Background: an optimization exercise with open tools, aiming at small area and a short achievable clock period. Do not read the settings as production practice. RTL that was checked went through simulation tests only; none was proved equivalent to the original. Some runs may be left out. An edit can pass the tests and still lose a function that they never use. Function not checked in runs 6 to 8: the RTL went through the layout flow alone. No activity file was given, so power comes from the tool's default toggle rates.

==> run_1/sizes.png <==
Bar = 50 um.
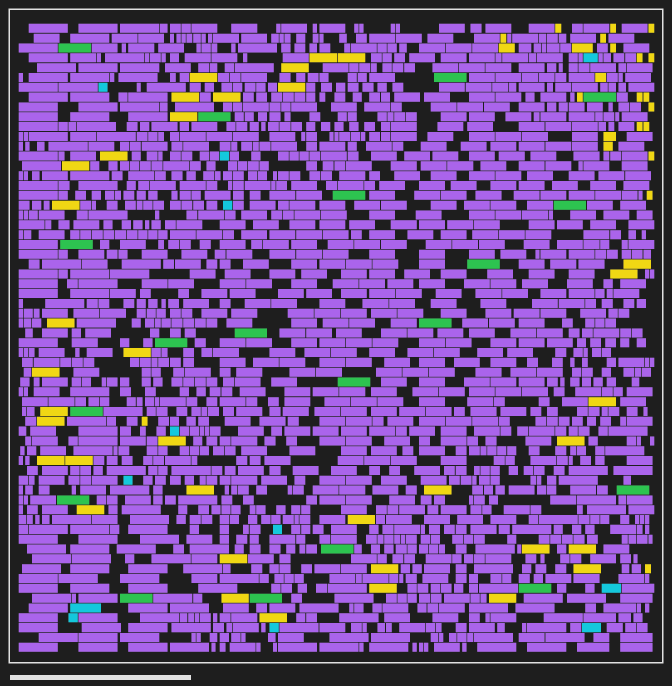
==> run_1/flops_by_reg.png <==
Bar = 50 um.
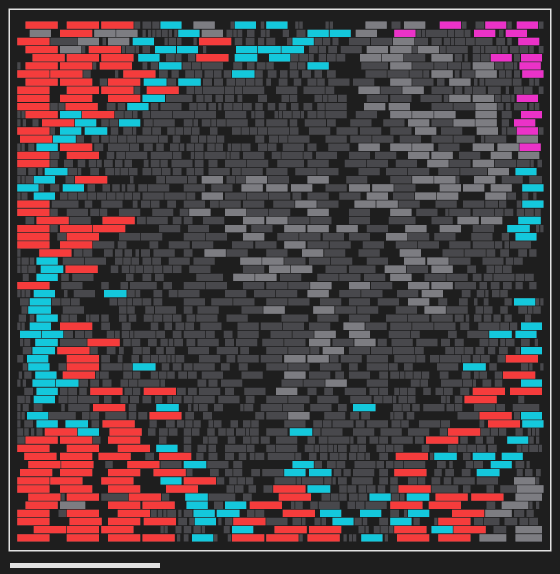
==> run_1/logic_types.png <==
Bar = 50 um.
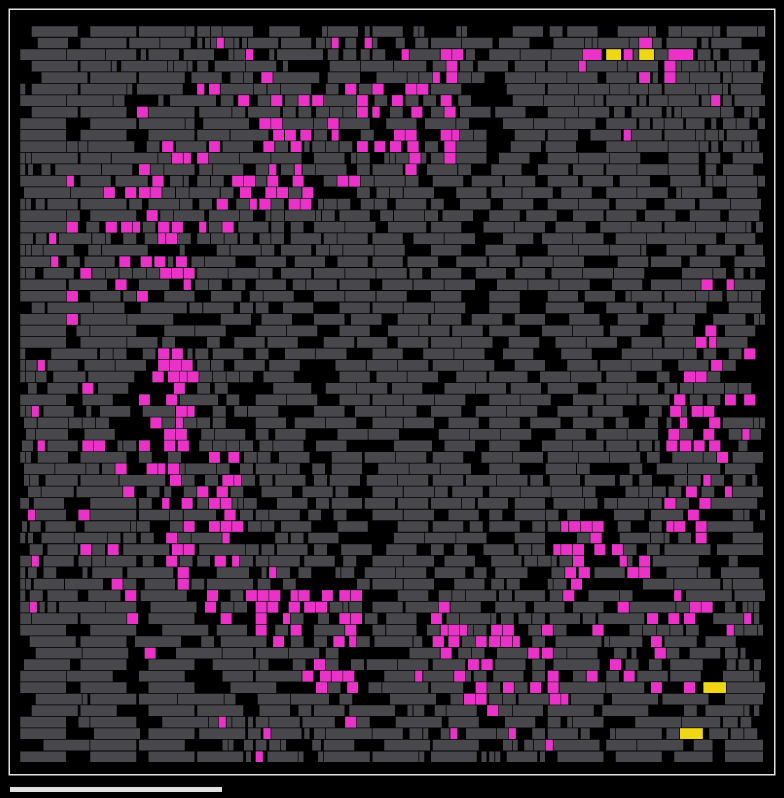
==> run_1/routing.png <==
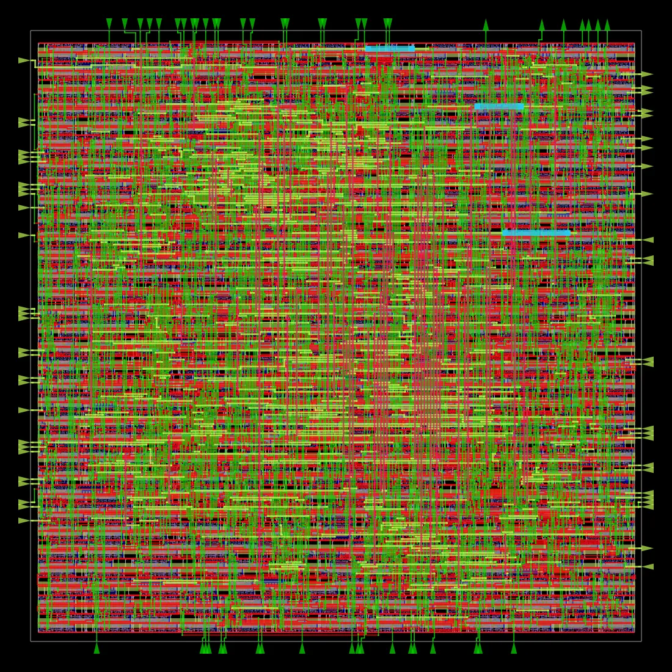
==> flow/design.v, too long to show whole: its modules and the start of the top module <==
// module line_buffer: 26 lines
// module conv_core: 1935 lines
// module csa_fa: 4 lines
// module conv_top: 38 lines
module conv_top (
    input  wire        clk,
    input  wire        rst,
    input  wire        pixel_valid,
    input  wire [7:0]  pixel_in,
    input  wire [71:0] kernel_in,
    output wire signed [15:0] conv_out,
    output wire        conv_valid
);
  // ...
==> flow/flow/run.sh <==
#!/bin/bash
# The standard layout (standard.sh), with these changes:
#  - port buffers are plain buffers: buf_2 on the outputs, and buf_1 on the
#    inputs (swapped in after global placement by flow/small_inbuf.tcl);
#  - clock tree: sink clusters of up to 27 sinks within 90 um, no dummy loads;
#  - the timing repair steps aim for 7.75 ns of setup slack.
# Each tool's output goes to the ORFS logs; make's own output to standard.log.
bash standard.sh \
  BUFFER_PORTS_ARGS="-buffer_cell sky130_fd_sc_hd__buf_2" \
  POST_GLOBAL_PLACE_TCL="$PWD/flow/small_inbuf.tcl" \
  CTS_ARGS="-sink_clustering_enable -repair_clock_nets -sink_clustering_size 27 -sink_clustering_max_diameter 90 -dont_use_dummy_load" \
  SETUP_SLACK_MARGIN=7.75 \
  finish > standard.log 2>&1
==> flow/flow/small_inbuf.tcl <==
# Input port buffers only drive a register or two: use buf_1 for them.
set db [ord::get_db]
set block [ord::get_db_block]
set m [$db findMaster sky130_fd_sc_hd__buf_1]
set n 0
foreach bt [$block getBTerms] {
  if {[$bt getIoType] ne "INPUT" || [$bt getName] eq "clk"} { continue }
  set net [$bt getNet]
  foreach it [$net getITerms] {
    set inst [$it getInst]
    if {[[$inst getMaster] getName] eq "sky130_fd_sc_hd__buf_2"} {
      $inst swapMaster $m
      incr n
    }
  }
}
puts "small_inbuf: $n input buffers set to buf_1"
==> flow/standard.sh <==
#!/bin/bash
# synth_recipe.tcl (not shown) runs the flow's synth.tcl, then flattens the netlist and writes it again
# the make line also repeats each setting of config.mk as NAME=value (left out here)
make -C /OpenROAD-flow-scripts/flow DESIGN_CONFIG=/design/flow/config.mk WORK_HOME=/design/flow/orfs CLKGATE_MAP_FILE= SYNTH_SCRIPT=/design/flow/synth_recipe.tcl "${@:-finish}"
==> flow/config.mk <==
export PLATFORM = sky130hd
export DESIGN_NAME = conv_top
export DESIGN_NICKNAME = conv_top
export VERILOG_FILES = /design/flow/design.v
export SDC_FILE = /design/flow/constraint.sdc
export NUM_CORES = 4
export LEC_CHECK = 0
export CAP_MARGIN = 20
export CORE_MARGIN = 2
export CORE_UTILIZATION = 75
export PLACE_DENSITY = 0.8
export SLEW_MARGIN = 20
export SYNTH_HIERARCHICAL = 1
==> flow/constraint.sdc <==
create_clock -name core_clock -period 11.0 [get_ports {clk}]
set_input_delay 2.2000 -clock core_clock [delete_from_list [all_inputs] [get_ports {clk}]]
set_output_delay 2.2000 -clock core_clock [all_outputs]
set_load 0.01 [all_outputs]
==> results.ini, run 1 <==
[final_layout]
design_area_sq_mm=0.0242
finalNetCount=2139
drive_above_1_share_pct=5.25
n_antenna_cell=0
final_cell_mix=fa_1, xnor2_1, a22oi_1
largest_reg_flops=144
layout_commonest_cell=fa_1
area_growth_pct=3.53

[synth]
netlist_instances=1759
async_flop_share_pct=1.73
yosys_most_used_dff=dfxtp_1
yosysTopAreaCellShare_pct=28.1
synth_most_common_cell=fa_1
synth.largest_area_cell=fa_1
synthesis.nets=2182
ys_ff_latch=405
synth_edf_count=144
ys_warn_count=9
yosysSeqAreaShare_pct=41.0
syn_area_sq_mm=0.0234
synth_top_cells_by_count=fa_1, xnor2_1, dfxtp_1, a22oi_1, clkbuf_1
synth_cell_types=38
ys_top_cells_by_area=fa_1, dfxtp_1, edfxtp_1, xnor2_1, a22oi_1
syn_area_per_cell_sq_um=13.3

[clock_tree]
cts_buffers=19
numClockSinks=405
ctsHoldBuffers=0
worstSkewPairLatency_ns=0.57
clk_pin_slew_ns=0.11
htree_levels=1
cts.path.max_buffers=3
cts_tree=done
root_buffer=clkbuf_16

[setup_path]
crit_chain=fa_1 -> fa_1 -> fa_1 -> fa_1 -> fa_1
critPathMostFrequentCell=fa_1
max_stage_delay_ns=0.59
worstPathRequired_ns=11.42
cp-end-kind=flip-flop
cp-start-kind=flip-flop
ff2ff_path_depth=5
cp_slowest_cell=fa_1
setup.worst_path.class=reg2reg
r2r_setup_slack_ns=7.77
worst-path-max-fanout=10
worst_ep_arrival_time_ns=3.64

[run]
drv_cap=0

[timing]
min_period_ns=3.23
worst-slew-pin-transition_ns=1.01
finalHoldViolCount=0
fmax_mhz=310
slew_violations=0
setup_tns_ns=0
max_slew_margin_pct=32.9
setup_viol=0
post-route-period-util_pct=29.3
fin_ws_ns=7.77
rsz0062_at_grt=true
fin_skew_ns=0.0563

[global_route]
grt_use_total_pct=37.5
grt_antenna_before_repair=3
grt_first_pass_wirelength_um=89600
grt_pass1_vias=14400
grt_overflow=0
grt_max_degree=82

[route]
first_iter_violations=1746
first_pass_iters=6
dr_total_vias=14000
viasPerCell=6.62
drc=0
final_antenna_net_count=0
wirelength_um=59500

[placement]
dpl_cell_area_sq_mm=0.0236
post-dp-hpwl_um=47100
portBuffers=99
dp_slack_ns=7.69

[floorplanning]
dieArea_sq_mm=0.0326
std_cell_rows=64
pin_count=100
fp.dieH_um=181
core_area_sq_mm=0.0307
initial_core_util_pct=76.2
dieWidth_um=181

[power_and_ir_drop]
p_per_area_mw_per_mm2=298
leakagePower_nw=8.59
ir_drop_v=0.000175

[min_path]
hp-class=reg2reg
hold_depth=0

[status]
status=no timing/DRC/antenna violations

-- sizes.png (at the start) --
- _2 cells: yellow (cells 59; share 3.4%)
- _0 and _1 cells: purple (cells 1624; share 95%)
- _6 and larger: green (cells 19; share 1.1%)
- _3 and _4 cells: cyan (cells 12; share 0.70%)

-- flops_by_reg.png (at the start) --
- u_core.conv_out: magenta (flops 16; where north-east)
- u_core.ke: cyan (flops 108; where spread over the die)
- u_line_buffer.taps: red (flops 144; where spread over the die)
sequential share of cell area: 39.8%
Sequential Power: 0.00233 W

-- logic_types.png (at the start) --
- mux cells: yellow (cells 4)
- aoi and oai cells: magenta (cells 325; where spread over the die)

-- routing.png (at the start) --
met1 wire length: 22400 um
Met2 Wirelength: 27900 um
drt wl/cell: 28.2 um

==> run 1: per-stage QoR <==
step / total power, W / hold WS (ns) / utilization [%] / std cells
after global placement: 0.00617 / 0.312 / 77.3 / 2083
after detailed placement: 0.00641 / 0.315 / 77.0 / 2083
final: 0.00721 / 0.337 / 78.9 / 2110
after floorplan: 0.00469 / 0.310 / - / 1759
after global routing: 0.00763 / 0.343 / 78.9 / 2110
after CTS: 0.00718 / 0.338 / 78.7 / 2102
==> run 1: timing repair <==
action | CTS | global route
gates resized for setup | 25 | 11
endpoints found under the setup margin | 9 | 10
setup buffers | 0 | 8
cloned | 0 | 0
==> run 1: cell families (layout without fill, tap and decap cells) <==
family / after synthesis / in the layout / share of synthesized area, %
DFF: 405 / 405 / 41.0
xor gates and xnor gates: 375 / 375 / 14.1
adders and majority gates: 340 / 340 / 28.7
AOI/OAI and AO/OA: 331 / 331 / 10.0
buffers and inverters: 178 / 133 / 2.89
and+or+nand+nor: 126 / 126 / 3.08
muxes: 4 / 4 / 0.214
==> run 1: layer usage <==
| metal | global-route usage (%) | part of all wire (%) | up-vias | routed length, um |
|---|---|---|---|---|
| met4 | 15.8 | 5.5 | 6 | 3260 |
| met1 | 52.8 | 38 | 7097 | 22400 |
| met3 | 6.35 | 9.8 | 159 | 5820 |
| met2 | 59.1 | 47 | 867 | 27900 |
| li1 | - | - | 5833 | - |
| met5 | 0 | 0.074 | - | 44 |
==> run 1: power breakdown <==
part	switching [W]	internal, W	total, W
Combinational	0.00228	0.00184	0.00412
Sequential	0.000308	0.00203	0.00233
Clock	0.000447	0.000311	0.000758
Total	0.00303	0.00418	0.00721
==> run 1: layout make-up <==
| type | count | area [sq um] |
|---|---|---|
| Tap cell | 396 | 495 |
| Inverter | 6 | 22.5 |
| Clock buffer | 19 | 475 |
| Fill cell | 1844 | 6470 |
| Multi-Input combinational cell | 1176 | 13100 |
| Sequential cell | 405 | 9630 |
| Timing Repair Buffer | 108 | 458 |
==> run 1: worst max-delay path, delay by kind of cell (launching register included) <==
| family | cells | cell delay [ns] |
|---|---|---|
| fa+ha+maj | 5 | 2.56 |
| flops | 1 | 0.52 |
==> run_1/layer_met1.png <==
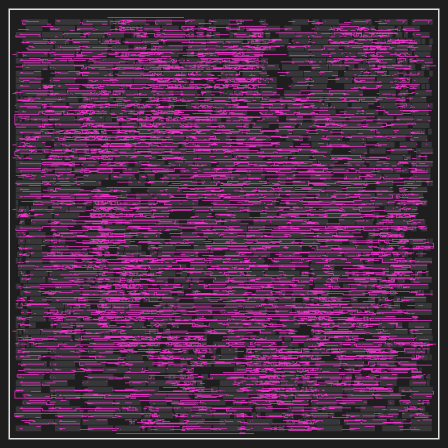

--- run 2 (diff from run 1) ---
--- a/flow/config.mk
+++ b/flow/config.mk
@@ -6,8 +6,9 @@
 export NUM_CORES = 4
 export LEC_CHECK = 0
+export ABC_AREA = 1
 export CAP_MARGIN = 20
 export CORE_MARGIN = 2
-export CORE_UTILIZATION = 75
-export PLACE_DENSITY = 0.8
+export CORE_UTILIZATION = 65
+export PLACE_DENSITY = 0.72
 export SLEW_MARGIN = 20
 export SYNTH_HIERARCHICAL = 1
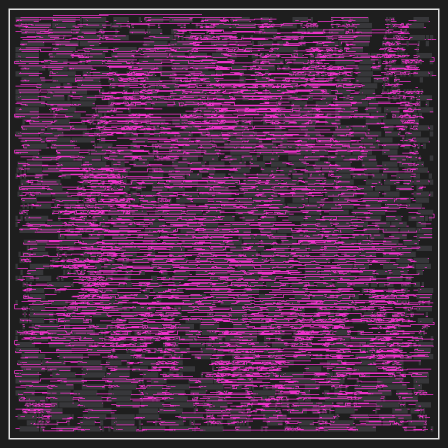
(run_2/layer_met1.png)
- wire length on this layer: 24.8 mm
- longest straight run: 67.6 um

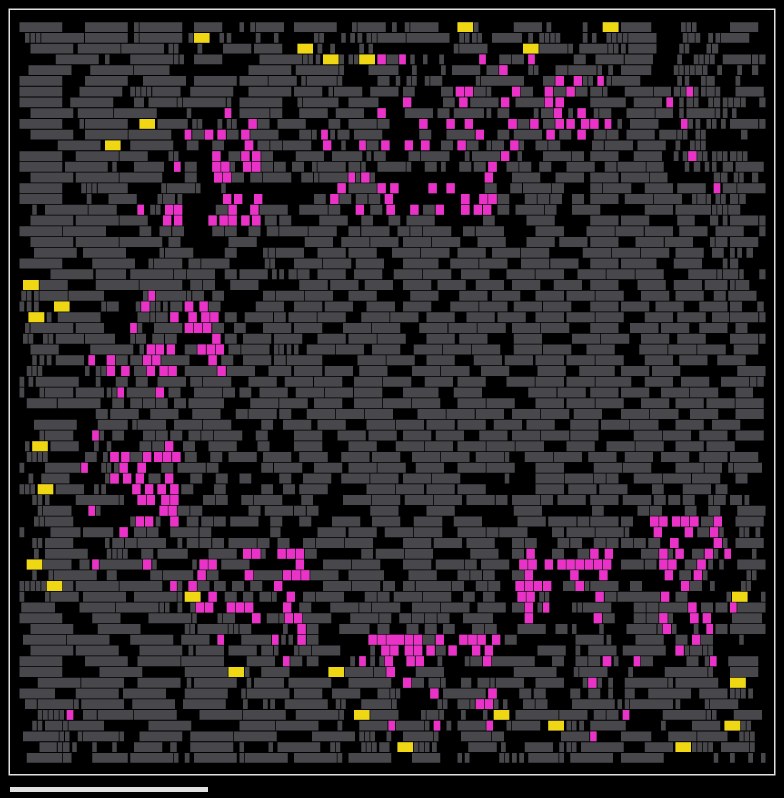
(run_2/logic_types.png)
Bar = 50 um.
- mux cells: yellow (cells 27; where spread over the die)
- aoi and oai cells: magenta (cells 294; where spread over the die)
Layout Cells excl Fill: 2446
commonest non-fill, non-tap cell in the layout: fa_1
multi-input combinational area share: 51.4%

==> run 2 against run 1 <==
  * Cell count grew 16%
  * Worst setup slack got worse by 0.0059 ns
  * Clock skew decreased by 0.013 ns
  * Largest power group unchanged
  * Highest routed layer is now met4
==> results.ini, run 2 <==
[status]
status=no timing/DRC/antenna violations

[synth]
ys_ff_latch=405
ys_warn_count=9
synth_cell_types=29
synth_edf_count=144
netlist_instances=1889
async_flop_share_pct=1.73
syn_area_per_cell_sq_um=12.3
syn_area_sq_mm=0.0233
ys_top_cells_by_area=fa_1, dfxtp_1, edfxtp_1, xor2_1, o22ai_1
synth_most_common_cell=fa_1
yosysTopAreaCellShare_pct=28.2
synth_top_cells_by_count=fa_1, xor2_1, dfxtp_1, o22ai_1, inv_1

[final_layout]
final_cell_mix=fa_1, xor2_1, o22ai_1
design_area_sq_mm=0.0248
largest_reg_flops=144
finalNetCount=2410
n_antenna_cell=0
drive_above_1_share_pct=7.15
finalCoreUtilization_pct=69.9

[setup_path]
worst_ep_arrival_time_ns=3.67
setup.worst_path.class=reg2reg
cp-start-kind=flip-flop
ff2ff_path_depth=7
worstPathRequired_ns=11.44
cp-end-kind=flip-flop
worst-path-max-fanout=6

[clock_tree]
ctsHoldBuffers=0
cts_buffers=21
numClockSinks=405
cts.path.max_buffers=3
htree_levels=1
cts_tree=done
root_buffer=clkbuf_16
clk_pin_slew_ns=0.10
worstSkewPairLatency_ns=0.57

[timing]
setup_tns_ns=0
setup_viol=0
fin_skew_ns=0.0435
fmax_mhz=309
max_slew_margin_pct=35.0
worst-slew-pin-transition_ns=0.975
rsz0062_at_grt=false
post-route-period-util_pct=29.4
hold-worst-slack_ns=0.336
min_period_ns=3.23
slew_violations=0
finalHoldViolCount=0

[route]
wirelength_um=59700
first_pass_iters=5
first_iter_violations=1488
wl_per_cell_um=24.4
final_antenna_net_count=0
viasPerCell=5.97
drc=0

[power_and_ir_drop]
ir_drop_v=0.000489
leakagePower_nw=10.2
p_per_area_mw_per_mm2=291

[global_route]
grt_antenna_before_repair=1
grt_first_pass_wirelength_um=90300
grt_pass1_vias=14900
grt_max_degree=78
grt_overflow=0
grt_use_total_pct=32.6

[min_path]
hp-class=reg2reg
hold_depth=0

[floorplanning]
dieWidth_um=193
fp.dieH_um=193
initial_core_util_pct=65.7
dieArea_sq_mm=0.0374
core_area_sq_mm=0.0355
pin_count=100
std_cell_rows=69

[placement]
post-dp-hpwl_um=48700
dp.cells=2414
dpl_cell_area_sq_mm=0.0241
portBuffers=99

[run]
drv_cap=0

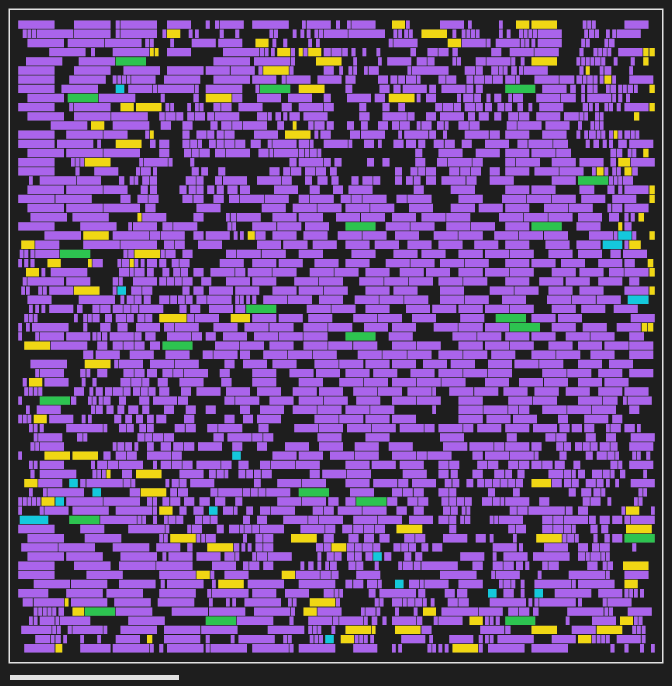
(run_2/sizes.png)
Bar = 50 um.
- _2 cells: yellow (cells 105; share 5.3%)
- _6 and larger: green (cells 21; share 1.1%)
- _3 and _4 cells: cyan (cells 16; share 0.81%)
- _0 and _1 cells: purple (cells 1843; share 93%)
bufs w/o clock: 111
synthesis-to-layout area growth: 6.33%

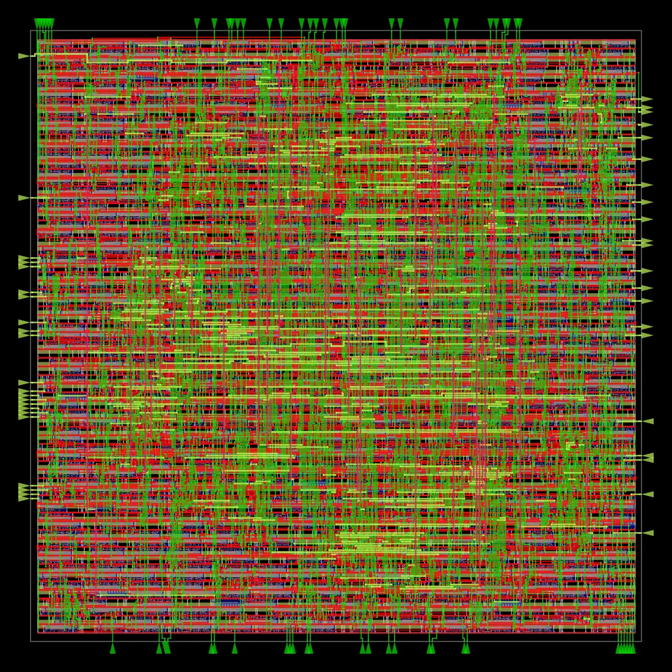
(run_2/routing.png)
top sig layer: met4
DR vias: 14600

## run 2: what timing repair did
item / in CTS / in global routing
pin swaps: 0 / 0
endpoints found under the setup margin: 12 / 16
buffers inserted: 0 / 11
resized for setup: 24 / 25
## run 2: final cells by class
type | instances | area (sq um) | area share [%]
well taps | 461 | 577 | 2.33
multi-input cells | 1229 | 12700 | 51.4
inverters | 219 | 822 | 3.32
flip-flops and latches | 405 | 9630 | 38.9
clock buffers | 21 | 526 | 2.12
repair buffers | 111 | 483 | 1.95
## run 2: routing by layer
metal  up-vias  wire length [um]  track usage [%]
met5         -                 0                0
met4         0              2190             9.70
met3       118              4490             5.25
met2       665             28200             52.7
met1      7414             24800             46.1
li1       6402                 -                -
## run 2: kinds of logic after synthesis
| group | Yosys count | synth area share, % |
|---|---|---|
| XOR/XNOR | 338 | 12.7 |
| adder cells (fa/ha/maj) | 340 | 28.8 |
| AO/OA/AOI/OAI | 294 | 7.67 |
| flip-flops | 405 | 41.1 |
| buffers and inverters | 255 | 4.30 |
| multiplexers | 27 | 1.30 |
| AND/OR/NAND/NOR | 230 | 4.11 |
## run 2: worst max-delay path: stages (launching register included)
cell	delay, ns
edfxtp_1	0.51
inv_1	0.16
o22ai_1	0.21
xor2_1	0.26
fa_1	0.54
fa_1	0.53
fa_1	0.46
fa_1	0.45
## run 2: per-stage QoR
| step | setup slack [ns] | power [W] |
|---|---|---|
| final | 7.77 | 0.00721 |
| after global routing | 7.75 | 0.00768 |
| after CTS | 7.74 | 0.00718 |
| after detailed placement | 7.68 | 0.00635 |
| after global placement | 7.73 | 0.00619 |
| after floorplan | 8.22 | 0.00462 |
## run 2: power breakdown
part           internal (W)  leakage (nW)  switching [W]
clock network      0.000341         0.259       0.000453
logic               0.00178          6.34        0.00240
registers           0.00202          3.64       0.000228
==> run_2/flops_by_reg.png <==
Bar = 50 um.
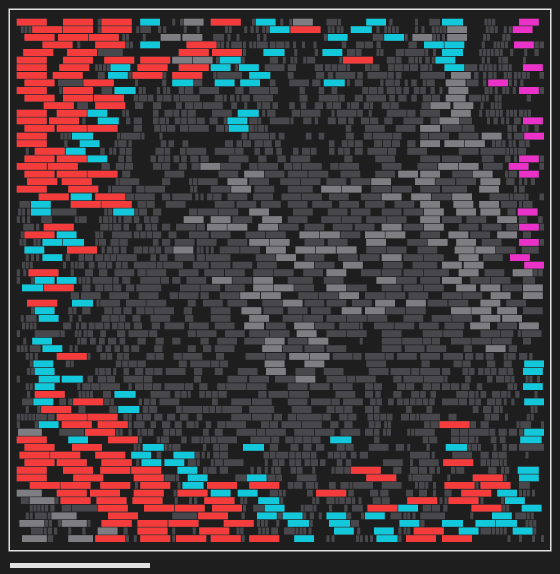

--- run 3 (diff from run 2) ---
--- a/flow/config.mk
+++ b/flow/config.mk
@@ -6,8 +6,9 @@
 export NUM_CORES = 4
 export LEC_CHECK = 0
-export ABC_AREA = 1
 export CAP_MARGIN = 20
 export CORE_MARGIN = 2
 export CORE_UTILIZATION = 65
+export CTS_CLUSTER_DIAMETER = 80
+export CTS_CLUSTER_SIZE = 24
 export PLACE_DENSITY = 0.72
 export SLEW_MARGIN = 20
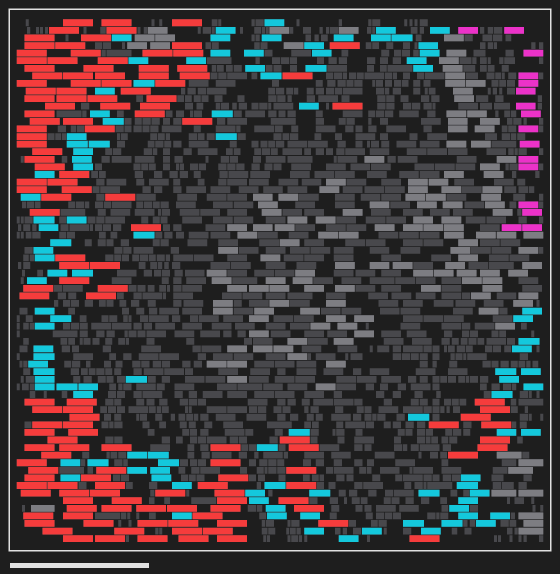
(run_3/flops_by_reg.png)
Bar = 50 um.
- u_line_buffer.taps: red (flops 144)
- u_core.conv_out: magenta (flops 16; where north-east)
- u_core.ke: cyan (flops 108; where spread over the die)
- not colored: 137
Layout Utilization: 68.4%
sequential share of cell area: 39.7%

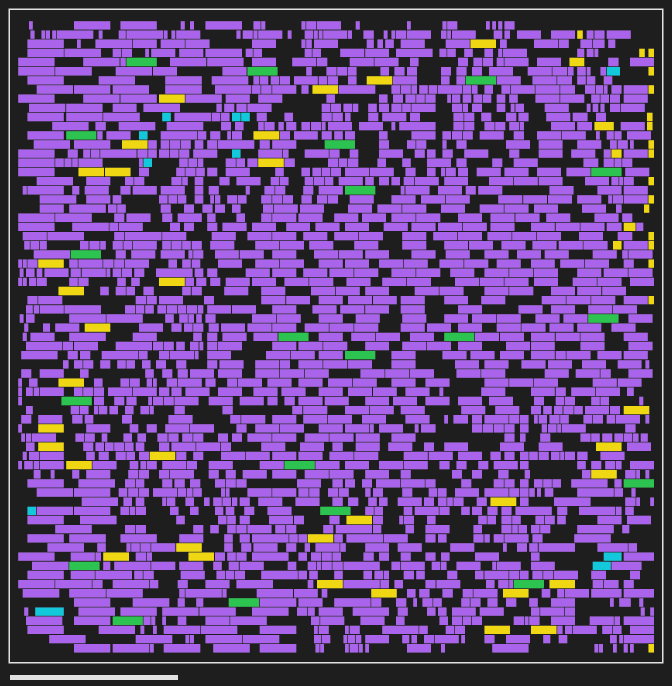
(run_3/sizes.png)
Bar = 50 um.
- _2 cells: yellow (cells 55; share 3.2%)
- _6 and larger: green (cells 20; share 1.2%)
- _3 and _4 cells: cyan (cells 11; share 0.64%)
- _0 and _1 cells: purple (cells 1627; share 95%)

==> run 3 against run 2 <==
  * Still clean on timing, DRC and antenna
  * Area after synthesis up 0.25%
  * First-iteration DRC count fell by 7.9%
  * Sequential share of layout area increased by 0.80 points
  * Via count decreased by 7.6%
  * Sequential cell count did not move
  * Clock skew rose by 0.0089 ns
  * Register-to-register slack improved by 0.04 ns
  * Utilization decreased by 1.4 points
  * Total power barely moved
  * Die area up 0.24%
  * Worst setup slack improved by 0.033 ns
  * Combinational power down 2%
  * Critical path type is now reg2out
  * Largest cell class unchanged
  * Largest power group unchanged
==> results.ini, run 3 <==
[final_layout]
design_area_sq_mm=0.0243
drive_above_1_share_pct=5.02
n_antenna_cell=0
largest_reg_flops=144
layout_commonest_cell=fa_1
fillers=2563
final_cell_mix=fa_1, xnor2_1, a22oi_1
finalNetCount=2138
area_growth_pct=3.91

[setup_path]
ff2ff_path_depth=5
max_stage_delay_ns=0.33
cp-start-kind=flip-flop
worst-path-max-fanout=1
worst_ep_arrival_time_ns=1.00
crit_chain=buf_2
worstPathRequired_ns=8.80
cp-end-kind=output port
crit_buf_inv=1
cp_slowest_cell=dfxtp_1
crit_family=flip-flops
r2r_setup_slack_ns=7.81
setup.worst_path.class=reg2out
cp.depth=1

[floorplanning]
core_area_sq_mm=0.0355
initial_core_util_pct=65.9
pin_count=100
fp.dieH_um=194
dieWidth_um=194
std_cell_rows=69
dieArea_sq_mm=0.0375

[timing]
fin_skew_ns=0.0524
rsz0062_at_grt=true
worst-slew-pin-transition_ns=0.986
post-route-period-util_pct=29.1
setup_tns_ns=0
finalHoldViolCount=0
fin_ws_ns=7.80
min_period_ns=3.20
setup_viol=0
fmax_mhz=312
max_slew_margin_pct=34.3
slew_violations=0

[clock_tree]
root_buffer=clkbuf_16
cts.path.max_buffers=3
cts_tree=done
clk_pin_slew_ns=0.09
worstSkewPairLatency_ns=0.55
numClockSinks=405
htree_levels=1
cts_buffers=20

[synth]
synthesis.nets=2182
synth_cell_types=38
ys_ff_latch=405
netlist_instances=1759
yosysSeqAreaShare_pct=41.0
syn_area_sq_mm=0.0234
yosys_most_used_dff=dfxtp_1
ys_warn_count=9
synth_edf_count=144
yosysTopAreaCellShare_pct=28.1
synth_top_cells_by_count=fa_1, xnor2_1, dfxtp_1, a22oi_1, clkbuf_1
syn_area_per_cell_sq_um=13.3
async_flop_share_pct=1.73
synth_most_common_cell=fa_1
synth.largest_area_cell=fa_1
ys_top_cells_by_area=fa_1, dfxtp_1, edfxtp_1, xnor2_1, a22oi_1

[route]
wl_per_cell_um=26.4
first_iter_violations=1370
first_pass_iters=6
drc=0
viasPerCell=6.21
final_antenna_net_count=0

[status]
status=no timing/DRC/antenna violations

[global_route]
grt_use_total_pct=31.2
grt_first_pass_wirelength_um=86300
grt_max_degree=78
grt_pass1_vias=13700
grt_overflow=0
grt_antenna_before_repair=2

[min_path]
hold_depth=0
hp-class=reg2reg

[placement]
post-dp-hpwl_um=46000
dpl_cell_area_sq_mm=0.0237
portBuffers=99
dp_slack_ns=7.68

[power_and_ir_drop]
ir_drop_v=0.000409
p_per_area_mw_per_mm2=297
leakagePower_nw=8.59
p_total_w=0.00721

[run]
drv_cap=0

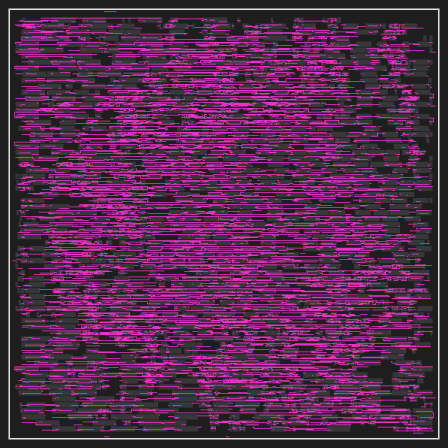
(run_3/layer_met1.png)
- nets with wire on the layer: 1915
- main direction: horizontal
- wire length on this layer: 24.3 mm
- share of all routed wire: 42%
met1 GRT Util: 45.4%
DR vias: 13500
final wirelength: 57500 um

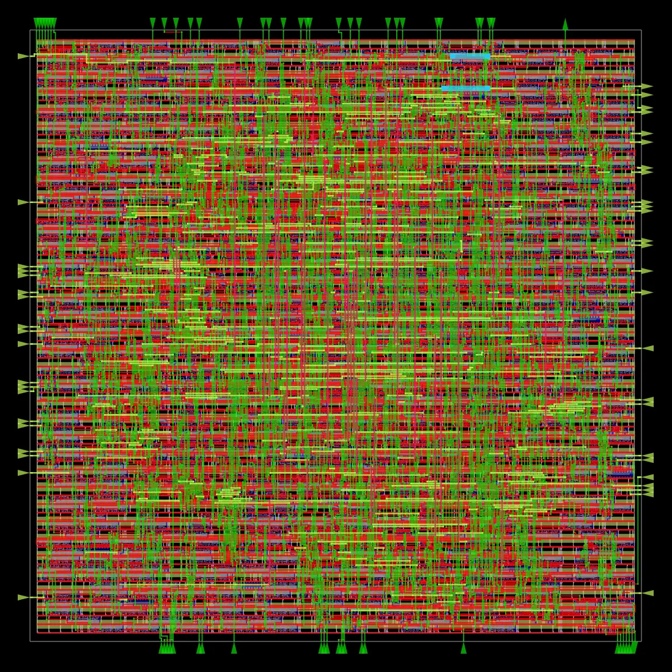
(run_3/routing.png)
met1 wire length: 24300 um
top sig layer: met5

[run 3: cell types whose count changed after synthesis, moves of 169 or more]
cell      change
inv_1       -209
xor2_1      -229
xnor2_1     +266
clkbuf_1    +169
o22ai_1     -252
a22oi_1     +253
[run 3: final cells by class]
class                      count  area, sq um  area share [%]
tap                          461          577            2.38
sequential                   405         9630            39.7
timing repair buffer         106          445            1.83
multi-input combinational   1176        13100            54.0
clock buffer                  20          500            2.06
inverter                       6         22.5          0.0927
[run 3: logic make-up after synthesis]
| family | count (synthesis) | share of synthesized area (%) |
|---|---|---|
| DFF | 405 | 41.0 |
| xor gates and xnor gates | 375 | 14.1 |
| adders and majority gates | 340 | 28.7 |
| AOI/OAI and AO/OA | 331 | 10.0 |
| buffers and inverters | 178 | 2.89 |
| and+or+nand+nor | 126 | 3.08 |
| muxes | 4 | 0.214 |
[run 3: routing by layer]
layer | vias up | global-route usage (%) | wire [um]
met5 | - | 0 | 24
met4 | 4 | 10.2 | 2030
met3 | 96 | 4.84 | 4360
met2 | 622 | 48.9 | 26800
met1 | 6936 | 45.4 | 24300
li1 | 5835 | - | -
[run 3: per-stage QoR]
stage               std cells  hold WS (ns)
CTS                      2168         0.349
global route             2174         0.351
finish                   2174         0.339
global placement         2148         0.312
floorplan                1759         0.310
detailed placement       2148         0.324
[run 3: power breakdown]
part	switching (W)	leakage [nW]	internal [W]
Combinational	0.00228	4.71	0.00184
Sequential	0.000300	3.63	0.00203
Clock	0.000447	0.246	0.000326
[run 3: what timing repair did]
action,4_1_cts,5_1_grt
gates cloned,0,0
hold buffers,0,0
endpoints found under the hold margin,0,0
resized for setup,13,20
setup endpoints to repair,7,13
setup buffers,0,6
==> run_3/logic_types.png <==
Bar = 50 um.
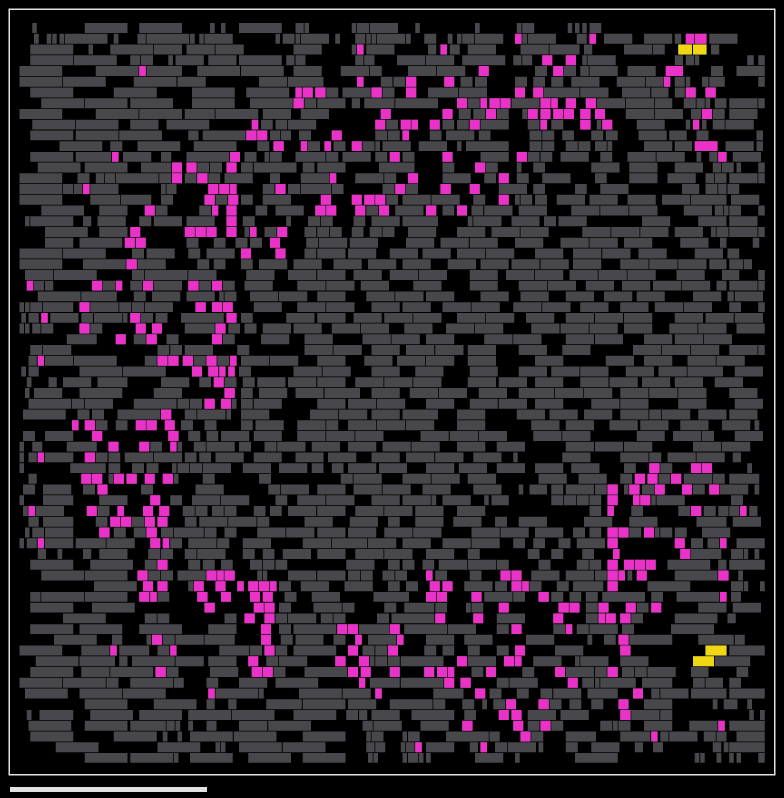

--- run 4 (diff from run 3) ---
--- a/flow/flow/run.sh
+++ b/flow/flow/run.sh
@@ -4,5 +4,5 @@
 #    inputs (swapped in after global placement by flow/small_inbuf.tcl);
 #  - clock tree: sink clusters of up to 27 sinks within 90 um, no dummy loads;
-#  - the timing repair steps aim for 7.75 ns of setup slack.
+#  - the timing repair steps aim for 7.68 ns of setup slack.
 # Each tool's output goes to the ORFS logs; make's own output to standard.log.
 bash standard.sh \
@@ -10,4 +10,4 @@
   POST_GLOBAL_PLACE_TCL="$PWD/flow/small_inbuf.tcl" \
   CTS_ARGS="-sink_clustering_enable -repair_clock_nets -sink_clustering_size 27 -sink_clustering_max_diameter 90 -dont_use_dummy_load" \
-  SETUP_SLACK_MARGIN=7.75 \
+  SETUP_SLACK_MARGIN=7.68 \
   finish > standard.log 2>&1
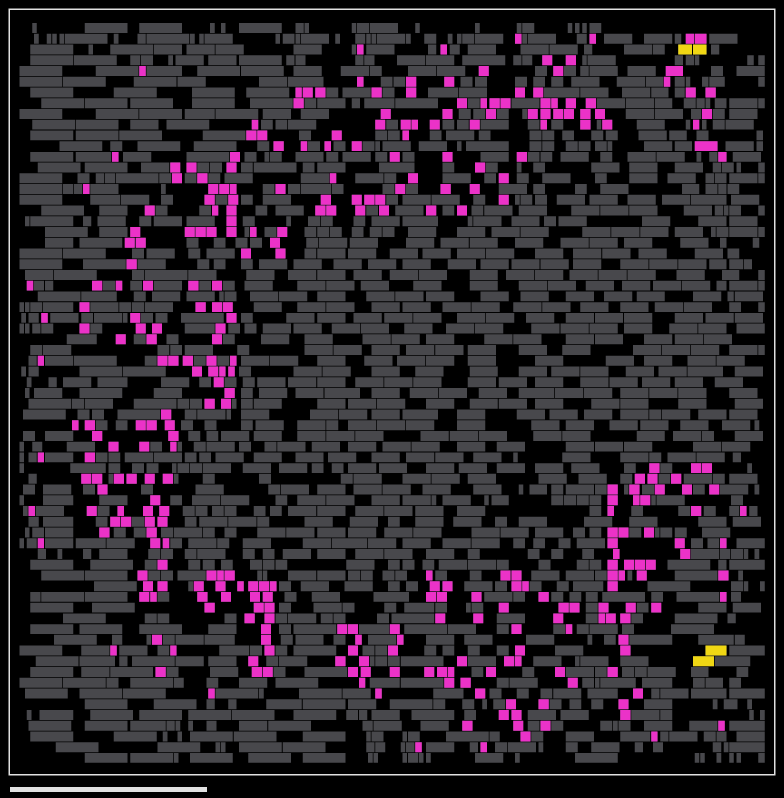
(run_4/logic_types.png)
Bar = 50 um.
- aoi and oai cells: magenta (cells 325; where spread over the die)
- mux cells: yellow (cells 4)
Layout Cells excl Fill: 2168
multi-input combinational area share: 54.1%

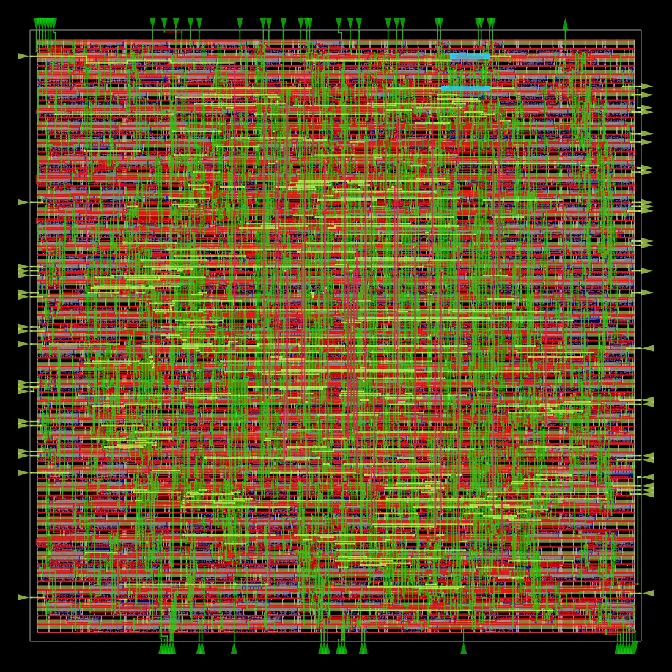
(run_4/routing.png)
DR vias: 13500
met1 wire length: 24000 um
drt wl/cell: 26.5 um

==> run 4 against run 3 <==
  * Largest cell class unchanged
  * Critical path depth increased by 4
  * Sequential power barely moved
  * Still clean
  * Utilization is 0.17 points lower
  * Wire length hardly changed
==> results.ini, run 4 <==
[global_route]
grt_pass1_vias=13700
grt_overflow=0
grt_first_pass_wirelength_um=86200
grt_antenna_before_repair=2
grt_max_degree=78
grt_use_total_pct=31.2

[placement]
post-dp-hpwl_um=46000
dp.cells=2148
portBuffers=99
dp_slack_ns=7.68

[route]
final_antenna_net_count=0
first_pass_iters=7
dr_wl_met2_um=26800
routed.top_layer=met5
viasPerCell=6.23
wl_met3_um=4580
drc=0
first_iter_violations=1584
wirelength_um=57500

[synth]
synth_top_cells_by_count=fa_1, xnor2_1, dfxtp_1, a22oi_1, clkbuf_1
synth_edf_count=144
synth_cell_types=38
synth_most_common_cell=fa_1
async_flop_share_pct=1.73
ys_top_cells_by_area=fa_1, dfxtp_1, edfxtp_1, xnor2_1, a22oi_1
yosysTopAreaCellShare_pct=28.1
syn_area_per_cell_sq_um=13.3
synth.largest_area_cell=fa_1
yosysSeqAreaShare_pct=41.0
netlist_instances=1759
synthesis.nets=2182
ys_ff_latch=405
ys_warn_count=9
yosys_most_used_dff=dfxtp_1
syn_area_sq_mm=0.0234

[min_path]
hold_depth=0
hp-class=reg2reg

[final_layout]
layout_commonest_cell=fa_1
largest_reg_flops=144
finalNetCount=2132
n_antenna_cell=0
fillers=2572
final_cell_mix=fa_1, xnor2_1, a22oi_1
drive_above_1_share_pct=4.04
area_growth_pct=3.66

[setup_path]
ff2ff_path_depth=5
cp-start-kind=flip-flop
worstPathRequired_ns=11.44
setup.worst_path.class=reg2reg
r2r_setup_slack_ns=7.76
worst_ep_arrival_time_ns=3.68
worst-path-max-fanout=10
cp-end-kind=flip-flop

[timing]
setup_tns_ns=0
hold-worst-slack_ns=0.338
finalHoldViolCount=0
worst-slew-pin-transition_ns=0.984
fin_skew_ns=0.0528
fmax_mhz=309
fin_ws_ns=7.76
slew_violations=0
max_slew_margin_pct=34.4
setup_viol=0
post-route-period-util_pct=29.4
min_period_ns=3.24
rsz0062_at_grt=false

[power_and_ir_drop]
ir_drop_v=0.000410
p_total_w=0.00722
leakagePower_nw=8.56
p_per_area_mw_per_mm2=298

[clock_tree]
cts_buffers=20
cts.path.max_buffers=3
worstSkewPairLatency_ns=0.56
cts_tree=done
root_buffer=clkbuf_16
cts_setup_buffers=0
htree_levels=1
clk_pin_slew_ns=0.10
numClockSinks=405

[floorplanning]
dieWidth_um=194
initial_core_util_pct=65.9
dieArea_sq_mm=0.0375
pin_count=100
std_cell_rows=69
core_area_sq_mm=0.0355
fp.dieH_um=194

[status]
status=no timing/DRC/antenna violations

[run]
drv_cap=0

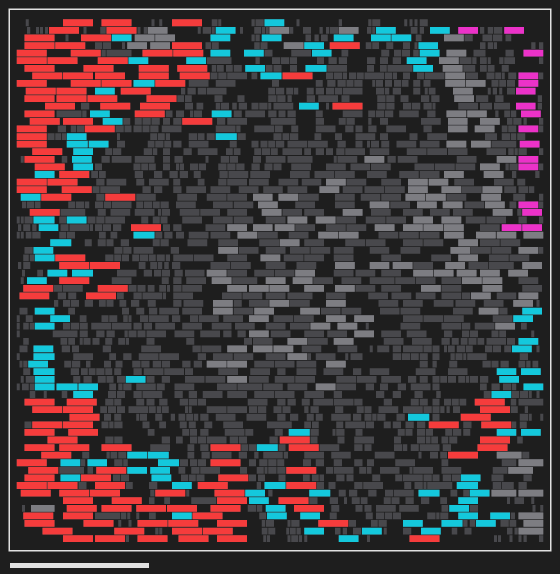
(run_4/flops_by_reg.png)
Bar = 50 um.
- u_core.conv_out: magenta (flops 16; where north-east)
- u_core.ke: cyan (flops 108; where spread over the die)
- u_line_buffer.taps: red (flops 144)
- not colored: 137

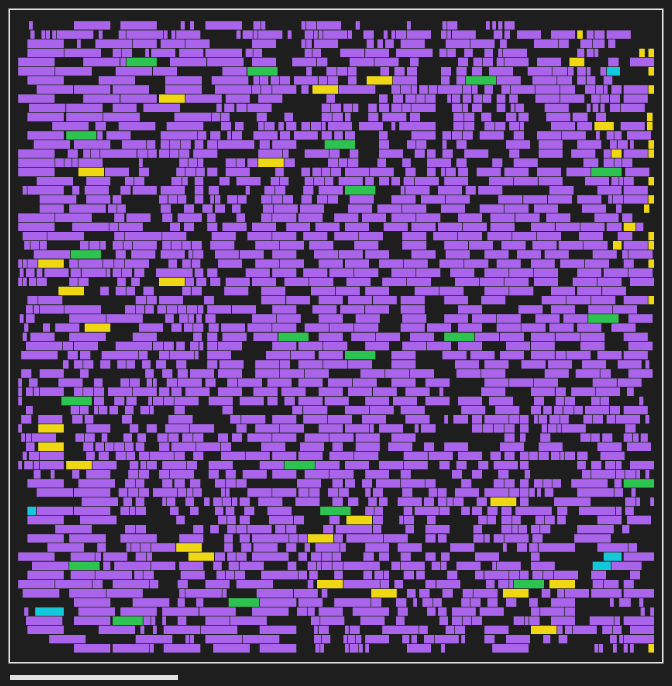
(run_4/sizes.png)
Bar = 50 um.
- _3 and _4 cells: cyan (cells 5; share 0.29%)
- _6 and larger: green (cells 20; share 1.2%)
- _2 cells: yellow (cells 44; share 2.6%)
- _0 and _1 cells: purple (cells 1638; share 96%)

## run 4: changes by cell type in the layout (fill, tap and decap cells not counted), sizes merged
cell | previous run | this run
buf | 106 | 100
## run 4: metal layers
layer / track usage [%] / up-vias
met3: 4.84 / 94
met1: 45.3 / 6992
li1: - / 5822
met4: 10.2 / 4
met2: 49.0 / 596
met5: 0 / -
## run 4: layout make-up
class	count	area, sq um	share of cell area [%]
multi-input combinational	1176	13100	54.1
tap	461	577	2.38
clock buffer	20	500	2.07
timing repair buffer	100	400	1.65
sequential	405	9620	39.7
inverter	6	22.5	0.0930
## run 4: per-stage QoR
stage                     instance area [sq um]  util [%]
after floorplan                           23400         -
after global placement                    23800      67.1
after detailed placement                  23700      66.8
after CTS                                 24200      68.2
after global routing                      24200      68.3
final                                     24200      68.3
## run 4: repair_timing
action / in CTS / in global routing
hold buffers: 0 / 0
resized for setup: 0 / 22
setup endpoints to repair: 0 / 8
## run 4: worst max-delay path, stage by stage (launching register included)
cell and delay, ns:
dfxtp_1 0.77, fa_1 0.57, fa_1 0.43, fa_1 0.47, fa_1 0.41, fa_1 0.46
## run 4: logic make-up (layout without fill, tap and decap cells)
| logic type | Yosys count | in the layout | share of synthesized area (%) |
|---|---|---|---|
| flops | 405 | 405 | 41.0 |
| buf+inv | 178 | 126 | 2.89 |
| xor+xnor | 375 | 375 | 14.1 |
| simple gates | 126 | 126 | 3.08 |
| compound gates | 331 | 331 | 10.0 |
| fa+ha+maj | 340 | 340 | 28.7 |
| mux | 4 | 4 | 0.214 |
## run 4: power breakdown
group	internal, W	switching [W]	leakage (nW)	total, W
Combinational	0.00184	0.00228	4.68	0.00411
Sequential	0.00203	0.000303	3.63	0.00233
Clock	0.000326	0.000448	0.246	0.000774
Total	0.00419	0.00303	8.56	0.00722
==> run_4/layer_met1.png <==
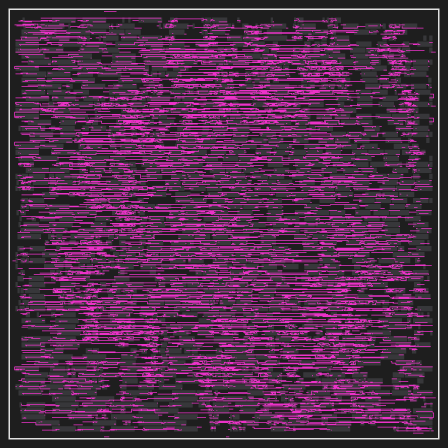

--- run 5 (diff from run 4) ---
--- a/flow/design.v
+++ b/flow/design.v
@@ -1952,11 +1952,12 @@
         r1107 <= x1081;
         conv_out <= ra + rb;
-        conv_valid <= vpipe[1];
     end
     always @(posedge clk or posedge rst) begin
         if (rst) begin
             vpipe <= 2'd0;
+            conv_valid <= 1'b0;
         end else begin
             vpipe <= {vpipe[0:0], window_valid};
+            conv_valid <= vpipe[1];
         end
     end
==> flow/flow/run.sh (replaced) <==
#!/bin/bash
bash standard.sh BUFFER_PORTS_ARGS="-buffer_cell sky130_fd_sc_hd__buf_2" SETUP_SLACK_MARGIN=7.75 finish > standard.log 2>&1
removed: flow/flow/small_inbuf.tcl
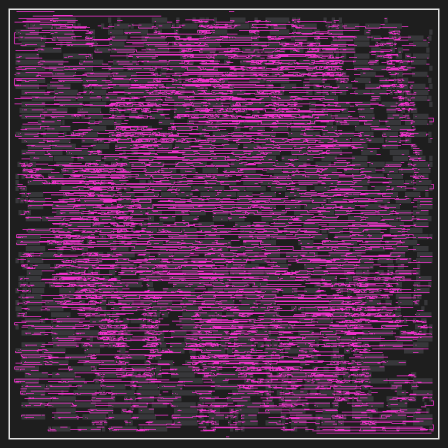
(run_5/layer_met1.png)
- longest straight run: 84.2 um
- nets with wire on the layer: 1903

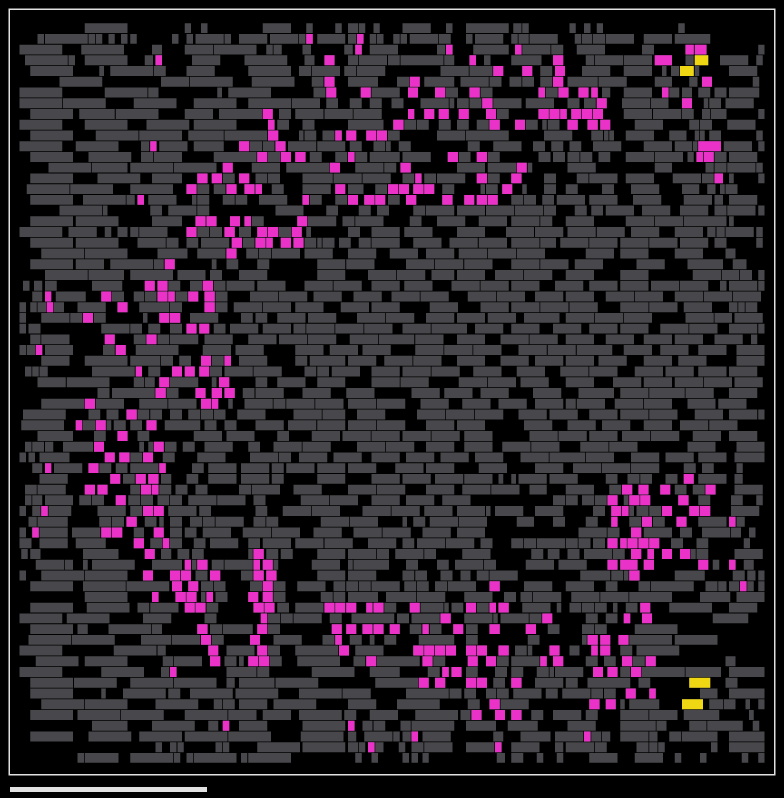
(run_5/logic_types.png)
Bar = 50 um.
- mux cells: yellow (cells 4)
- aoi and oai cells: magenta (cells 325; where spread over the die)
multi-input combinational area share: 53.0%
Layout Cells excl Fill: 2204

==> run 5 against run 4 <==
  * Register-to-register slack improved by 0.03 ns
  * Die area hardly changed
  * Total power is 3.3% higher
  * Synthesized cell count stayed put
  * Utilization increased by 1.5 points
  * Maximum frequency fell by 1.1%
==> results.ini, run 5 <==
[timing]
setup_tns_ns=0
rsz0062_at_grt=true
min_period_ns=3.27
max_slew_margin_pct=31.4
fin_ws_ns=7.73
setup_viol=0
post-route-period-util_pct=29.8
slew_violations=0
finalHoldViolCount=0
fmax_mhz=305
worst-slew-pin-transition_ns=1.03
fin_skew_ns=0.0235

[setup_path]
r2r_setup_slack_ns=7.79
worstPathRequired_ns=8.80
crit_family=flip-flops
cp.depth=1
cp-start-kind=flip-flop
crit_chain=buf_2
max_stage_delay_ns=0.36
cp_slowest_cell=dfrtp_1
worst-path-max-fanout=1
ff2ff_path_depth=5
setup.worst_path.class=reg2out
crit_buf_inv=1
worst_ep_arrival_time_ns=1.07
cp-end-kind=output port

[synth]
synth_cell_types=38
async_flop_share_pct=1.98
ys_ff_latch=405
syn_area_sq_mm=0.0234
ys_warn_count=9
synthesis.nets=2182
yosys_most_used_dff=dfxtp_1
synth_edf_count=144
ys_top_cells_by_area=fa_1, dfxtp_1, edfxtp_1, xnor2_1, a22oi_1
netlist_instances=1759
synth.largest_area_cell=fa_1
yosysSeqAreaShare_pct=41.0
synth_top_cells_by_count=fa_1, xnor2_1, a22oi_1, dfxtp_1, clkbuf_1
yosysTopAreaCellShare_pct=28.1
synth_most_common_cell=fa_1
syn_area_per_cell_sq_um=13.3

[placement]
dp.cells=2148
gp_congestion=0.956
dp_slack_ns=7.64
post-dp-hpwl_um=45700
portBuffers=99

[min_path]
hold_depth=0
hp-class=reg2reg

[status]
status=no timing/DRC/antenna violations

[route]
drc=0
viasPerCell=6.18
first_pass_iters=6
dr_total_vias=13600
first_iter_violations=1451
wirelength_um=57500
final_antenna_net_count=0
wl_per_cell_um=26.1

[floorplanning]
dieArea_sq_mm=0.0375
fp.dieH_um=194
initial_core_util_pct=65.9
dieWidth_um=194
core_area_sq_mm=0.0355
std_cell_rows=69
pin_count=100

[final_layout]
fillers=2553
final_cell_mix=fa_1, xnor2_1, a22oi_1
finalNetCount=2149
area_growth_pct=5.89
n_antenna_cell=0
largest_reg_flops=144
layout_commonest_cell=fa_1
drive_above_1_share_pct=11.0

[power_and_ir_drop]
ir_drop_v=0.000333
p_total_w=0.00745
p_per_area_mw_per_mm2=301
leakagePower_nw=8.99

[global_route]
grt_use_total_pct=31.6
grt_pass1_vias=14000
grt_overflow=0
grt_first_pass_wirelength_um=87600
grt_antenna_before_repair=0
grt_max_degree=81

[clock_tree]
numClockSinks=405
clk_pin_slew_ns=0.09
cts.path.max_buffers=3
ctsHoldBuffers=0
root_buffer=clkbuf_16
cts_tree=done
htree_levels=1
cts_buffers=24
worstSkewPairLatency_ns=0.58

[run]
drv_cap=0

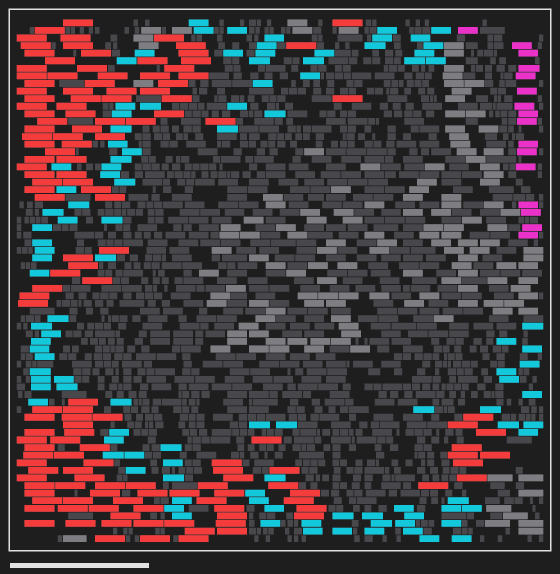
(run_5/flops_by_reg.png)
Bar = 50 um.
- u_core.ke: cyan (flops 108; where spread over the die)
- u_core.conv_out: magenta (flops 16; where north-east)
- u_line_buffer.taps: red (flops 144)
- not colored: 137
Layout Utilization: 69.8%
sequential share of cell area: 38.9%

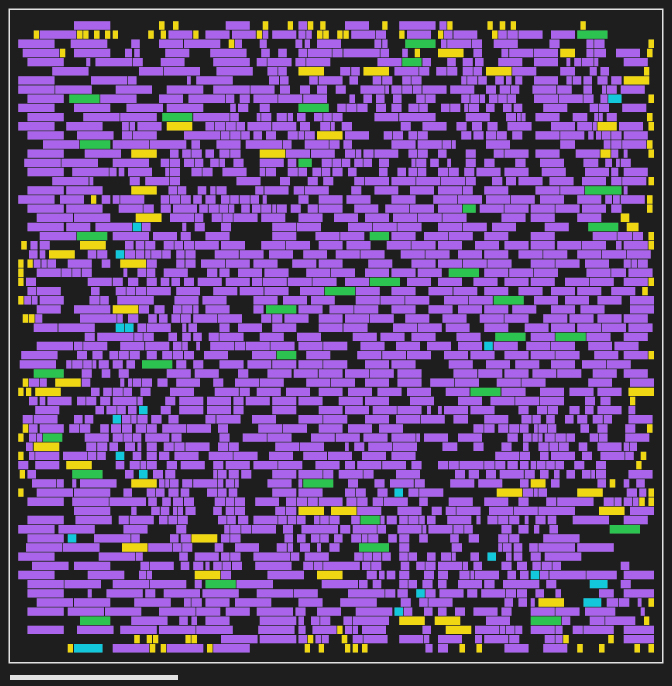
(run_5/sizes.png)
Bar = 50 um.
- _3 and _4 cells: cyan (cells 19; share 1.1%)
- _2 cells: yellow (cells 140; share 8.0%)
- _6 and larger: green (cells 33; share 1.9%)
- _0 and _1 cells: purple (cells 1551; share 89%)

==> run 5: cell count changes in the layout (fill, tap and decap cells not counted), moves of 2 or more <==
cell | previous run | this run
clkbuf_16 | 20 | 25
buf_4 | 1 | 14
buf_1 | 82 | 0
dfxtp_1 | 231 | 218
dfxtp_2 | 22 | 34
buf_2 | 17 | 99
inv_8 | 0 | 2
clkinv_8 | 0 | 2
clkbuf_1 | 0 | 7
inv_12 | 0 | 3
==> run 5: timing repair <==
item / 4_1_cts / 5_1_grt
hold endpoints to repair: 0 / 0
setup buffers: 0 / 13
setup endpoints to repair: 9 / 16
resized for setup: 22 / 13
==> run 5: final cells by class <==
| cell class | count | area [sq um] | area share, % |
|---|---|---|---|
| Clock inverter | 11 | 150 | 0.607 |
| Timing Repair Buffer | 113 | 601 | 2.43 |
| Sequential cell | 405 | 9640 | 38.9 |
| Tap cell | 461 | 577 | 2.33 |
| Inverter | 6 | 22.5 | 0.0910 |
| Multi-Input combinational cell | 1176 | 13100 | 53.0 |
| Clock buffer | 32 | 652 | 2.63 |
==> run 5: logic make-up after synthesis <==
kind of cell / share of synthesized area, %
buf+inv: 2.89
mux: 0.214
fa+ha+maj: 28.7
simple gates: 3.08
flops: 41.0
xor+xnor: 14.1
compound gates: 10.0
==> run 5: metrics by stage <==
stage	hold WS, ns	cell area [sq um]
finish	0.334	24800
detailed placement	0.316	23800
global route	0.340	24800
floorplan	0.310	23400
global placement	0.312	23800
CTS	0.336	24600
==> run 5: per-layer routing <==
layer | GRT usage, % | routed length, um | vias up
li1 | - | - | 5873
met2 | 48.8 | 26600 | 619
met4 | 12.4 | 2710 | 0
met3 | 5.58 | 4530 | 124
met5 | 0 | 0 | -
met1 | 45.4 | 23700 | 6996
==> run 5: where the power goes <==
group	total [W]	internal, W	switching (W)	leakage, nW
clock network	0.000989	0.000463	0.000525	0.384
registers	0.00233	0.00203	0.000302	3.64
logic	0.00414	0.00186	0.00228	4.97
total	0.00745	0.00435	0.00311	8.99
==> run_5/routing.png <==
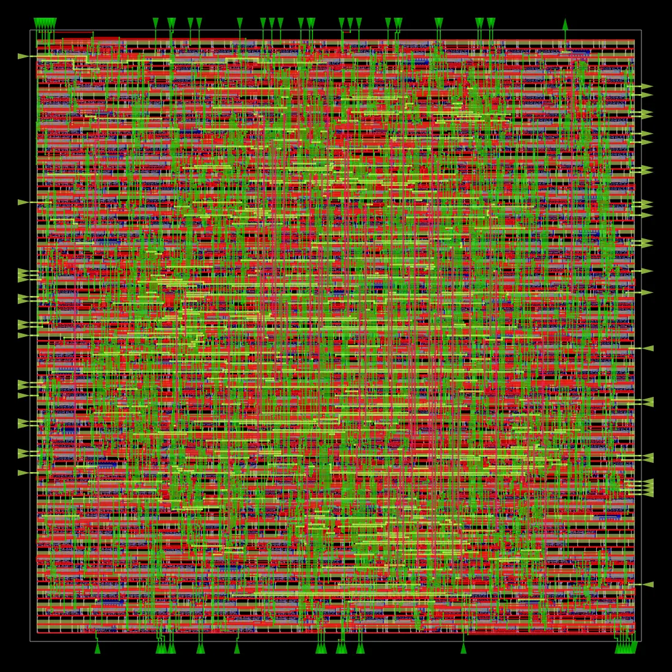

==> run 6: too many edits to list; what changed since run 5 <==
flow/design.v: 2007 -> 2046 lines; modules unchanged: 3
  conv_core: edited, 1936 -> 1972 lines
  booth_two: new, 3 lines
==> module booth_two as of run 6 <==
module booth_two(input wire n, input wire nb, input wire one, output wire two);
    assign two = (n ^ nb) & ~one;
endmodule
==> flow/flow/run.sh (replaced) <==
#!/bin/bash
# The standard layout (standard.sh), with these changes:
#  - port buffers are plain buffers: buf_2 on the outputs, and buf_1 on the
#    inputs (swapped in after global placement by flow/small_inbuf.tcl);
#  - clock tree: sink clusters of up to 27 sinks within 90 um, no dummy loads;
#  - the timing repair steps aim for 7.75 ns of setup slack.
# Each tool's output goes to the ORFS logs; make's own output to standard.log.
bash standard.sh \
  BUFFER_PORTS_ARGS="-buffer_cell sky130_fd_sc_hd__buf_2" \
  POST_GLOBAL_PLACE_TCL="$PWD/flow/small_inbuf.tcl" \
  CTS_ARGS="-sink_clustering_enable -repair_clock_nets -sink_clustering_size 27 -sink_clustering_max_diameter 90 -dont_use_dummy_load" \
  SETUP_SLACK_MARGIN=7.75 \
  finish > standard.log 2>&1
==> flow/flow/small_inbuf.tcl (new file) <==
# Input port buffers only drive a register or two: use buf_1 for them.
set db [ord::get_db]
set block [ord::get_db_block]
set m [$db findMaster sky130_fd_sc_hd__buf_1]
set n 0
foreach bt [$block getBTerms] {
  if {[$bt getIoType] ne "INPUT" || [$bt getName] eq "clk"} { continue }
  set net [$bt getNet]
  foreach it [$net getITerms] {
    set inst [$it getInst]
    if {[[$inst getMaster] getName] eq "sky130_fd_sc_hd__buf_2"} {
      $inst swapMaster $m
      incr n
    }
  }
}
puts "small_inbuf: $n input buffers set to buf_1"
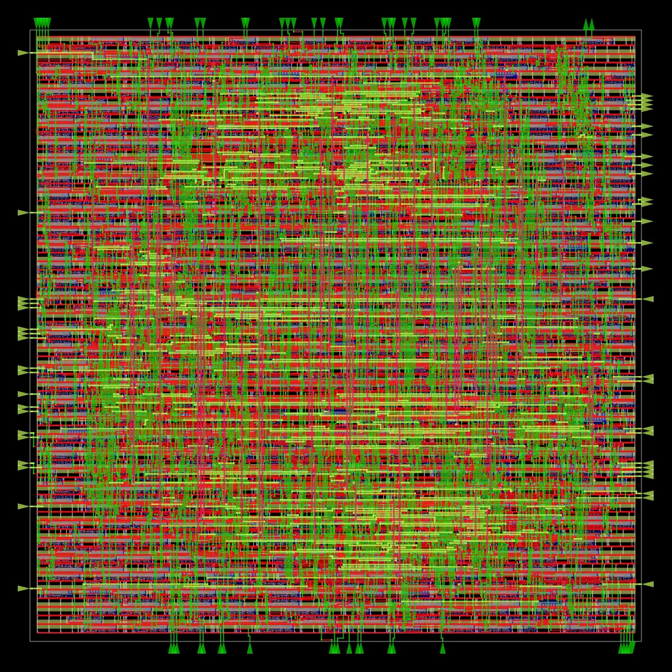
(run_6/routing.png)
DR vias: 14200
met3 wire length: 5990 um
Met2 Wirelength: 27500 um

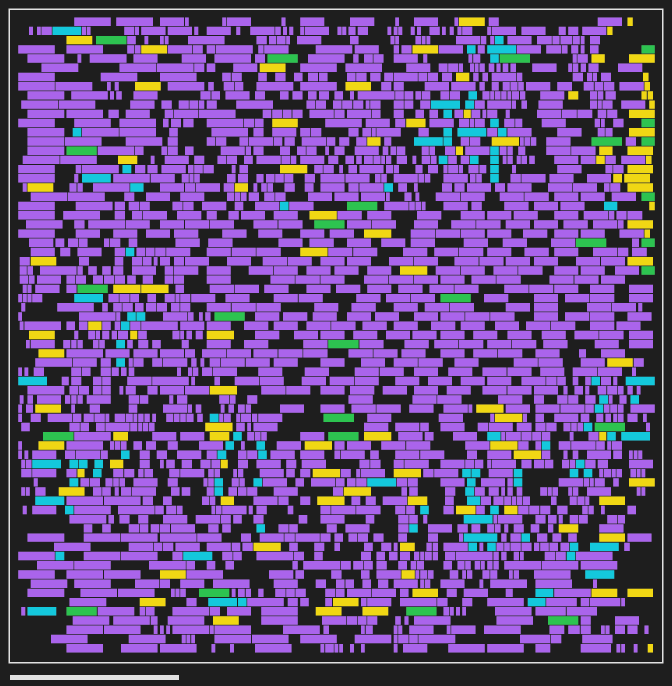
(run_6/sizes.png)
Bar = 50 um.
- _3 and _4 cells: cyan (cells 95; share 5.1%)
- _0 and _1 cells: purple (cells 1646; share 88%)
- _2 cells: yellow (cells 97; share 5.2%)
- _6 and larger: green (cells 26; share 1.4%)

==> run 6 against run 5 <==
  * Wire length rose by 2.9%
  * Via count rose by 4.6%
  * Largest power group unchanged
  * Cell count rose by 5.5%
  * Highest routed layer unchanged
  * Register-to-register slack got worse by 0.08 ns
  * First-iteration DRC count rose by 1.2%
  * Sequential power fell by 3%
  * Non-clock buffer count rose by 55
  * Maximum frequency fell by 0.58%
  * Utilization rose by 0.27 points
  * Sequential share of layout area fell by 1.2 points
==> results.ini, run 6 <==
[status]
status=no timing/DRC/antenna violations

[setup_path]
crit_chain=nand2_1 -> o21ai_0 -> fa_1 -> fa_1 -> fa_1 -> fa_1
r2r_setup_slack_ns=7.71
ff2ff_path_depth=6
max_stage_delay_ns=0.62
worst-path-max-fanout=9
worstPathRequired_ns=11.39
setup.worst_path.class=reg2reg
cp-start-kind=flip-flop
worst_ep_arrival_time_ns=3.68
critPathMostFrequentCell=fa_1
cp-end-kind=flip-flop
cp_slowest_cell=edfxtp_1

[clock_tree]
cts_buffers=20
cts_tree=done
root_buffer=clkbuf_16
worstSkewPairLatency_ns=0.57
ctsHoldBuffers=0
cts.path.max_buffers=3
htree_levels=1
numClockSinks=387
clk_pin_slew_ns=0.09

[final_layout]
layout_commonest_cell=fa_1
largest_reg_flops=144
drive_above_1_share_pct=11.7
n_antenna_cell=0
area_growth_pct=7.08
final_cell_mix=fa_1, xnor2_1, a22oi_1
finalNetCount=2289

[route]
viasPerCell=6.12
first_iter_violations=1468
wirelength_um=59200
first_pass_iters=6
drc=0
wl_per_cell_um=25.5
final_antenna_net_count=0

[timing]
fin_skew_ns=0.0621
worst-slew-pin-transition_ns=1.06
setup_tns_ns=0
post-route-period-util_pct=29.9
setup_viol=0
slew_violations=0
finalHoldViolCount=0
max_slew_margin_pct=29.6
rsz0062_at_grt=true
min_period_ns=3.29
fmax_mhz=304

[power_and_ir_drop]
ir_drop_v=0.000357
leakagePower_nw=8.99
power_frac_comb_pct=58.1
sw_frac_of_total_pct=42.2
pwr-share-seq_pct=31.3
p_per_area_mw_per_mm2=291
clkPwrFrac_pct=10.7
p_switching_w=0.00303
p_int_w=0.00416

[global_route]
grt_pass1_vias=14000
grt_use_total_pct=32.8
grt_max_degree=83
grt_overflow=0
grt_antenna_before_repair=0
grt_first_pass_wirelength_um=86500

[placement]
post-dp-hpwl_um=45900
portBuffers=99
dp.cells=2237

[floorplanning]
fp.dieH_um=192
dieArea_sq_mm=0.0371
pin_count=100
dieWidth_um=192
std_cell_rows=69
core_area_sq_mm=0.0353
initial_core_util_pct=65.4

[min_path]
hold_depth=0
hp-class=reg2reg

[synth]
synth_cell_types=40
ys_ff_latch=387
synth_top_cells_by_count=fa_1, xnor2_1, dfxtp_1, a22oi_1, clkbuf_1
yosysSeqAreaShare_pct=39.9
ys_top_cells_by_area=fa_1, dfxtp_1, edfxtp_1, xnor2_1, a22oi_1
syn_area_sq_mm=0.0231
yosys_most_used_dff=dfxtp_1
ys_warn_count=9
synthesis.nets=2273
synth_most_common_cell=fa_1
syn_area_per_cell_sq_um=12.5
async_flop_share_pct=1.81
netlist_instances=1850
synth.largest_area_cell=fa_1
synth_edf_count=144
yosysTopAreaCellShare_pct=28.4

[run]
drv_cap=0

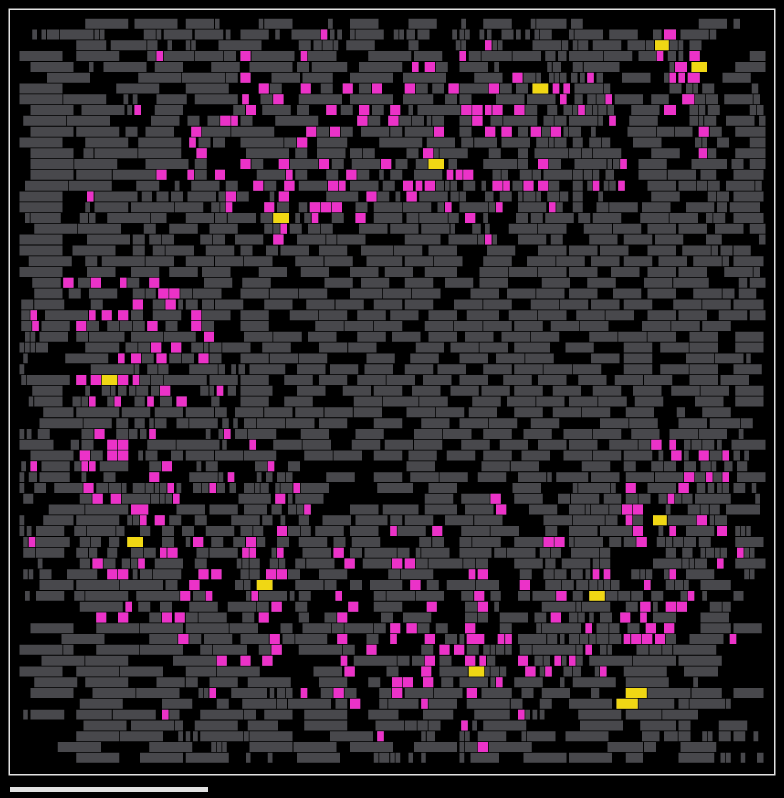
(run_6/logic_types.png)
Bar = 50 um.
- aoi and oai cells: magenta (cells 308; where spread over the die)
- mux cells: yellow (cells 13; where spread over the die)
multi-input combinational area share: 53.9%
Layout Cells excl Fill: 2325

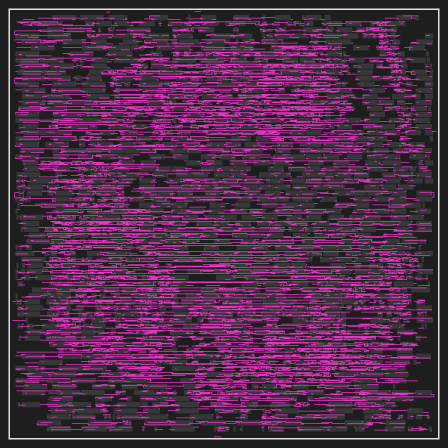
(run_6/layer_met1.png)
- nets with wire on the layer: 2034
- wire length on this layer: 22.8 mm
- share of all routed wire: 38%

==> run 6: changes by cell type after synthesis, moves of 7 or more <==
cell	change
nand2_1	+80
a22oi_1	-64
nand3_1	+64
xnor2_1	-57
nand2b_1	+46
o21ai_0	+46
nand3b_1	-18
dfxtp_1	-17
nor2_1	+17
mux2_2	+9
nor2b_1	-9
xor2_1	-7
==> run 6: cells by family (layout without fill, tap and decap cells) <==
logic type / Yosys count / after routing / share of synthesized area, %
xor gates and xnor gates: 311 / 311 / 11.8
adders and majority gates: 340 / 340 / 29.1
buffers and inverters: 180 / 194 / 3.02
muxes: 13 / 13 / 0.656
and+or+nand+nor: 306 / 306 / 6.47
DFF: 387 / 387 / 39.9
AOI/OAI and AO/OA: 313 / 313 / 9.03
==> run 6: power by group through the flow <==
| stage | Sequential [W] | Combinational (W) | Clock, W |
|---|---|---|---|
| floorplan | 0.00214 | 0.00243 | 0 |
| global placement | 0.00227 | 0.00396 | 0 |
| detailed placement | 0.00229 | 0.00404 | 0 |
| CTS | 0.00225 | 0.00407 | 0.000789 |
| global route | 0.00229 | 0.00458 | 0.000835 |
| finish | 0.00225 | 0.00418 | 0.000766 |
==> run 6: final cells by class <==
| cell class | instances | area (sq um) |
|---|---|---|
| Multi-Input combinational cell | 1283 | 13300 |
| Fill cell | 2540 | 10600 |
| Clock buffer | 20 | 500 |
| Sequential cell | 387 | 9340 |
| Tap cell | 461 | 577 |
| Timing Repair Buffer | 168 | 948 |
| Inverter | 6 | 22.5 |
==> run 6: through the flow <==
step	power [W]	cell area [sq um]	hold slack, ns	worst slack (ns)	util (%)
global placement	0.00623	23500	0.316	7.04	66.6
finish	0.00719	24700	0.341	7.71	70.0
floorplan	0.00457	23100	0.310	7.96	-
detailed placement	0.00632	23400	0.316	6.97	66.3
CTS	0.00711	24200	0.345	7.75	68.5
global route	0.00770	24700	0.351	7.69	70.0
==> run 6: critical path, delay by kind of cell, from the launching register on <==
family,cells,cell delay (ns)
fa+ha+maj,4,1.96
flops,1,0.62
compound gates,1,0.45
simple gates,1,0.15
==> run 6: timing repair <==
action / in CTS / in global routing
resized for setup: 68 / 58
buffers inserted: 21 / 47
pin swaps: 7 / 35
endpoints found under the setup margin: 70 / 32
==> run 6: metal layers <==
metal | share of wire (%) | GRT usage (%)
met1 | 38 | 44.1
met2 | 47 | 51.3
met3 | 10 | 8.53
met5 | 0 | 0
met4 | 4.9 | 13.9
==> run_6/flops_by_reg.png <==
Bar = 50 um.
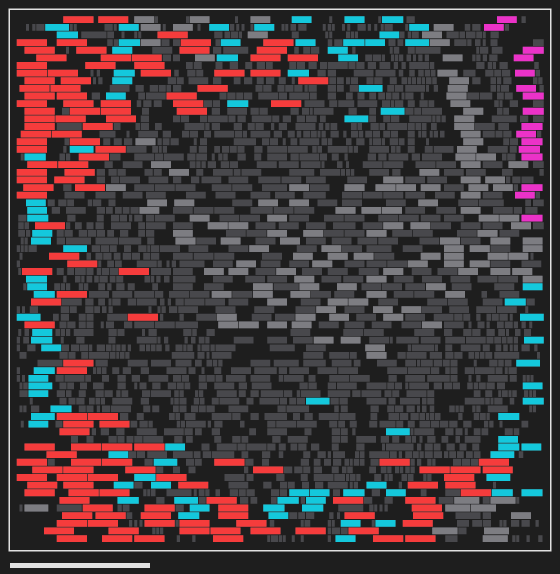

--- run 7: outline of the changes from run 6 ---
flow/design.v: 2046 -> 2080 lines; modules unchanged: 4
  conv_core: edited, 1972 -> 2006 lines
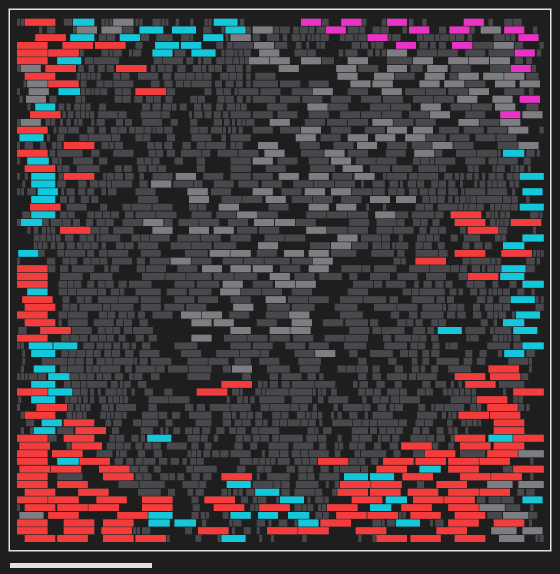
(run_7/flops_by_reg.png)
Bar = 50 um.
- u_core.conv_out: magenta (flops 16; where north-east)
- u_line_buffer.taps: red (flops 144; where spread over the die)
- u_core.ke: cyan (flops 72; where spread over the die)

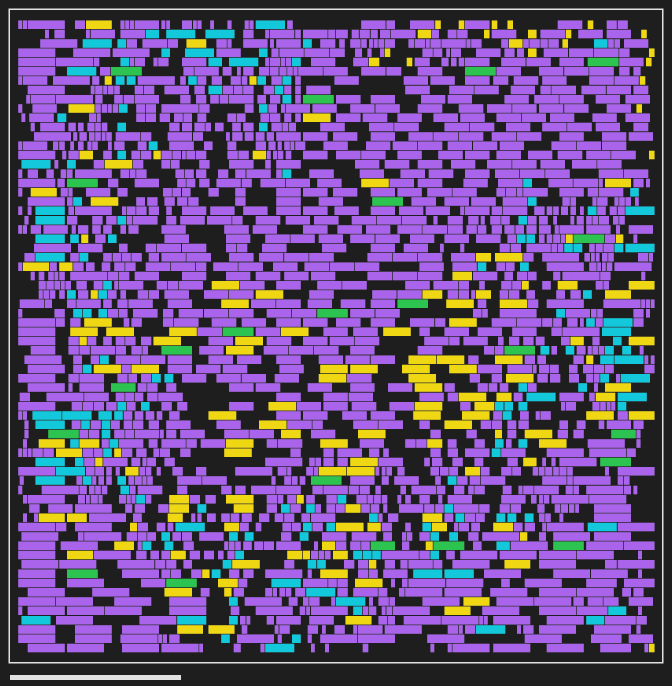
(run_7/sizes.png)
Bar = 50 um.
- _0 and _1 cells: purple (cells 1528; share 82%)
- _2 cells: yellow (cells 156; share 8.3%)
- _6 and larger: green (cells 22; share 1.2%)
- _3 and _4 cells: cyan (cells 164; share 8.8%)
final instance area: 0.0249 sq mm
post-layout worst setup margin: 7.77 ns
synthesis-to-layout area growth: 10.1%

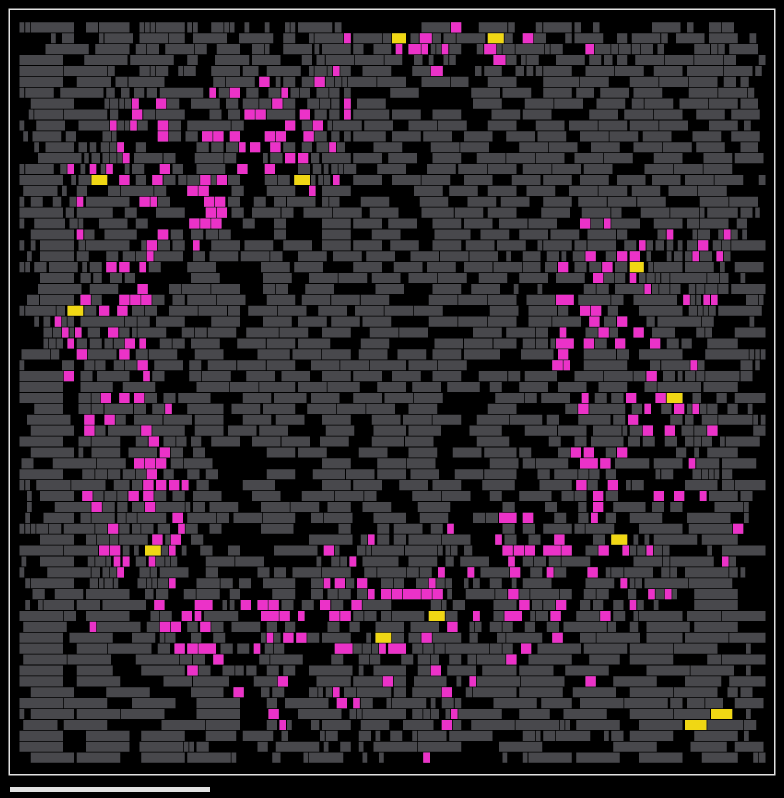
(run_7/logic_types.png)
Bar = 50 um.
- mux cells: yellow (cells 13; where spread over the die)
- aoi and oai cells: magenta (cells 290; where spread over the die)
multi-input combinational area share: 54.1%

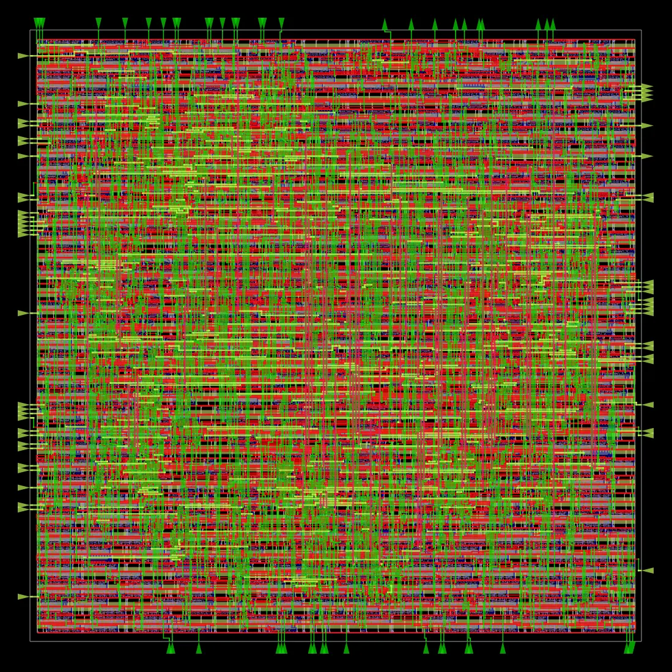
(run_7/routing.png)
final wirelength: 59700 um
drt wl/cell: 25.7 um
met3 wire length: 4900 um
top sig layer: met4

==> run 7 against run 6 <==
  * Combinational power is 6.2% lower
  * Cell count unchanged
  * Wire length grew 0.88%
  * Critical endpoint is now u_core.r898
  * Largest cell class unchanged
==> results.ini, run 7 <==
[synth]
synth_edf_count=144
synth.largest_area_cell=fa_1
yosysTopAreaCellShare_pct=29.0
ys_warn_count=9
syn_area_sq_mm=0.0226
synth_top_cells_by_count=fa_1, xnor2_1, dfxtp_1, a22oi_1, clkbuf_1
syn_area_per_cell_sq_um=12.5
synthXorXnorAreaFrac_pct=12.7
netlist_instances=1805
synth-compound-area-share_pct=8.81
ys_top_cells_by_area=fa_1, dfxtp_1, edfxtp_1, xnor2_1, a22oi_1
synth_fa_ha_area_share_pct=29.7
async_flop_share_pct=1.90
yosysSeqAreaShare_pct=39.1
synth_most_common_cell=fa_1
synthesis.nets=2228
synth_top_family_by_area=adder cells
yosys_most_used_dff=dfxtp_1
synth.area.mux_share_pct=0.669
ys_ff_latch=369
yosys.area_share.simple_pct=5.91
synth_cell_types=40

[route]
final_antenna_net_count=0
first_pass_iters=6
dr_total_vias=14100
first_iter_violations=1452
viasPerCell=6.08
drc=0

[setup_path]
cp-start-kind=flip-flop
r2r_setup_slack_ns=7.77
worstPathRequired_ns=11.43
max_stage_delay_ns=0.67
cp_slowest_cell=fa_1
ff2ff_path_depth=6
crit_chain=buf_4 -> fa_1 -> fa_1 -> fa_1 -> fa_1 -> fa_1
cp-end-kind=flip-flop
worst-path-max-fanout=6
critPathMostFrequentCell=fa_1
setup.worst_path.class=reg2reg
worst_ep_arrival_time_ns=3.66

[final_layout]
finalNetCount=2295
n_antenna_cell=0
drive_above_1_share_pct=18.3
layout_commonest_cell=fa_1
final_cell_mix=fa_1, xnor2_1, a22oi_1
largest_reg_flops=144
fillers=2364

[power_and_ir_drop]
leakagePower_nw=9.09
clkPwrFrac_pct=10.8
p_per_area_mw_per_mm2=273
p_switching_w=0.00278
pwr-share-seq_pct=31.6
power_frac_comb_pct=57.6
p_int_w=0.00402
sw_frac_of_total_pct=40.8
p_total_w=0.00680
ir_drop_v=0.000247

[timing]
min_period_ns=3.23
setup_viol=0
slew_violations=0
fin_skew_ns=0.0483
setup_tns_ns=0
worst-slew-pin-transition_ns=1.00
post-route-period-util_pct=29.4
rsz0062_at_grt=true
max_slew_margin_pct=33.1
finalHoldViolCount=0
fmax_mhz=310

[global_route]
grt_use_total_pct=33.8
grt_first_pass_wirelength_um=88300
grt_max_degree=80
grt_pass1_vias=14100
grt_overflow=0
grt_antenna_before_repair=0

[run]
drv_cap=0

[clock_tree]
worstSkewPairLatency_ns=0.55
cts_tree=done
cts.path.max_buffers=3
root_buffer=clkbuf_16
cts_buffers=19
htree_levels=1
clk_pin_slew_ns=0.10
ctsHoldBuffers=0
numClockSinks=369

[floorplanning]
fp.dieH_um=191
initial_core_util_pct=65.7
pin_count=100
dieWidth_um=191
dieArea_sq_mm=0.0363
core_area_sq_mm=0.0345
std_cell_rows=68

[min_path]
hold_depth=0
hp-class=reg2reg

[placement]
post-dp-hpwl_um=45400
dp_slack_ns=7.00
portBuffers=99

[status]
status=no timing/DRC/antenna violations

[run 7: cell count changes after synthesis]
cell / change
nand2_1: -18
o21ai_0: -18
nor2_1: +9
nand2b_1: -9
xnor2_1: +18
dfxtp_1: -18
nand3b_1: -9
[run 7: timing repair]
| action | in CTS | in global routing |
|---|---|---|
| pin swaps | 20 | 70 |
| gates resized for setup | 111 | 105 |
| setup buffers | 82 | 38 |
| hold endpoints to repair | 0 | 0 |
| endpoints found under the setup margin | 80 | 27 |
[run 7: power groups by stage]
| stage | Combinational (W) | Clock (W) | Sequential [W] |
|---|---|---|---|
| after detailed placement | 0.00380 | 0 | 0.00220 |
| after global placement | 0.00371 | 0 | 0.00219 |
| after CTS | 0.00387 | 0.000750 | 0.00215 |
| after global routing | 0.00434 | 0.000791 | 0.00219 |
| final | 0.00392 | 0.000735 | 0.00215 |
| after floorplan | 0.00248 | 0 | 0.00208 |
[run 7: area by class of cell]
cell class                      instances  area [sq um]  share of cell area (%)
Sequential cell                       369          9030                    36.2
Timing Repair Buffer                  220          1340                    5.37
Multi-Input combinational cell       1256         13500                    54.1
Inverter                                6          22.5                  0.0903
Tap cell                              455           569                    2.28
Clock buffer                           19           475                    1.91
[run 7: critical path: cells and delay by family, from the launching register on]
kind	cells	cell delay, ns
fa+ha+maj	5	2.58
flops	1	0.36
buf+inv	1	0.16
[run 7: cells by family after synthesis]
family,after synthesis
fa+ha+maj,340
buf+inv,180
compound gates,295
xor+xnor,329
mux,13
flops,369
simple gates,279
[run 7: per-layer routing]
layer	track usage (%)	wire (um)	share of wire, %	vias up
li1	-	-	-	6153
met1	47.0	23800	40	7194
met2	54.3	28300	47	668
met3	5.89	4900	8.2	131
met4	12.0	2740	4.6	0
met5	0	0	0	-
[run 7: through the flow]
stage,cells,utilization [%],instance area [sq um],hold slack [ns]
final,2325,72.4,24900,0.338
after global routing,2325,72.4,24900,0.348
after CTS,2287,70.5,24300,0.342
after detailed placement,2186,66.6,22900,0.319
after global placement,2186,66.9,23000,0.314
after floorplan,1805,-,22600,0.310
==> run_7/layer_met1.png <==
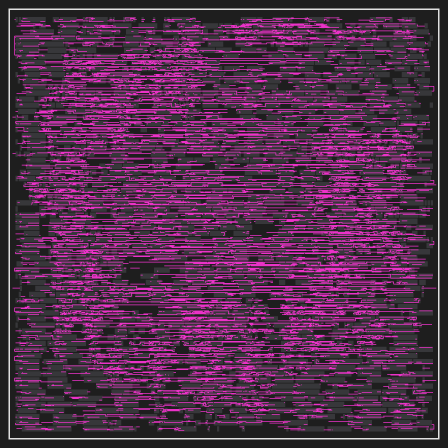

## Run 8: large edit since run 7, in outline
flow/design.v: 2080 -> 2114 lines; modules unchanged: 4
  conv_core: edited, 2006 -> 2040 lines
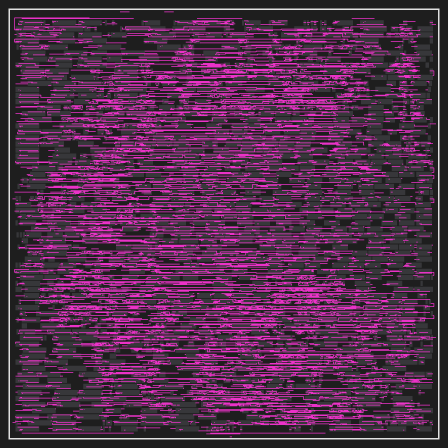
(run_8/layer_met1.png)
- share of all routed wire: 42%
- wire length on this layer: 24.5 mm
- longest straight run: 86.2 um
- nets with wire on the layer: 1978
final wirelength: 57900 um
met1 GRT Util: 47.0%
DR vias: 13800

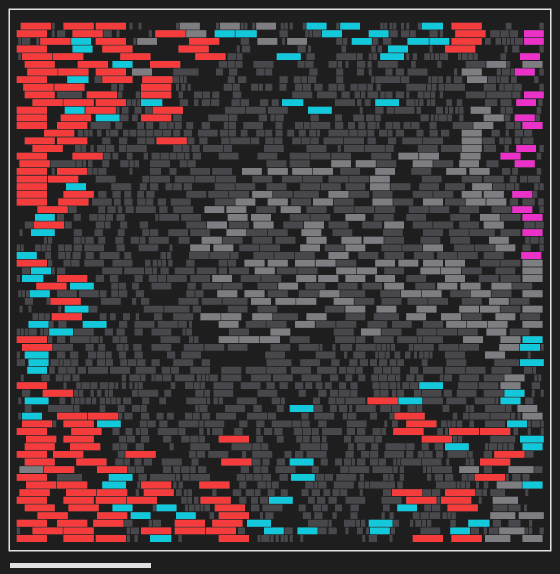
(run_8/flops_by_reg.png)
Bar = 50 um.
- u_core.conv_out: magenta (flops 16; where north-east)
- u_line_buffer.taps: red (flops 144; where spread over the die)
- u_core.ke: cyan (flops 72; where spread over the die)
- not colored: 154
sequential share of cell area: 38.8%
Sequential Power: 0.00231 W
Layout Utilization: 69.2%
FF/Latch Area: 0.00932 sq mm

==> run 8 against run 7 <==
  * Clock-buffer cell count unchanged
  * Worst hold slack improved by 0.00083 ns
  * Largest power group unchanged
  * Sequential power increased by 7%
  * Critical path depth increased by 4
  * Highest routed layer unchanged
  * Cell count decreased by 3.9%
  * Register-to-register slack about the same
  * Worst setup slack improved by 0.013 ns
  * Total power increased by 11%
  * Synthesized cell count increased by 0.94%
  * First-iteration DRC count increased by 5.2%
  * Area after synthesis increased by 1.5%
  * Still clean
  * Combinational power increased by 15%
==> results.ini, run 8 <==
[status]
status=no timing/DRC/antenna violations

[global_route]
globalRoute.busiestLayer=met2
grt_use_total_pct=32.1
grt_first_pass_wirelength_um=84600
grt_antenna_before_repair=1
grtUsageMet3_pct=3.80
grt_pass1_vias=13400
grt.met2_usage_pct=51.4
grt_overflow=0
grt_max_degree=81

[clock_tree]
root_buffer=clkbuf_16
cts.path.max_buffers=3
numClockSinks=386
cts_buffers=19
worstSkewPairLatency_ns=0.54
clk_pin_slew_ns=0.10
htree_levels=1
cts_tree=done
ctsHoldBuffers=0

[synth]
ys_top_cells_by_area=fa_1, dfxtp_1, edfxtp_1, xnor2_1, a22oi_1
yosysSeqAreaShare_pct=40.0
synth_top_cells_by_count=fa_1, xnor2_1, dfxtp_1, a22oi_1, clkbuf_1
yosys_most_used_dff=dfxtp_1
ys_warn_count=9
yosysTopAreaCellShare_pct=28.6
synth_edf_count=144
synth_cell_types=40
netlist_instances=1822
synthesis.nets=2245
async_flop_share_pct=1.81
ys_ff_latch=386
synth.largest_area_cell=fa_1
syn_area_sq_mm=0.0230
syn_area_per_cell_sq_um=12.6
synth_most_common_cell=fa_1

[timing]
setup_viol=0
fmax_mhz=311
setup_tns_ns=0
post-route-period-util_pct=29.2
rsz0062_at_grt=true
fin_skew_ns=0.0340
finalHoldViolCount=0
worst-slew-pin-transition_ns=1.02
max_slew_margin_pct=32.0
slew_violations=0
min_period_ns=3.22

[setup_path]
worst-path-max-fanout=12
r2r_setup_slack_ns=7.78
worstPathRequired_ns=11.46
ff2ff_path_depth=10
crit_chain=xnor2_1 -> nor2_2 -> o21ai_0 -> xor2_1 -> fa_1 -> fa_1 -> fa_1 -> xnor2_1 -> xnor2_1 -> xnor2_1
crit_family=adder cells
setup.worst_path.class=reg2reg
crit_buf_inv=0
cp-end-kind=flip-flop
cp_slowest_cell=fa_1
cp.depth=10
worst_ep_arrival_time_ns=3.68
max_stage_delay_ns=0.53
critPathMostFrequentCell=xnor2_1
cp-start-kind=flip-flop

[final_layout]
final_cell_mix=fa_1, xnor2_1, dfxtp_1
fillers=2497
largest_reg_flops=144
drive_above_1_share_pct=7.09
layout_commonest_cell=fa_1
multi_input_area_sq_mm=0.0132
finalNetCount=2203

[run]
drv_cap=0

[floorplanning]
initial_core_util_pct=66.2
fp.dieH_um=192
core_area_sq_mm=0.0347
dieWidth_um=192
pin_count=100
std_cell_rows=68
dieArea_sq_mm=0.0369

[power_and_ir_drop]
p_per_area_mw_per_mm2=314
ir_drop_v=0.000486
leakagePower_nw=8.63

[placement]
portBuffers=99
post-dp-hpwl_um=46000

[route]
first_pass_iters=5
wl_per_cell_um=25.9
viasPerCell=6.16
final_antenna_net_count=0
first_iter_violations=1528
drc=0

[min_path]
hp-class=reg2reg
hold_depth=0

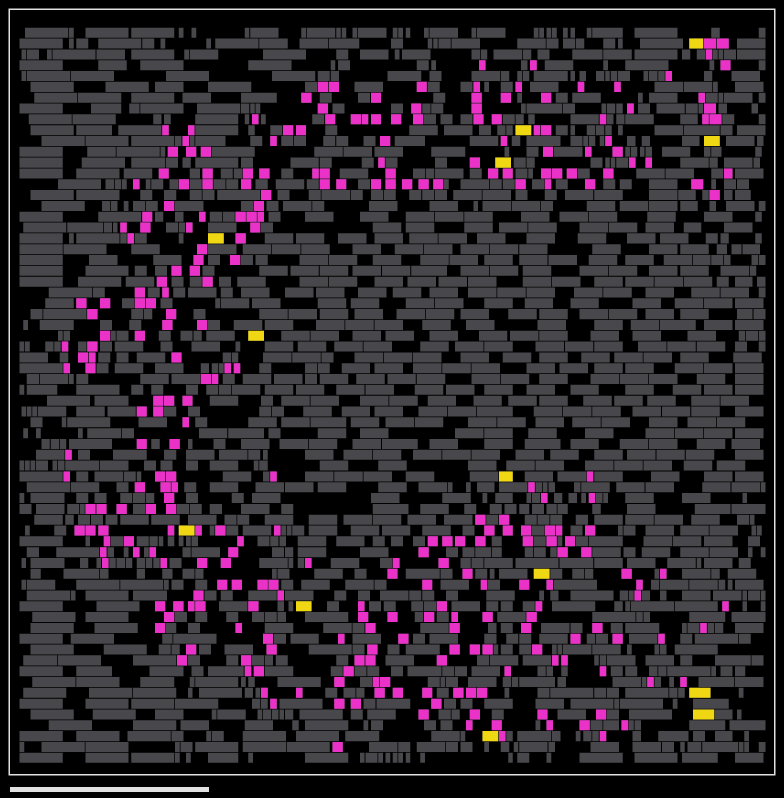
(run_8/logic_types.png)
Bar = 50 um.
- aoi and oai cells: magenta (cells 290; where spread over the die)
- mux cells: yellow (cells 13; where spread over the die)

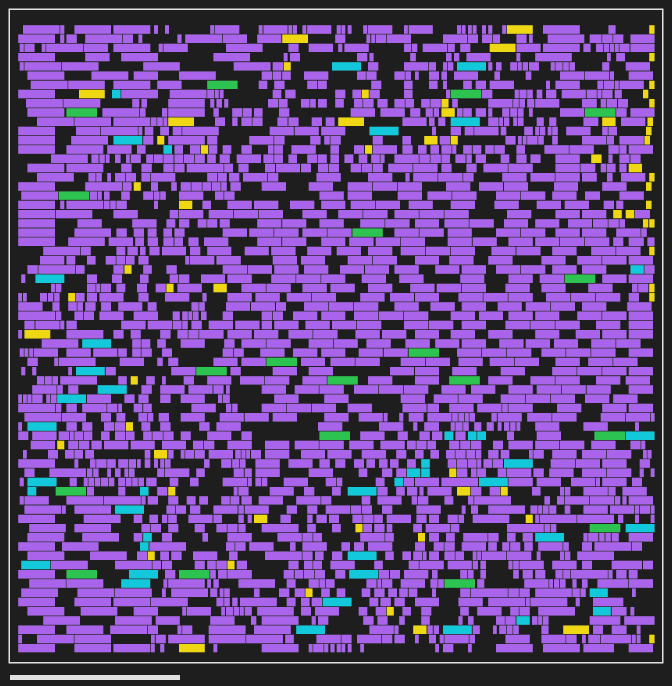
(run_8/sizes.png)
Bar = 50 um.
- _0 and _1 cells: purple (cells 1652; share 93%)
- _2 cells: yellow (cells 63; share 3.5%)
- _3 and _4 cells: cyan (cells 44; share 2.5%)
- _6 and larger: green (cells 19; share 1.1%)
final instance area: 0.0240 sq mm
synthesis-to-layout area growth: 4.53%
post-layout worst setup margin: 7.78 ns

[run 8: cell count changes in the layout (fill, tap and decap cells not counted), moves of 11 or more]
cell,before,now
xnor2_2,16,0
fa_1,271,328
a22oi_1,177,189
xnor2_1,247,263
buf_4,118,12
dfxtp_2,20,9
fa_2,57,0
a22oi_2,12,0
dfxtp_1,161,199
[run 8: kinds of logic after synthesis]
| kind of cell | after synthesis | share of synthesized area, % |
|---|---|---|
| flops | 386 | 40.0 |
| fa+ha+maj | 340 | 29.2 |
| xor+xnor | 329 | 12.5 |
| compound gates | 295 | 8.68 |
| simple gates | 279 | 5.82 |
| buf+inv | 180 | 3.04 |
| mux | 13 | 0.659 |
[run 8: area by class of cell]
cell class,count,share of cell area (%)
flip-flops and latches,386,38.8
clock buffers,19,1.98
inverters,6,0.0937
repair buffers,111,2.01
diodes,1,0.0104
multi-input cells,1256,54.8
well taps,455,2.37
[run 8: repair_timing]
action	4_1_cts	5_1_grt
resized for setup	37	52
setup endpoints to repair	66	50
pin swaps	0	3
buffers inserted	0	10
[run 8: power breakdown]
group | switching (W) | internal [W] | leakage (nW) | total [W]
Clock | 0.000433 | 0.000311 | 0.234 | 0.000744
Combinational | 0.00246 | 0.00203 | 4.91 | 0.00449
Sequential | 0.000319 | 0.00199 | 3.49 | 0.00231
Total | 0.00321 | 0.00433 | 8.63 | 0.00755
[run 8: metal layers]
metal  wire length (um)  share of wire (%)  up-vias
met2              27600                 48      591
met3               3960                6.8       82
met1              24500                 42     7116
met5                  0                  0        -
met4               1840                3.2        0
li1                   -                  -     5981
[run 8: through the flow]
stage	setup slack, ns	total power, W	area (sq um)	cells	hold slack [ns]
2_1_floorplan	8.05	0.00498	23000	1822	0.310
3_3_place_gp	7.40	0.00655	23400	2204	0.312
3_5_place_dp	7.34	0.00673	23300	2204	0.315
4_1_cts	7.59	0.00753	23800	2223	0.337
5_1_grt	7.65	0.00808	24000	2233	0.344
6_report	7.78	0.00755	24000	2234	0.339
==> run_8/routing.png <==
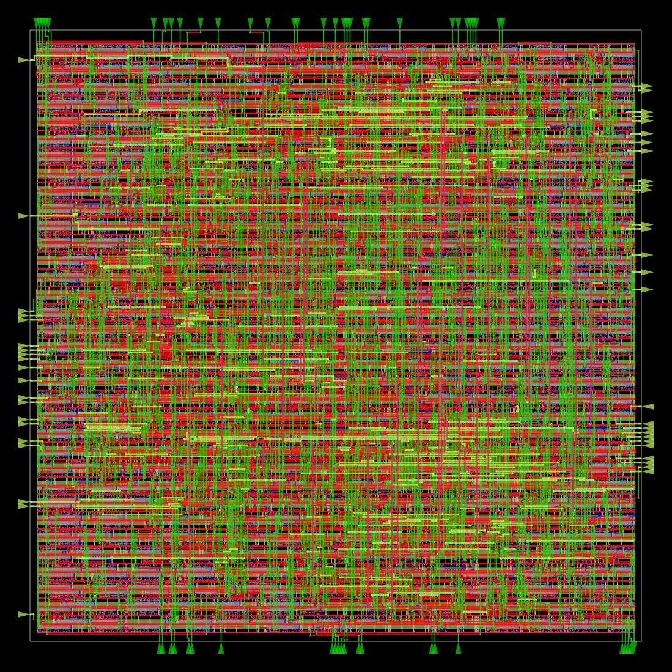

## Run 9: large edit since run 8, in outline
flow/design.v: 2114 -> 2112 lines; modules unchanged: 4
  conv_core: edited, 2040 -> 2038 lines
--- a/flow/flow/run.sh
+++ b/flow/flow/run.sh
@@ -4,5 +4,5 @@
 #    inputs (swapped in after global placement by flow/small_inbuf.tcl);
 #  - clock tree: sink clusters of up to 27 sinks within 90 um, no dummy loads;
-#  - the timing repair steps aim for 7.75 ns of setup slack.
+#  - the timing repair steps aim for 7.8 ns of setup slack.
 # Each tool's output goes to the ORFS logs; make's own output to standard.log.
 bash standard.sh \
@@ -10,4 +10,4 @@
   POST_GLOBAL_PLACE_TCL="$PWD/flow/small_inbuf.tcl" \
   CTS_ARGS="-sink_clustering_enable -repair_clock_nets -sink_clustering_size 27 -sink_clustering_max_diameter 90 -dont_use_dummy_load" \
-  SETUP_SLACK_MARGIN=7.75 \
+  SETUP_SLACK_MARGIN=7.8 \
   finish > standard.log 2>&1
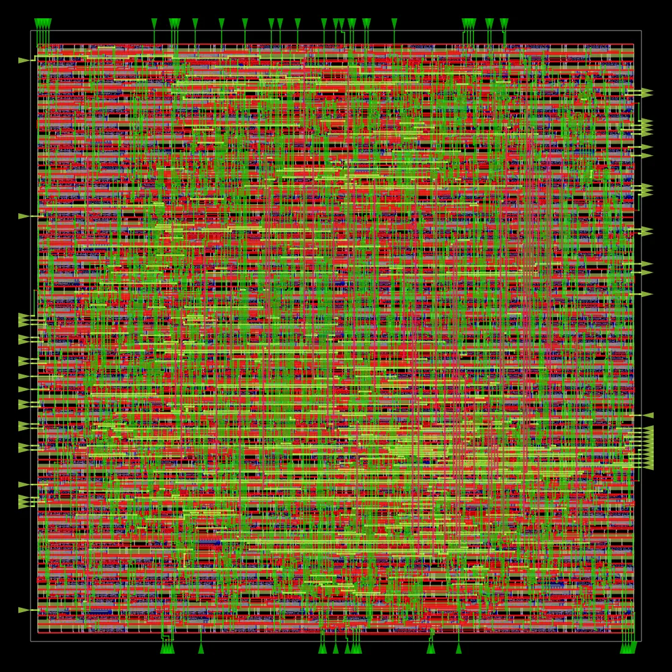
(run_9/routing.png)
met3 wire length: 5690 um
final wirelength: 57100 um
Met2 Wirelength: 26500 um

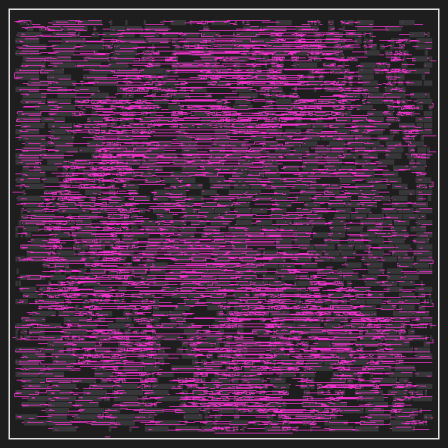
(run_9/layer_met1.png)
- share of all routed wire: 39%
- longest straight run: 90.2 um
- main direction: horizontal
- nets with wire on the layer: 1996

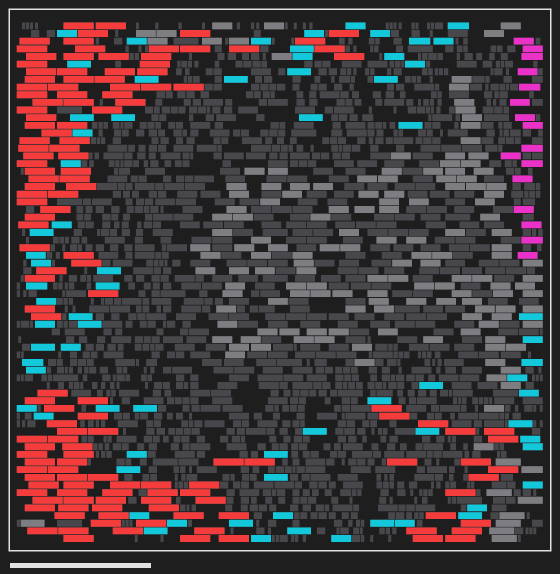
(run_9/flops_by_reg.png)
Bar = 50 um.
- u_core.ke: cyan (flops 72; where spread over the die)
- u_line_buffer.taps: red (flops 144; where spread over the die)
- u_core.conv_out: magenta (flops 16; where north-east)
- not colored: 153

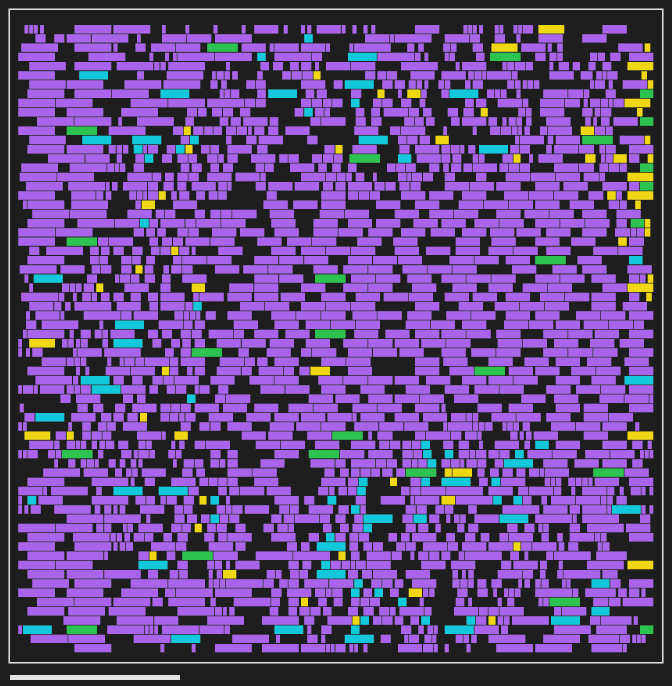
(run_9/sizes.png)
Bar = 50 um.
- _6 and larger: green (cells 25; share 1.4%)
- _3 and _4 cells: cyan (cells 77; share 4.3%)
- _2 cells: yellow (cells 61; share 3.4%)
- _0 and _1 cells: purple (cells 1640; share 91%)

==> run 9 against run 8 <==
  * Highest routed layer unchanged
  * Still clean on timing, DRC and antenna
  * Global-route usage fell by 0.12 points
  * Clock-buffer cell count did not move
  * Sequential share of layout area fell by 0.39 points
  * Critical path depth fell by 1
  * Combinational power rose by 3%
==> results.ini, run 9 <==
[status]
status=no timing/DRC/antenna violations

[synth]
ys_warn_count=9
synth_fa_ha_area_share_pct=29.2
synth_edf_count=144
synthXorXnorAreaFrac_pct=12.5
synth.largest_area_cell=fa_1
synth_top_cells_by_count=fa_1, xnor2_1, dfxtp_1, a22oi_1, clkbuf_1
ys_ff_latch=385
synthesis.nets=2244
syn_area_sq_mm=0.0230
netlist_instances=1821
synth-compound-area-share_pct=8.69
yosys.area_share.simple_pct=5.82
yosysTopAreaCellShare_pct=28.6
synth_most_common_cell=fa_1
syn_area_per_cell_sq_um=12.6
async_flop_share_pct=1.82
synth.area.mux_share_pct=0.659
yosysSeqAreaShare_pct=40.0
synth_top_family_by_area=adder cells
ys_top_cells_by_area=fa_1, dfxtp_1, edfxtp_1, xnor2_1, a22oi_1
synth_cell_types=40
yosys_most_used_dff=dfxtp_1

[min_path]
hold_depth=0
hp-class=reg2reg

[power_and_ir_drop]
power_frac_comb_pct=60.3
sw_frac_of_total_pct=42.8
p_int_w=0.00438
p_total_w=0.00767
ir_drop_v=0.000524
pwr-share-seq_pct=30.0
p_per_area_mw_per_mm2=316
p_switching_w=0.00329
leakagePower_nw=8.78
clkPwrFrac_pct=9.7

[final_layout]
layout_commonest_cell=fa_1
final_cell_mix=fa_1, xnor2_1, dfxtp_1
largest_reg_flops=144
area_growth_pct=5.76
drive_above_1_share_pct=9.04
finalNetCount=2228
finalCoreUtilization_pct=70.1

[clock_tree]
cts.path.max_buffers=3
cts_buffers=19
cts_tree=done
numClockSinks=385
root_buffer=clkbuf_16
worstSkewPairLatency_ns=0.55
htree_levels=1
clk_pin_slew_ns=0.10

[run]
drv_cap=0

[timing]
finalHoldViolCount=0
slew_violations=0
rsz0062_at_grt=true
post-route-period-util_pct=29.0
fin_skew_ns=0.0456
min_period_ns=3.19
max_slew_margin_pct=35.4
fin_ws_ns=7.81
fmax_mhz=313
setup_tns_ns=0
worst-slew-pin-transition_ns=0.969
setup_viol=0

[setup_path]
worst-path-max-fanout=18
ff2ff_path_depth=9
cp-start-kind=flip-flop
worstPathRequired_ns=11.42
cp-end-kind=flip-flop
setup.worst_path.class=reg2reg
r2r_setup_slack_ns=7.81
worst_ep_arrival_time_ns=3.62

[floorplanning]
initial_core_util_pct=66.3
std_cell_rows=68
dieArea_sq_mm=0.0368
pin_count=100
fp.dieH_um=192
core_area_sq_mm=0.0346
dieWidth_um=192

[route]
wl_per_cell_um=25.3
dr_total_vias=13500
first_iter_violations=1360
first_pass_iters=5
drc=0
viasPerCell=5.97
final_antenna_net_count=0

[placement]
post-dp-hpwl_um=45100
dp_slack_ns=7.38
portBuffers=99

[global_route]
grt_overflow=0
grt_first_pass_wirelength_um=83900
grt_use_total_pct=32.0
grt_pass1_vias=13600
grt_antenna_before_repair=1
grt_max_degree=77

[run 9: logic make-up (layout without fill, tap and decap cells)]
| family | after synthesis | count (layout) |
|---|---|---|
| flip-flops | 385 | 385 |
| XOR/XNOR | 329 | 329 |
| AO/OA/AOI/OAI | 295 | 295 |
| AND/OR/NAND/NOR | 279 | 279 |
| multiplexers | 13 | 13 |
| other | 0 | 1 |
| buffers and inverters | 180 | 162 |
| adder cells (fa/ha/maj) | 340 | 340 |
[run 9: routing by layer]
metal	track usage (%)	wire [um]	vias to the layer above
li1	-	-	6030
met3	8.86	5690	110
met4	12.8	2590	0
met5	0	0	-
met2	49.6	26500	561
met1	43.2	22300	6786
[run 9: critical path, stage by stage (launching register included)]
cell     delay, ns
dfxtp_4       0.43
xnor2_1       0.31
nor2_4        0.11
a22oi_1       0.20
xor2_1        0.25
ha_1          0.28
inv_1         0.07
fa_1          0.44
fa_1          0.57
fa_1          0.41
[run 9: power by group through the flow]
| stage | registers, W | logic, W | clock network [W] |
|---|---|---|---|
| after floorplan | 0.00220 | 0.00275 | 0 |
| after global placement | 0.00232 | 0.00435 | 0 |
| after detailed placement | 0.00234 | 0.00448 | 0 |
| after CTS | 0.00231 | 0.00454 | 0.000762 |
| after global routing | 0.00235 | 0.00510 | 0.000803 |
| final | 0.00230 | 0.00463 | 0.000743 |
[run 9: timing repair]
action | 4_1_cts | 5_1_grt
pin swaps | 0 | 9
setup buffers | 0 | 37
endpoints found under the setup margin | 74 | 64
gates resized for setup | 50 | 63
hold buffers | 0 | 0
[run 9: area by class of cell]
type,count,area [sq um]
antenna,1,2.50
clock buffer,19,475
fill,2489,10300
inverter,6,22.5
multi-input combinational,1256,13200
sequential,385,9320
tap,455,569
timing repair buffer,137,716
[run 9: metrics by stage]
step	hold WS (ns)	instances	cell area, sq um
floorplan	0.310	1821	23000
global placement	0.312	2202	23400
detailed placement	0.315	2202	23300
CTS	0.337	2221	23800
global route	0.340	2258	24300
finish	0.335	2259	24300
==> run_9/logic_types.png <==
Bar = 50 um.
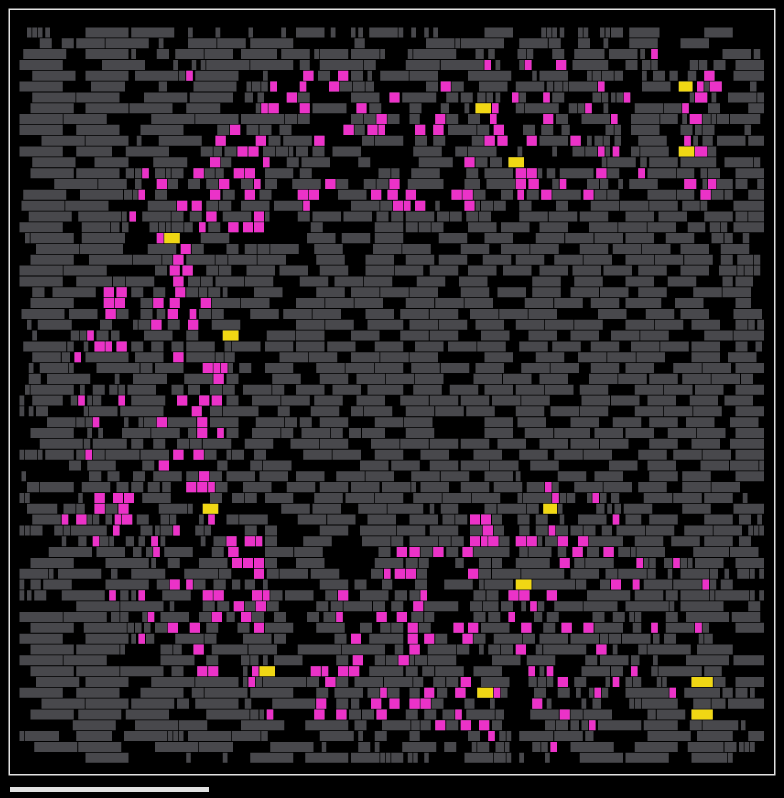

--- run 10 (diff from run 9) ---
--- a/flow/flow/run.sh
+++ b/flow/flow/run.sh
@@ -4,5 +4,5 @@
 #    inputs (swapped in after global placement by flow/small_inbuf.tcl);
 #  - clock tree: sink clusters of up to 27 sinks within 90 um, no dummy loads;
-#  - the timing repair steps aim for 7.8 ns of setup slack.
+#  - the timing repair steps aim for 7.75 ns of setup slack.
 # Each tool's output goes to the ORFS logs; make's own output to standard.log.
 bash standard.sh \
@@ -10,4 +10,4 @@
   POST_GLOBAL_PLACE_TCL="$PWD/flow/small_inbuf.tcl" \
   CTS_ARGS="-sink_clustering_enable -repair_clock_nets -sink_clustering_size 27 -sink_clustering_max_diameter 90 -dont_use_dummy_load" \
-  SETUP_SLACK_MARGIN=7.8 \
+  SETUP_SLACK_MARGIN=7.75 \
   finish > standard.log 2>&1
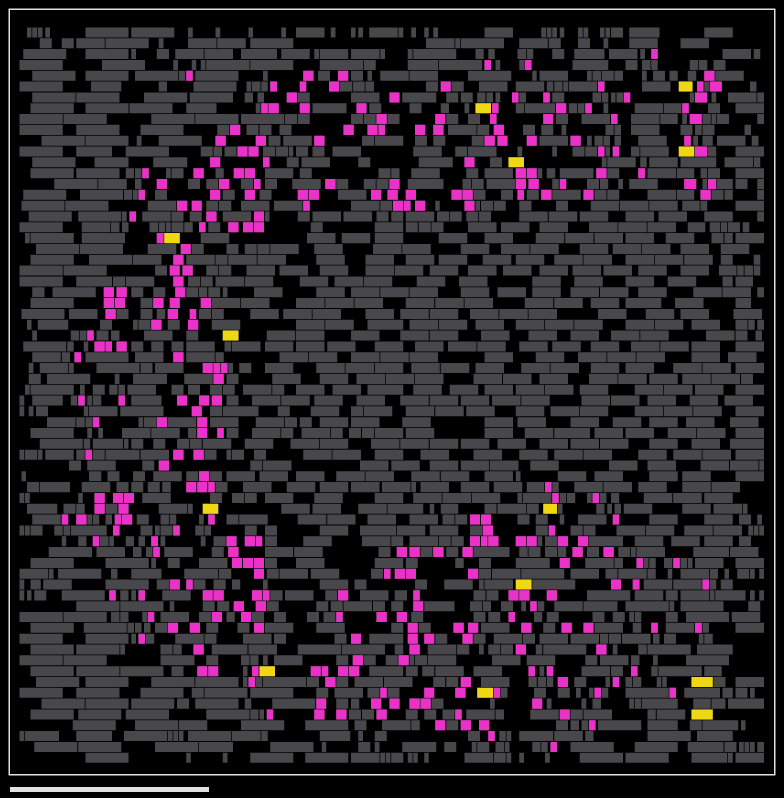
(run_10/logic_types.png)
Bar = 50 um.
- mux cells: yellow (cells 13; where spread over the die)
- aoi and oai cells: magenta (cells 290; where spread over the die)
multi-input combinational area share: 55.0%
Layout Cells excl Fill: 2222

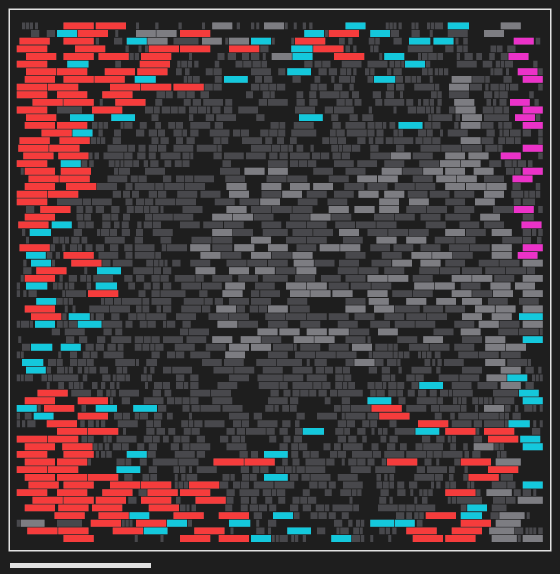
(run_10/flops_by_reg.png)
Bar = 50 um.
- u_core.conv_out: magenta (flops 16; where north-east)
- u_core.ke: cyan (flops 72; where spread over the die)
- u_line_buffer.taps: red (flops 144; where spread over the die)

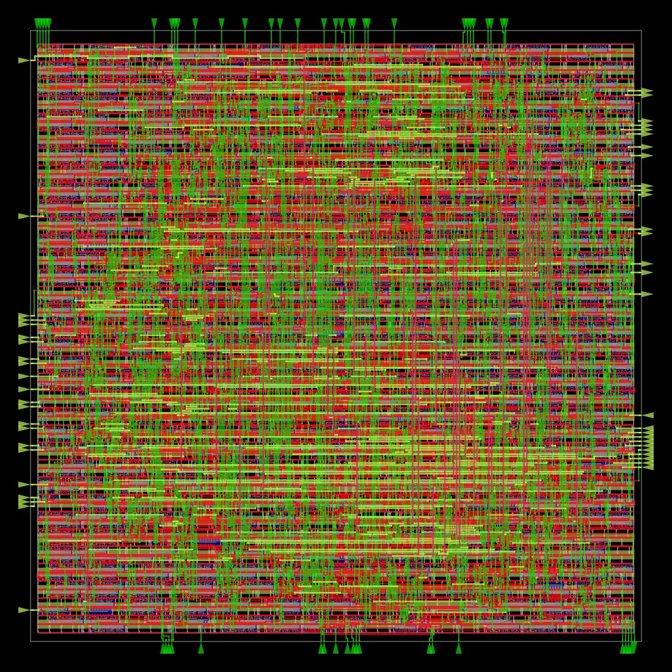
(run_10/routing.png)
met1 wire length: 22600 um
gr usage total: 32.0%
drt wl/cell: 25.5 um
DR vias: 13400
final wirelength: 56600 um

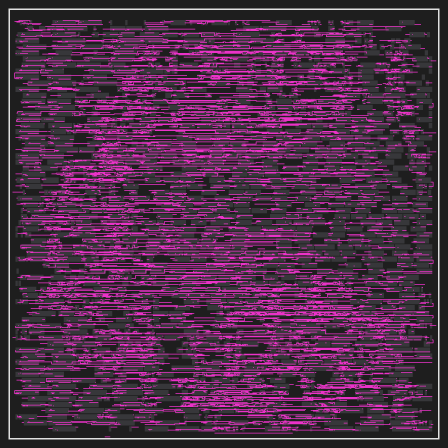
(run_10/layer_met1.png)
- longest straight run: 75.4 um
- main direction: horizontal
- nets with wire on the layer: 1963
- wire length on this layer: 22.6 mm
- share of all routed wire: 40%

==> run 10 against run 9 <==
  * Sequential power is essentially flat
  * Maximum frequency shrank 0.38%
  * Largest cell class unchanged
  * Wire length shrank 0.83%
==> results.ini, run 10 <==
[setup_path]
r2r_setup_slack_ns=7.79
crit_chain=xnor2_1 -> nor2_2 -> a22oi_1 -> xnor2_1 -> fa_1 -> fa_1 -> fa_1 -> xnor2_1 -> xnor2_1 -> xnor2_1
crit_buf_inv=0
cp-end-kind=flip-flop
critPathMostFrequentCell=xnor2_1
ff2ff_path_depth=10
worst-path-max-fanout=11
crit_family=adder cells
max_stage_delay_ns=0.57
setup.worst_path.class=reg2reg
cp-start-kind=flip-flop
worstPathRequired_ns=11.48
worst_ep_arrival_time_ns=3.68
cp.depth=10
cp_slowest_cell=dfxtp_2

[synth]
syn_area_sq_mm=0.0230
syn_area_per_cell_sq_um=12.6
synth.largest_area_cell=fa_1
yosysTopAreaCellShare_pct=28.6
ys_top_cells_by_area=fa_1, dfxtp_1, edfxtp_1, xnor2_1, a22oi_1
async_flop_share_pct=1.82
synthesis.nets=2244
ys_ff_latch=385
synth_most_common_cell=fa_1
synth_edf_count=144
synth_top_cells_by_count=fa_1, xnor2_1, dfxtp_1, a22oi_1, clkbuf_1
synth_cell_types=40
yosysSeqAreaShare_pct=40.0
yosys_most_used_dff=dfxtp_1
netlist_instances=1821
ys_warn_count=9

[clock_tree]
cts_tree=done
ctsHoldBuffers=0
worstSkewPairLatency_ns=0.55
cts_buffers=19
clk_pin_slew_ns=0.11
root_buffer=clkbuf_16
numClockSinks=385
htree_levels=1
cts.path.max_buffers=3

[min_path]
hold_depth=0
hp-class=reg2reg

[global_route]
grt_pass1_vias=13600
grt_max_degree=77
grt_first_pass_wirelength_um=83800
grt_overflow=0
grt_antenna_before_repair=1

[final_layout]
largest_reg_flops=144
area_growth_pct=4.06
final_cell_mix=fa_1, xnor2_1, dfxtp_1
finalNetCount=2191
register_area_sq_mm=0.00928
layout_commonest_cell=fa_1
fillers=2517
multi_input_area_sq_mm=0.0131
drive_above_1_share_pct=6.57

[timing]
setup_tns_ns=0
min_period_ns=3.21
fin_skew_ns=0.0484
hold-worst-slack_ns=0.335
slew_violations=0
max_slew_margin_pct=35.4
finalHoldViolCount=0
fmax_mhz=312
rsz0062_at_grt=true
setup_viol=0
post-route-period-util_pct=29.1
worst-slew-pin-transition_ns=0.968

[floorplanning]
dieArea_sq_mm=0.0368
dieWidth_um=192
fp.dieH_um=192
pin_count=100
std_cell_rows=68
initial_core_util_pct=66.3
core_area_sq_mm=0.0346

[power_and_ir_drop]
leakagePower_nw=8.56
ir_drop_v=0.000522
p_total_w=0.00760
p_per_area_mw_per_mm2=318

[route]
first_iter_violations=1412
viasPerCell=6.02
final_antenna_net_count=0
first_pass_iters=5
drc=0

[placement]
dp.cells=2202
portBuffers=99
post-dp-hpwl_um=45100

[run]
drv_cap=0

[status]
status=no timing/DRC/antenna violations

==> run 10: cell type report <==
| class | instances | share of cell area (%) |
|---|---|---|
| antenna | 1 | 0.0105 |
| clock buffer | 19 | 1.99 |
| inverter | 6 | 0.0942 |
| multi-input combinational | 1256 | 55.0 |
| sequential | 385 | 38.8 |
| tap | 455 | 2.38 |
| timing repair buffer | 100 | 1.68 |
==> run 10: cells by family (layout without fill, tap and decap cells) <==
family | Yosys count | count (layout) | synth area share [%]
AO/OA/AOI/OAI | 295 | 295 | 8.69
XOR/XNOR | 329 | 329 | 12.5
adder cells (fa/ha/maj) | 340 | 340 | 29.2
buffers and inverters | 180 | 125 | 3.04
flip-flops | 385 | 385 | 40.0
multiplexers | 13 | 13 | 0.659
other | 0 | 1 | 0
AND/OR/NAND/NOR | 279 | 279 | 5.82
==> run 10: per-layer routing <==
metal / share of wire, % / wire, um / GRT usage, % / vias up
li1: - / - / - / 5962
met1: 40 / 22600 / 43.2 / 6796
met2: 46 / 26100 / 49.5 / 520
met3: 9.6 / 5440 / 8.86 / 99
met4: 4.4 / 2460 / 12.8 / 0
met5: 0 / 0 / 0 / -
==> run 10: timing repair <==
action,4_1_cts,5_1_grt
cloned,0,0
setup buffers,0,0
endpoints found under the setup margin,68,48
gates resized for setup,40,41
==> run 10: where the power goes <==
part | switching (W) | internal (W)
registers | 0.000313 | 0.00199
clock network | 0.000433 | 0.000310
logic | 0.00252 | 0.00204
total | 0.00326 | 0.00434
==> run 10: stage by stage <==
step           util (%)  setup slack, ns  area (sq um)
2_1_floorplan         -             8.05         23000
3_5_place_dp       67.2             7.38         23300
3_3_place_gp       67.5             7.40         23400
5_1_grt            69.0             7.64         23900
6_report           69.0             7.79         23900
4_1_cts            68.7             7.61         23800
==> run 10: worst reg2reg max path: cells and delay by family, from the launching register on <==
kind / cells / cell delay, ns
flip-flops: 1 / 0.57
AND/OR/NAND/NOR: 1 / 0.30
XOR/XNOR: 5 / 0.81
adder cells (fa/ha/maj): 3 / 1.30
AO/OA/AOI/OAI: 1 / 0.14

==> port drivers added, routing unchanged <==
No port has a modelled driver above. Below, the same layouts with a new extraction and two added sets of constraints.
Step 1 assumes that a clkbuf_16 drives the clock port and a buf_2 every other input.
Step 2 also shifts input and output timing later by t, the mid clock arrival at the registers, as if the neighbouring blocks saw the same clock.
Three values: ideal ports, drivers, drivers and shift; two values: the first two.
run	t (ns)	setup WS [ns]	slew at the worst register clock pin (ns)
run 1	0.595	7.773 / 7.754 / 7.773	0.11 / 0.11
run 2	0.599	7.767 / 7.744 / 7.767	0.10 / 0.10
run 3	0.593	7.800 / 7.741 / 7.808	0.11 / 0.11
run 4	0.594	7.762 / 7.741 / 7.762	0.11 / 0.11
run 5	0.624	7.726 / 7.673 / 7.785	0.09 / 0.09
run 6	0.596	7.707 / 7.707 / 7.707	0.10 / 0.10
run 7	0.582	7.771 / 7.747 / 7.771	0.10 / 0.10
run 8	0.581	7.784 / 7.765 / 7.784	0.11 / 0.11
run 9	0.579	7.807 / 7.753 / 7.807	0.11 / 0.11
run 10	0.581	7.795 / 7.754 / 7.795	0.11 / 0.11
After both steps setup and hold are still met in every run listed.
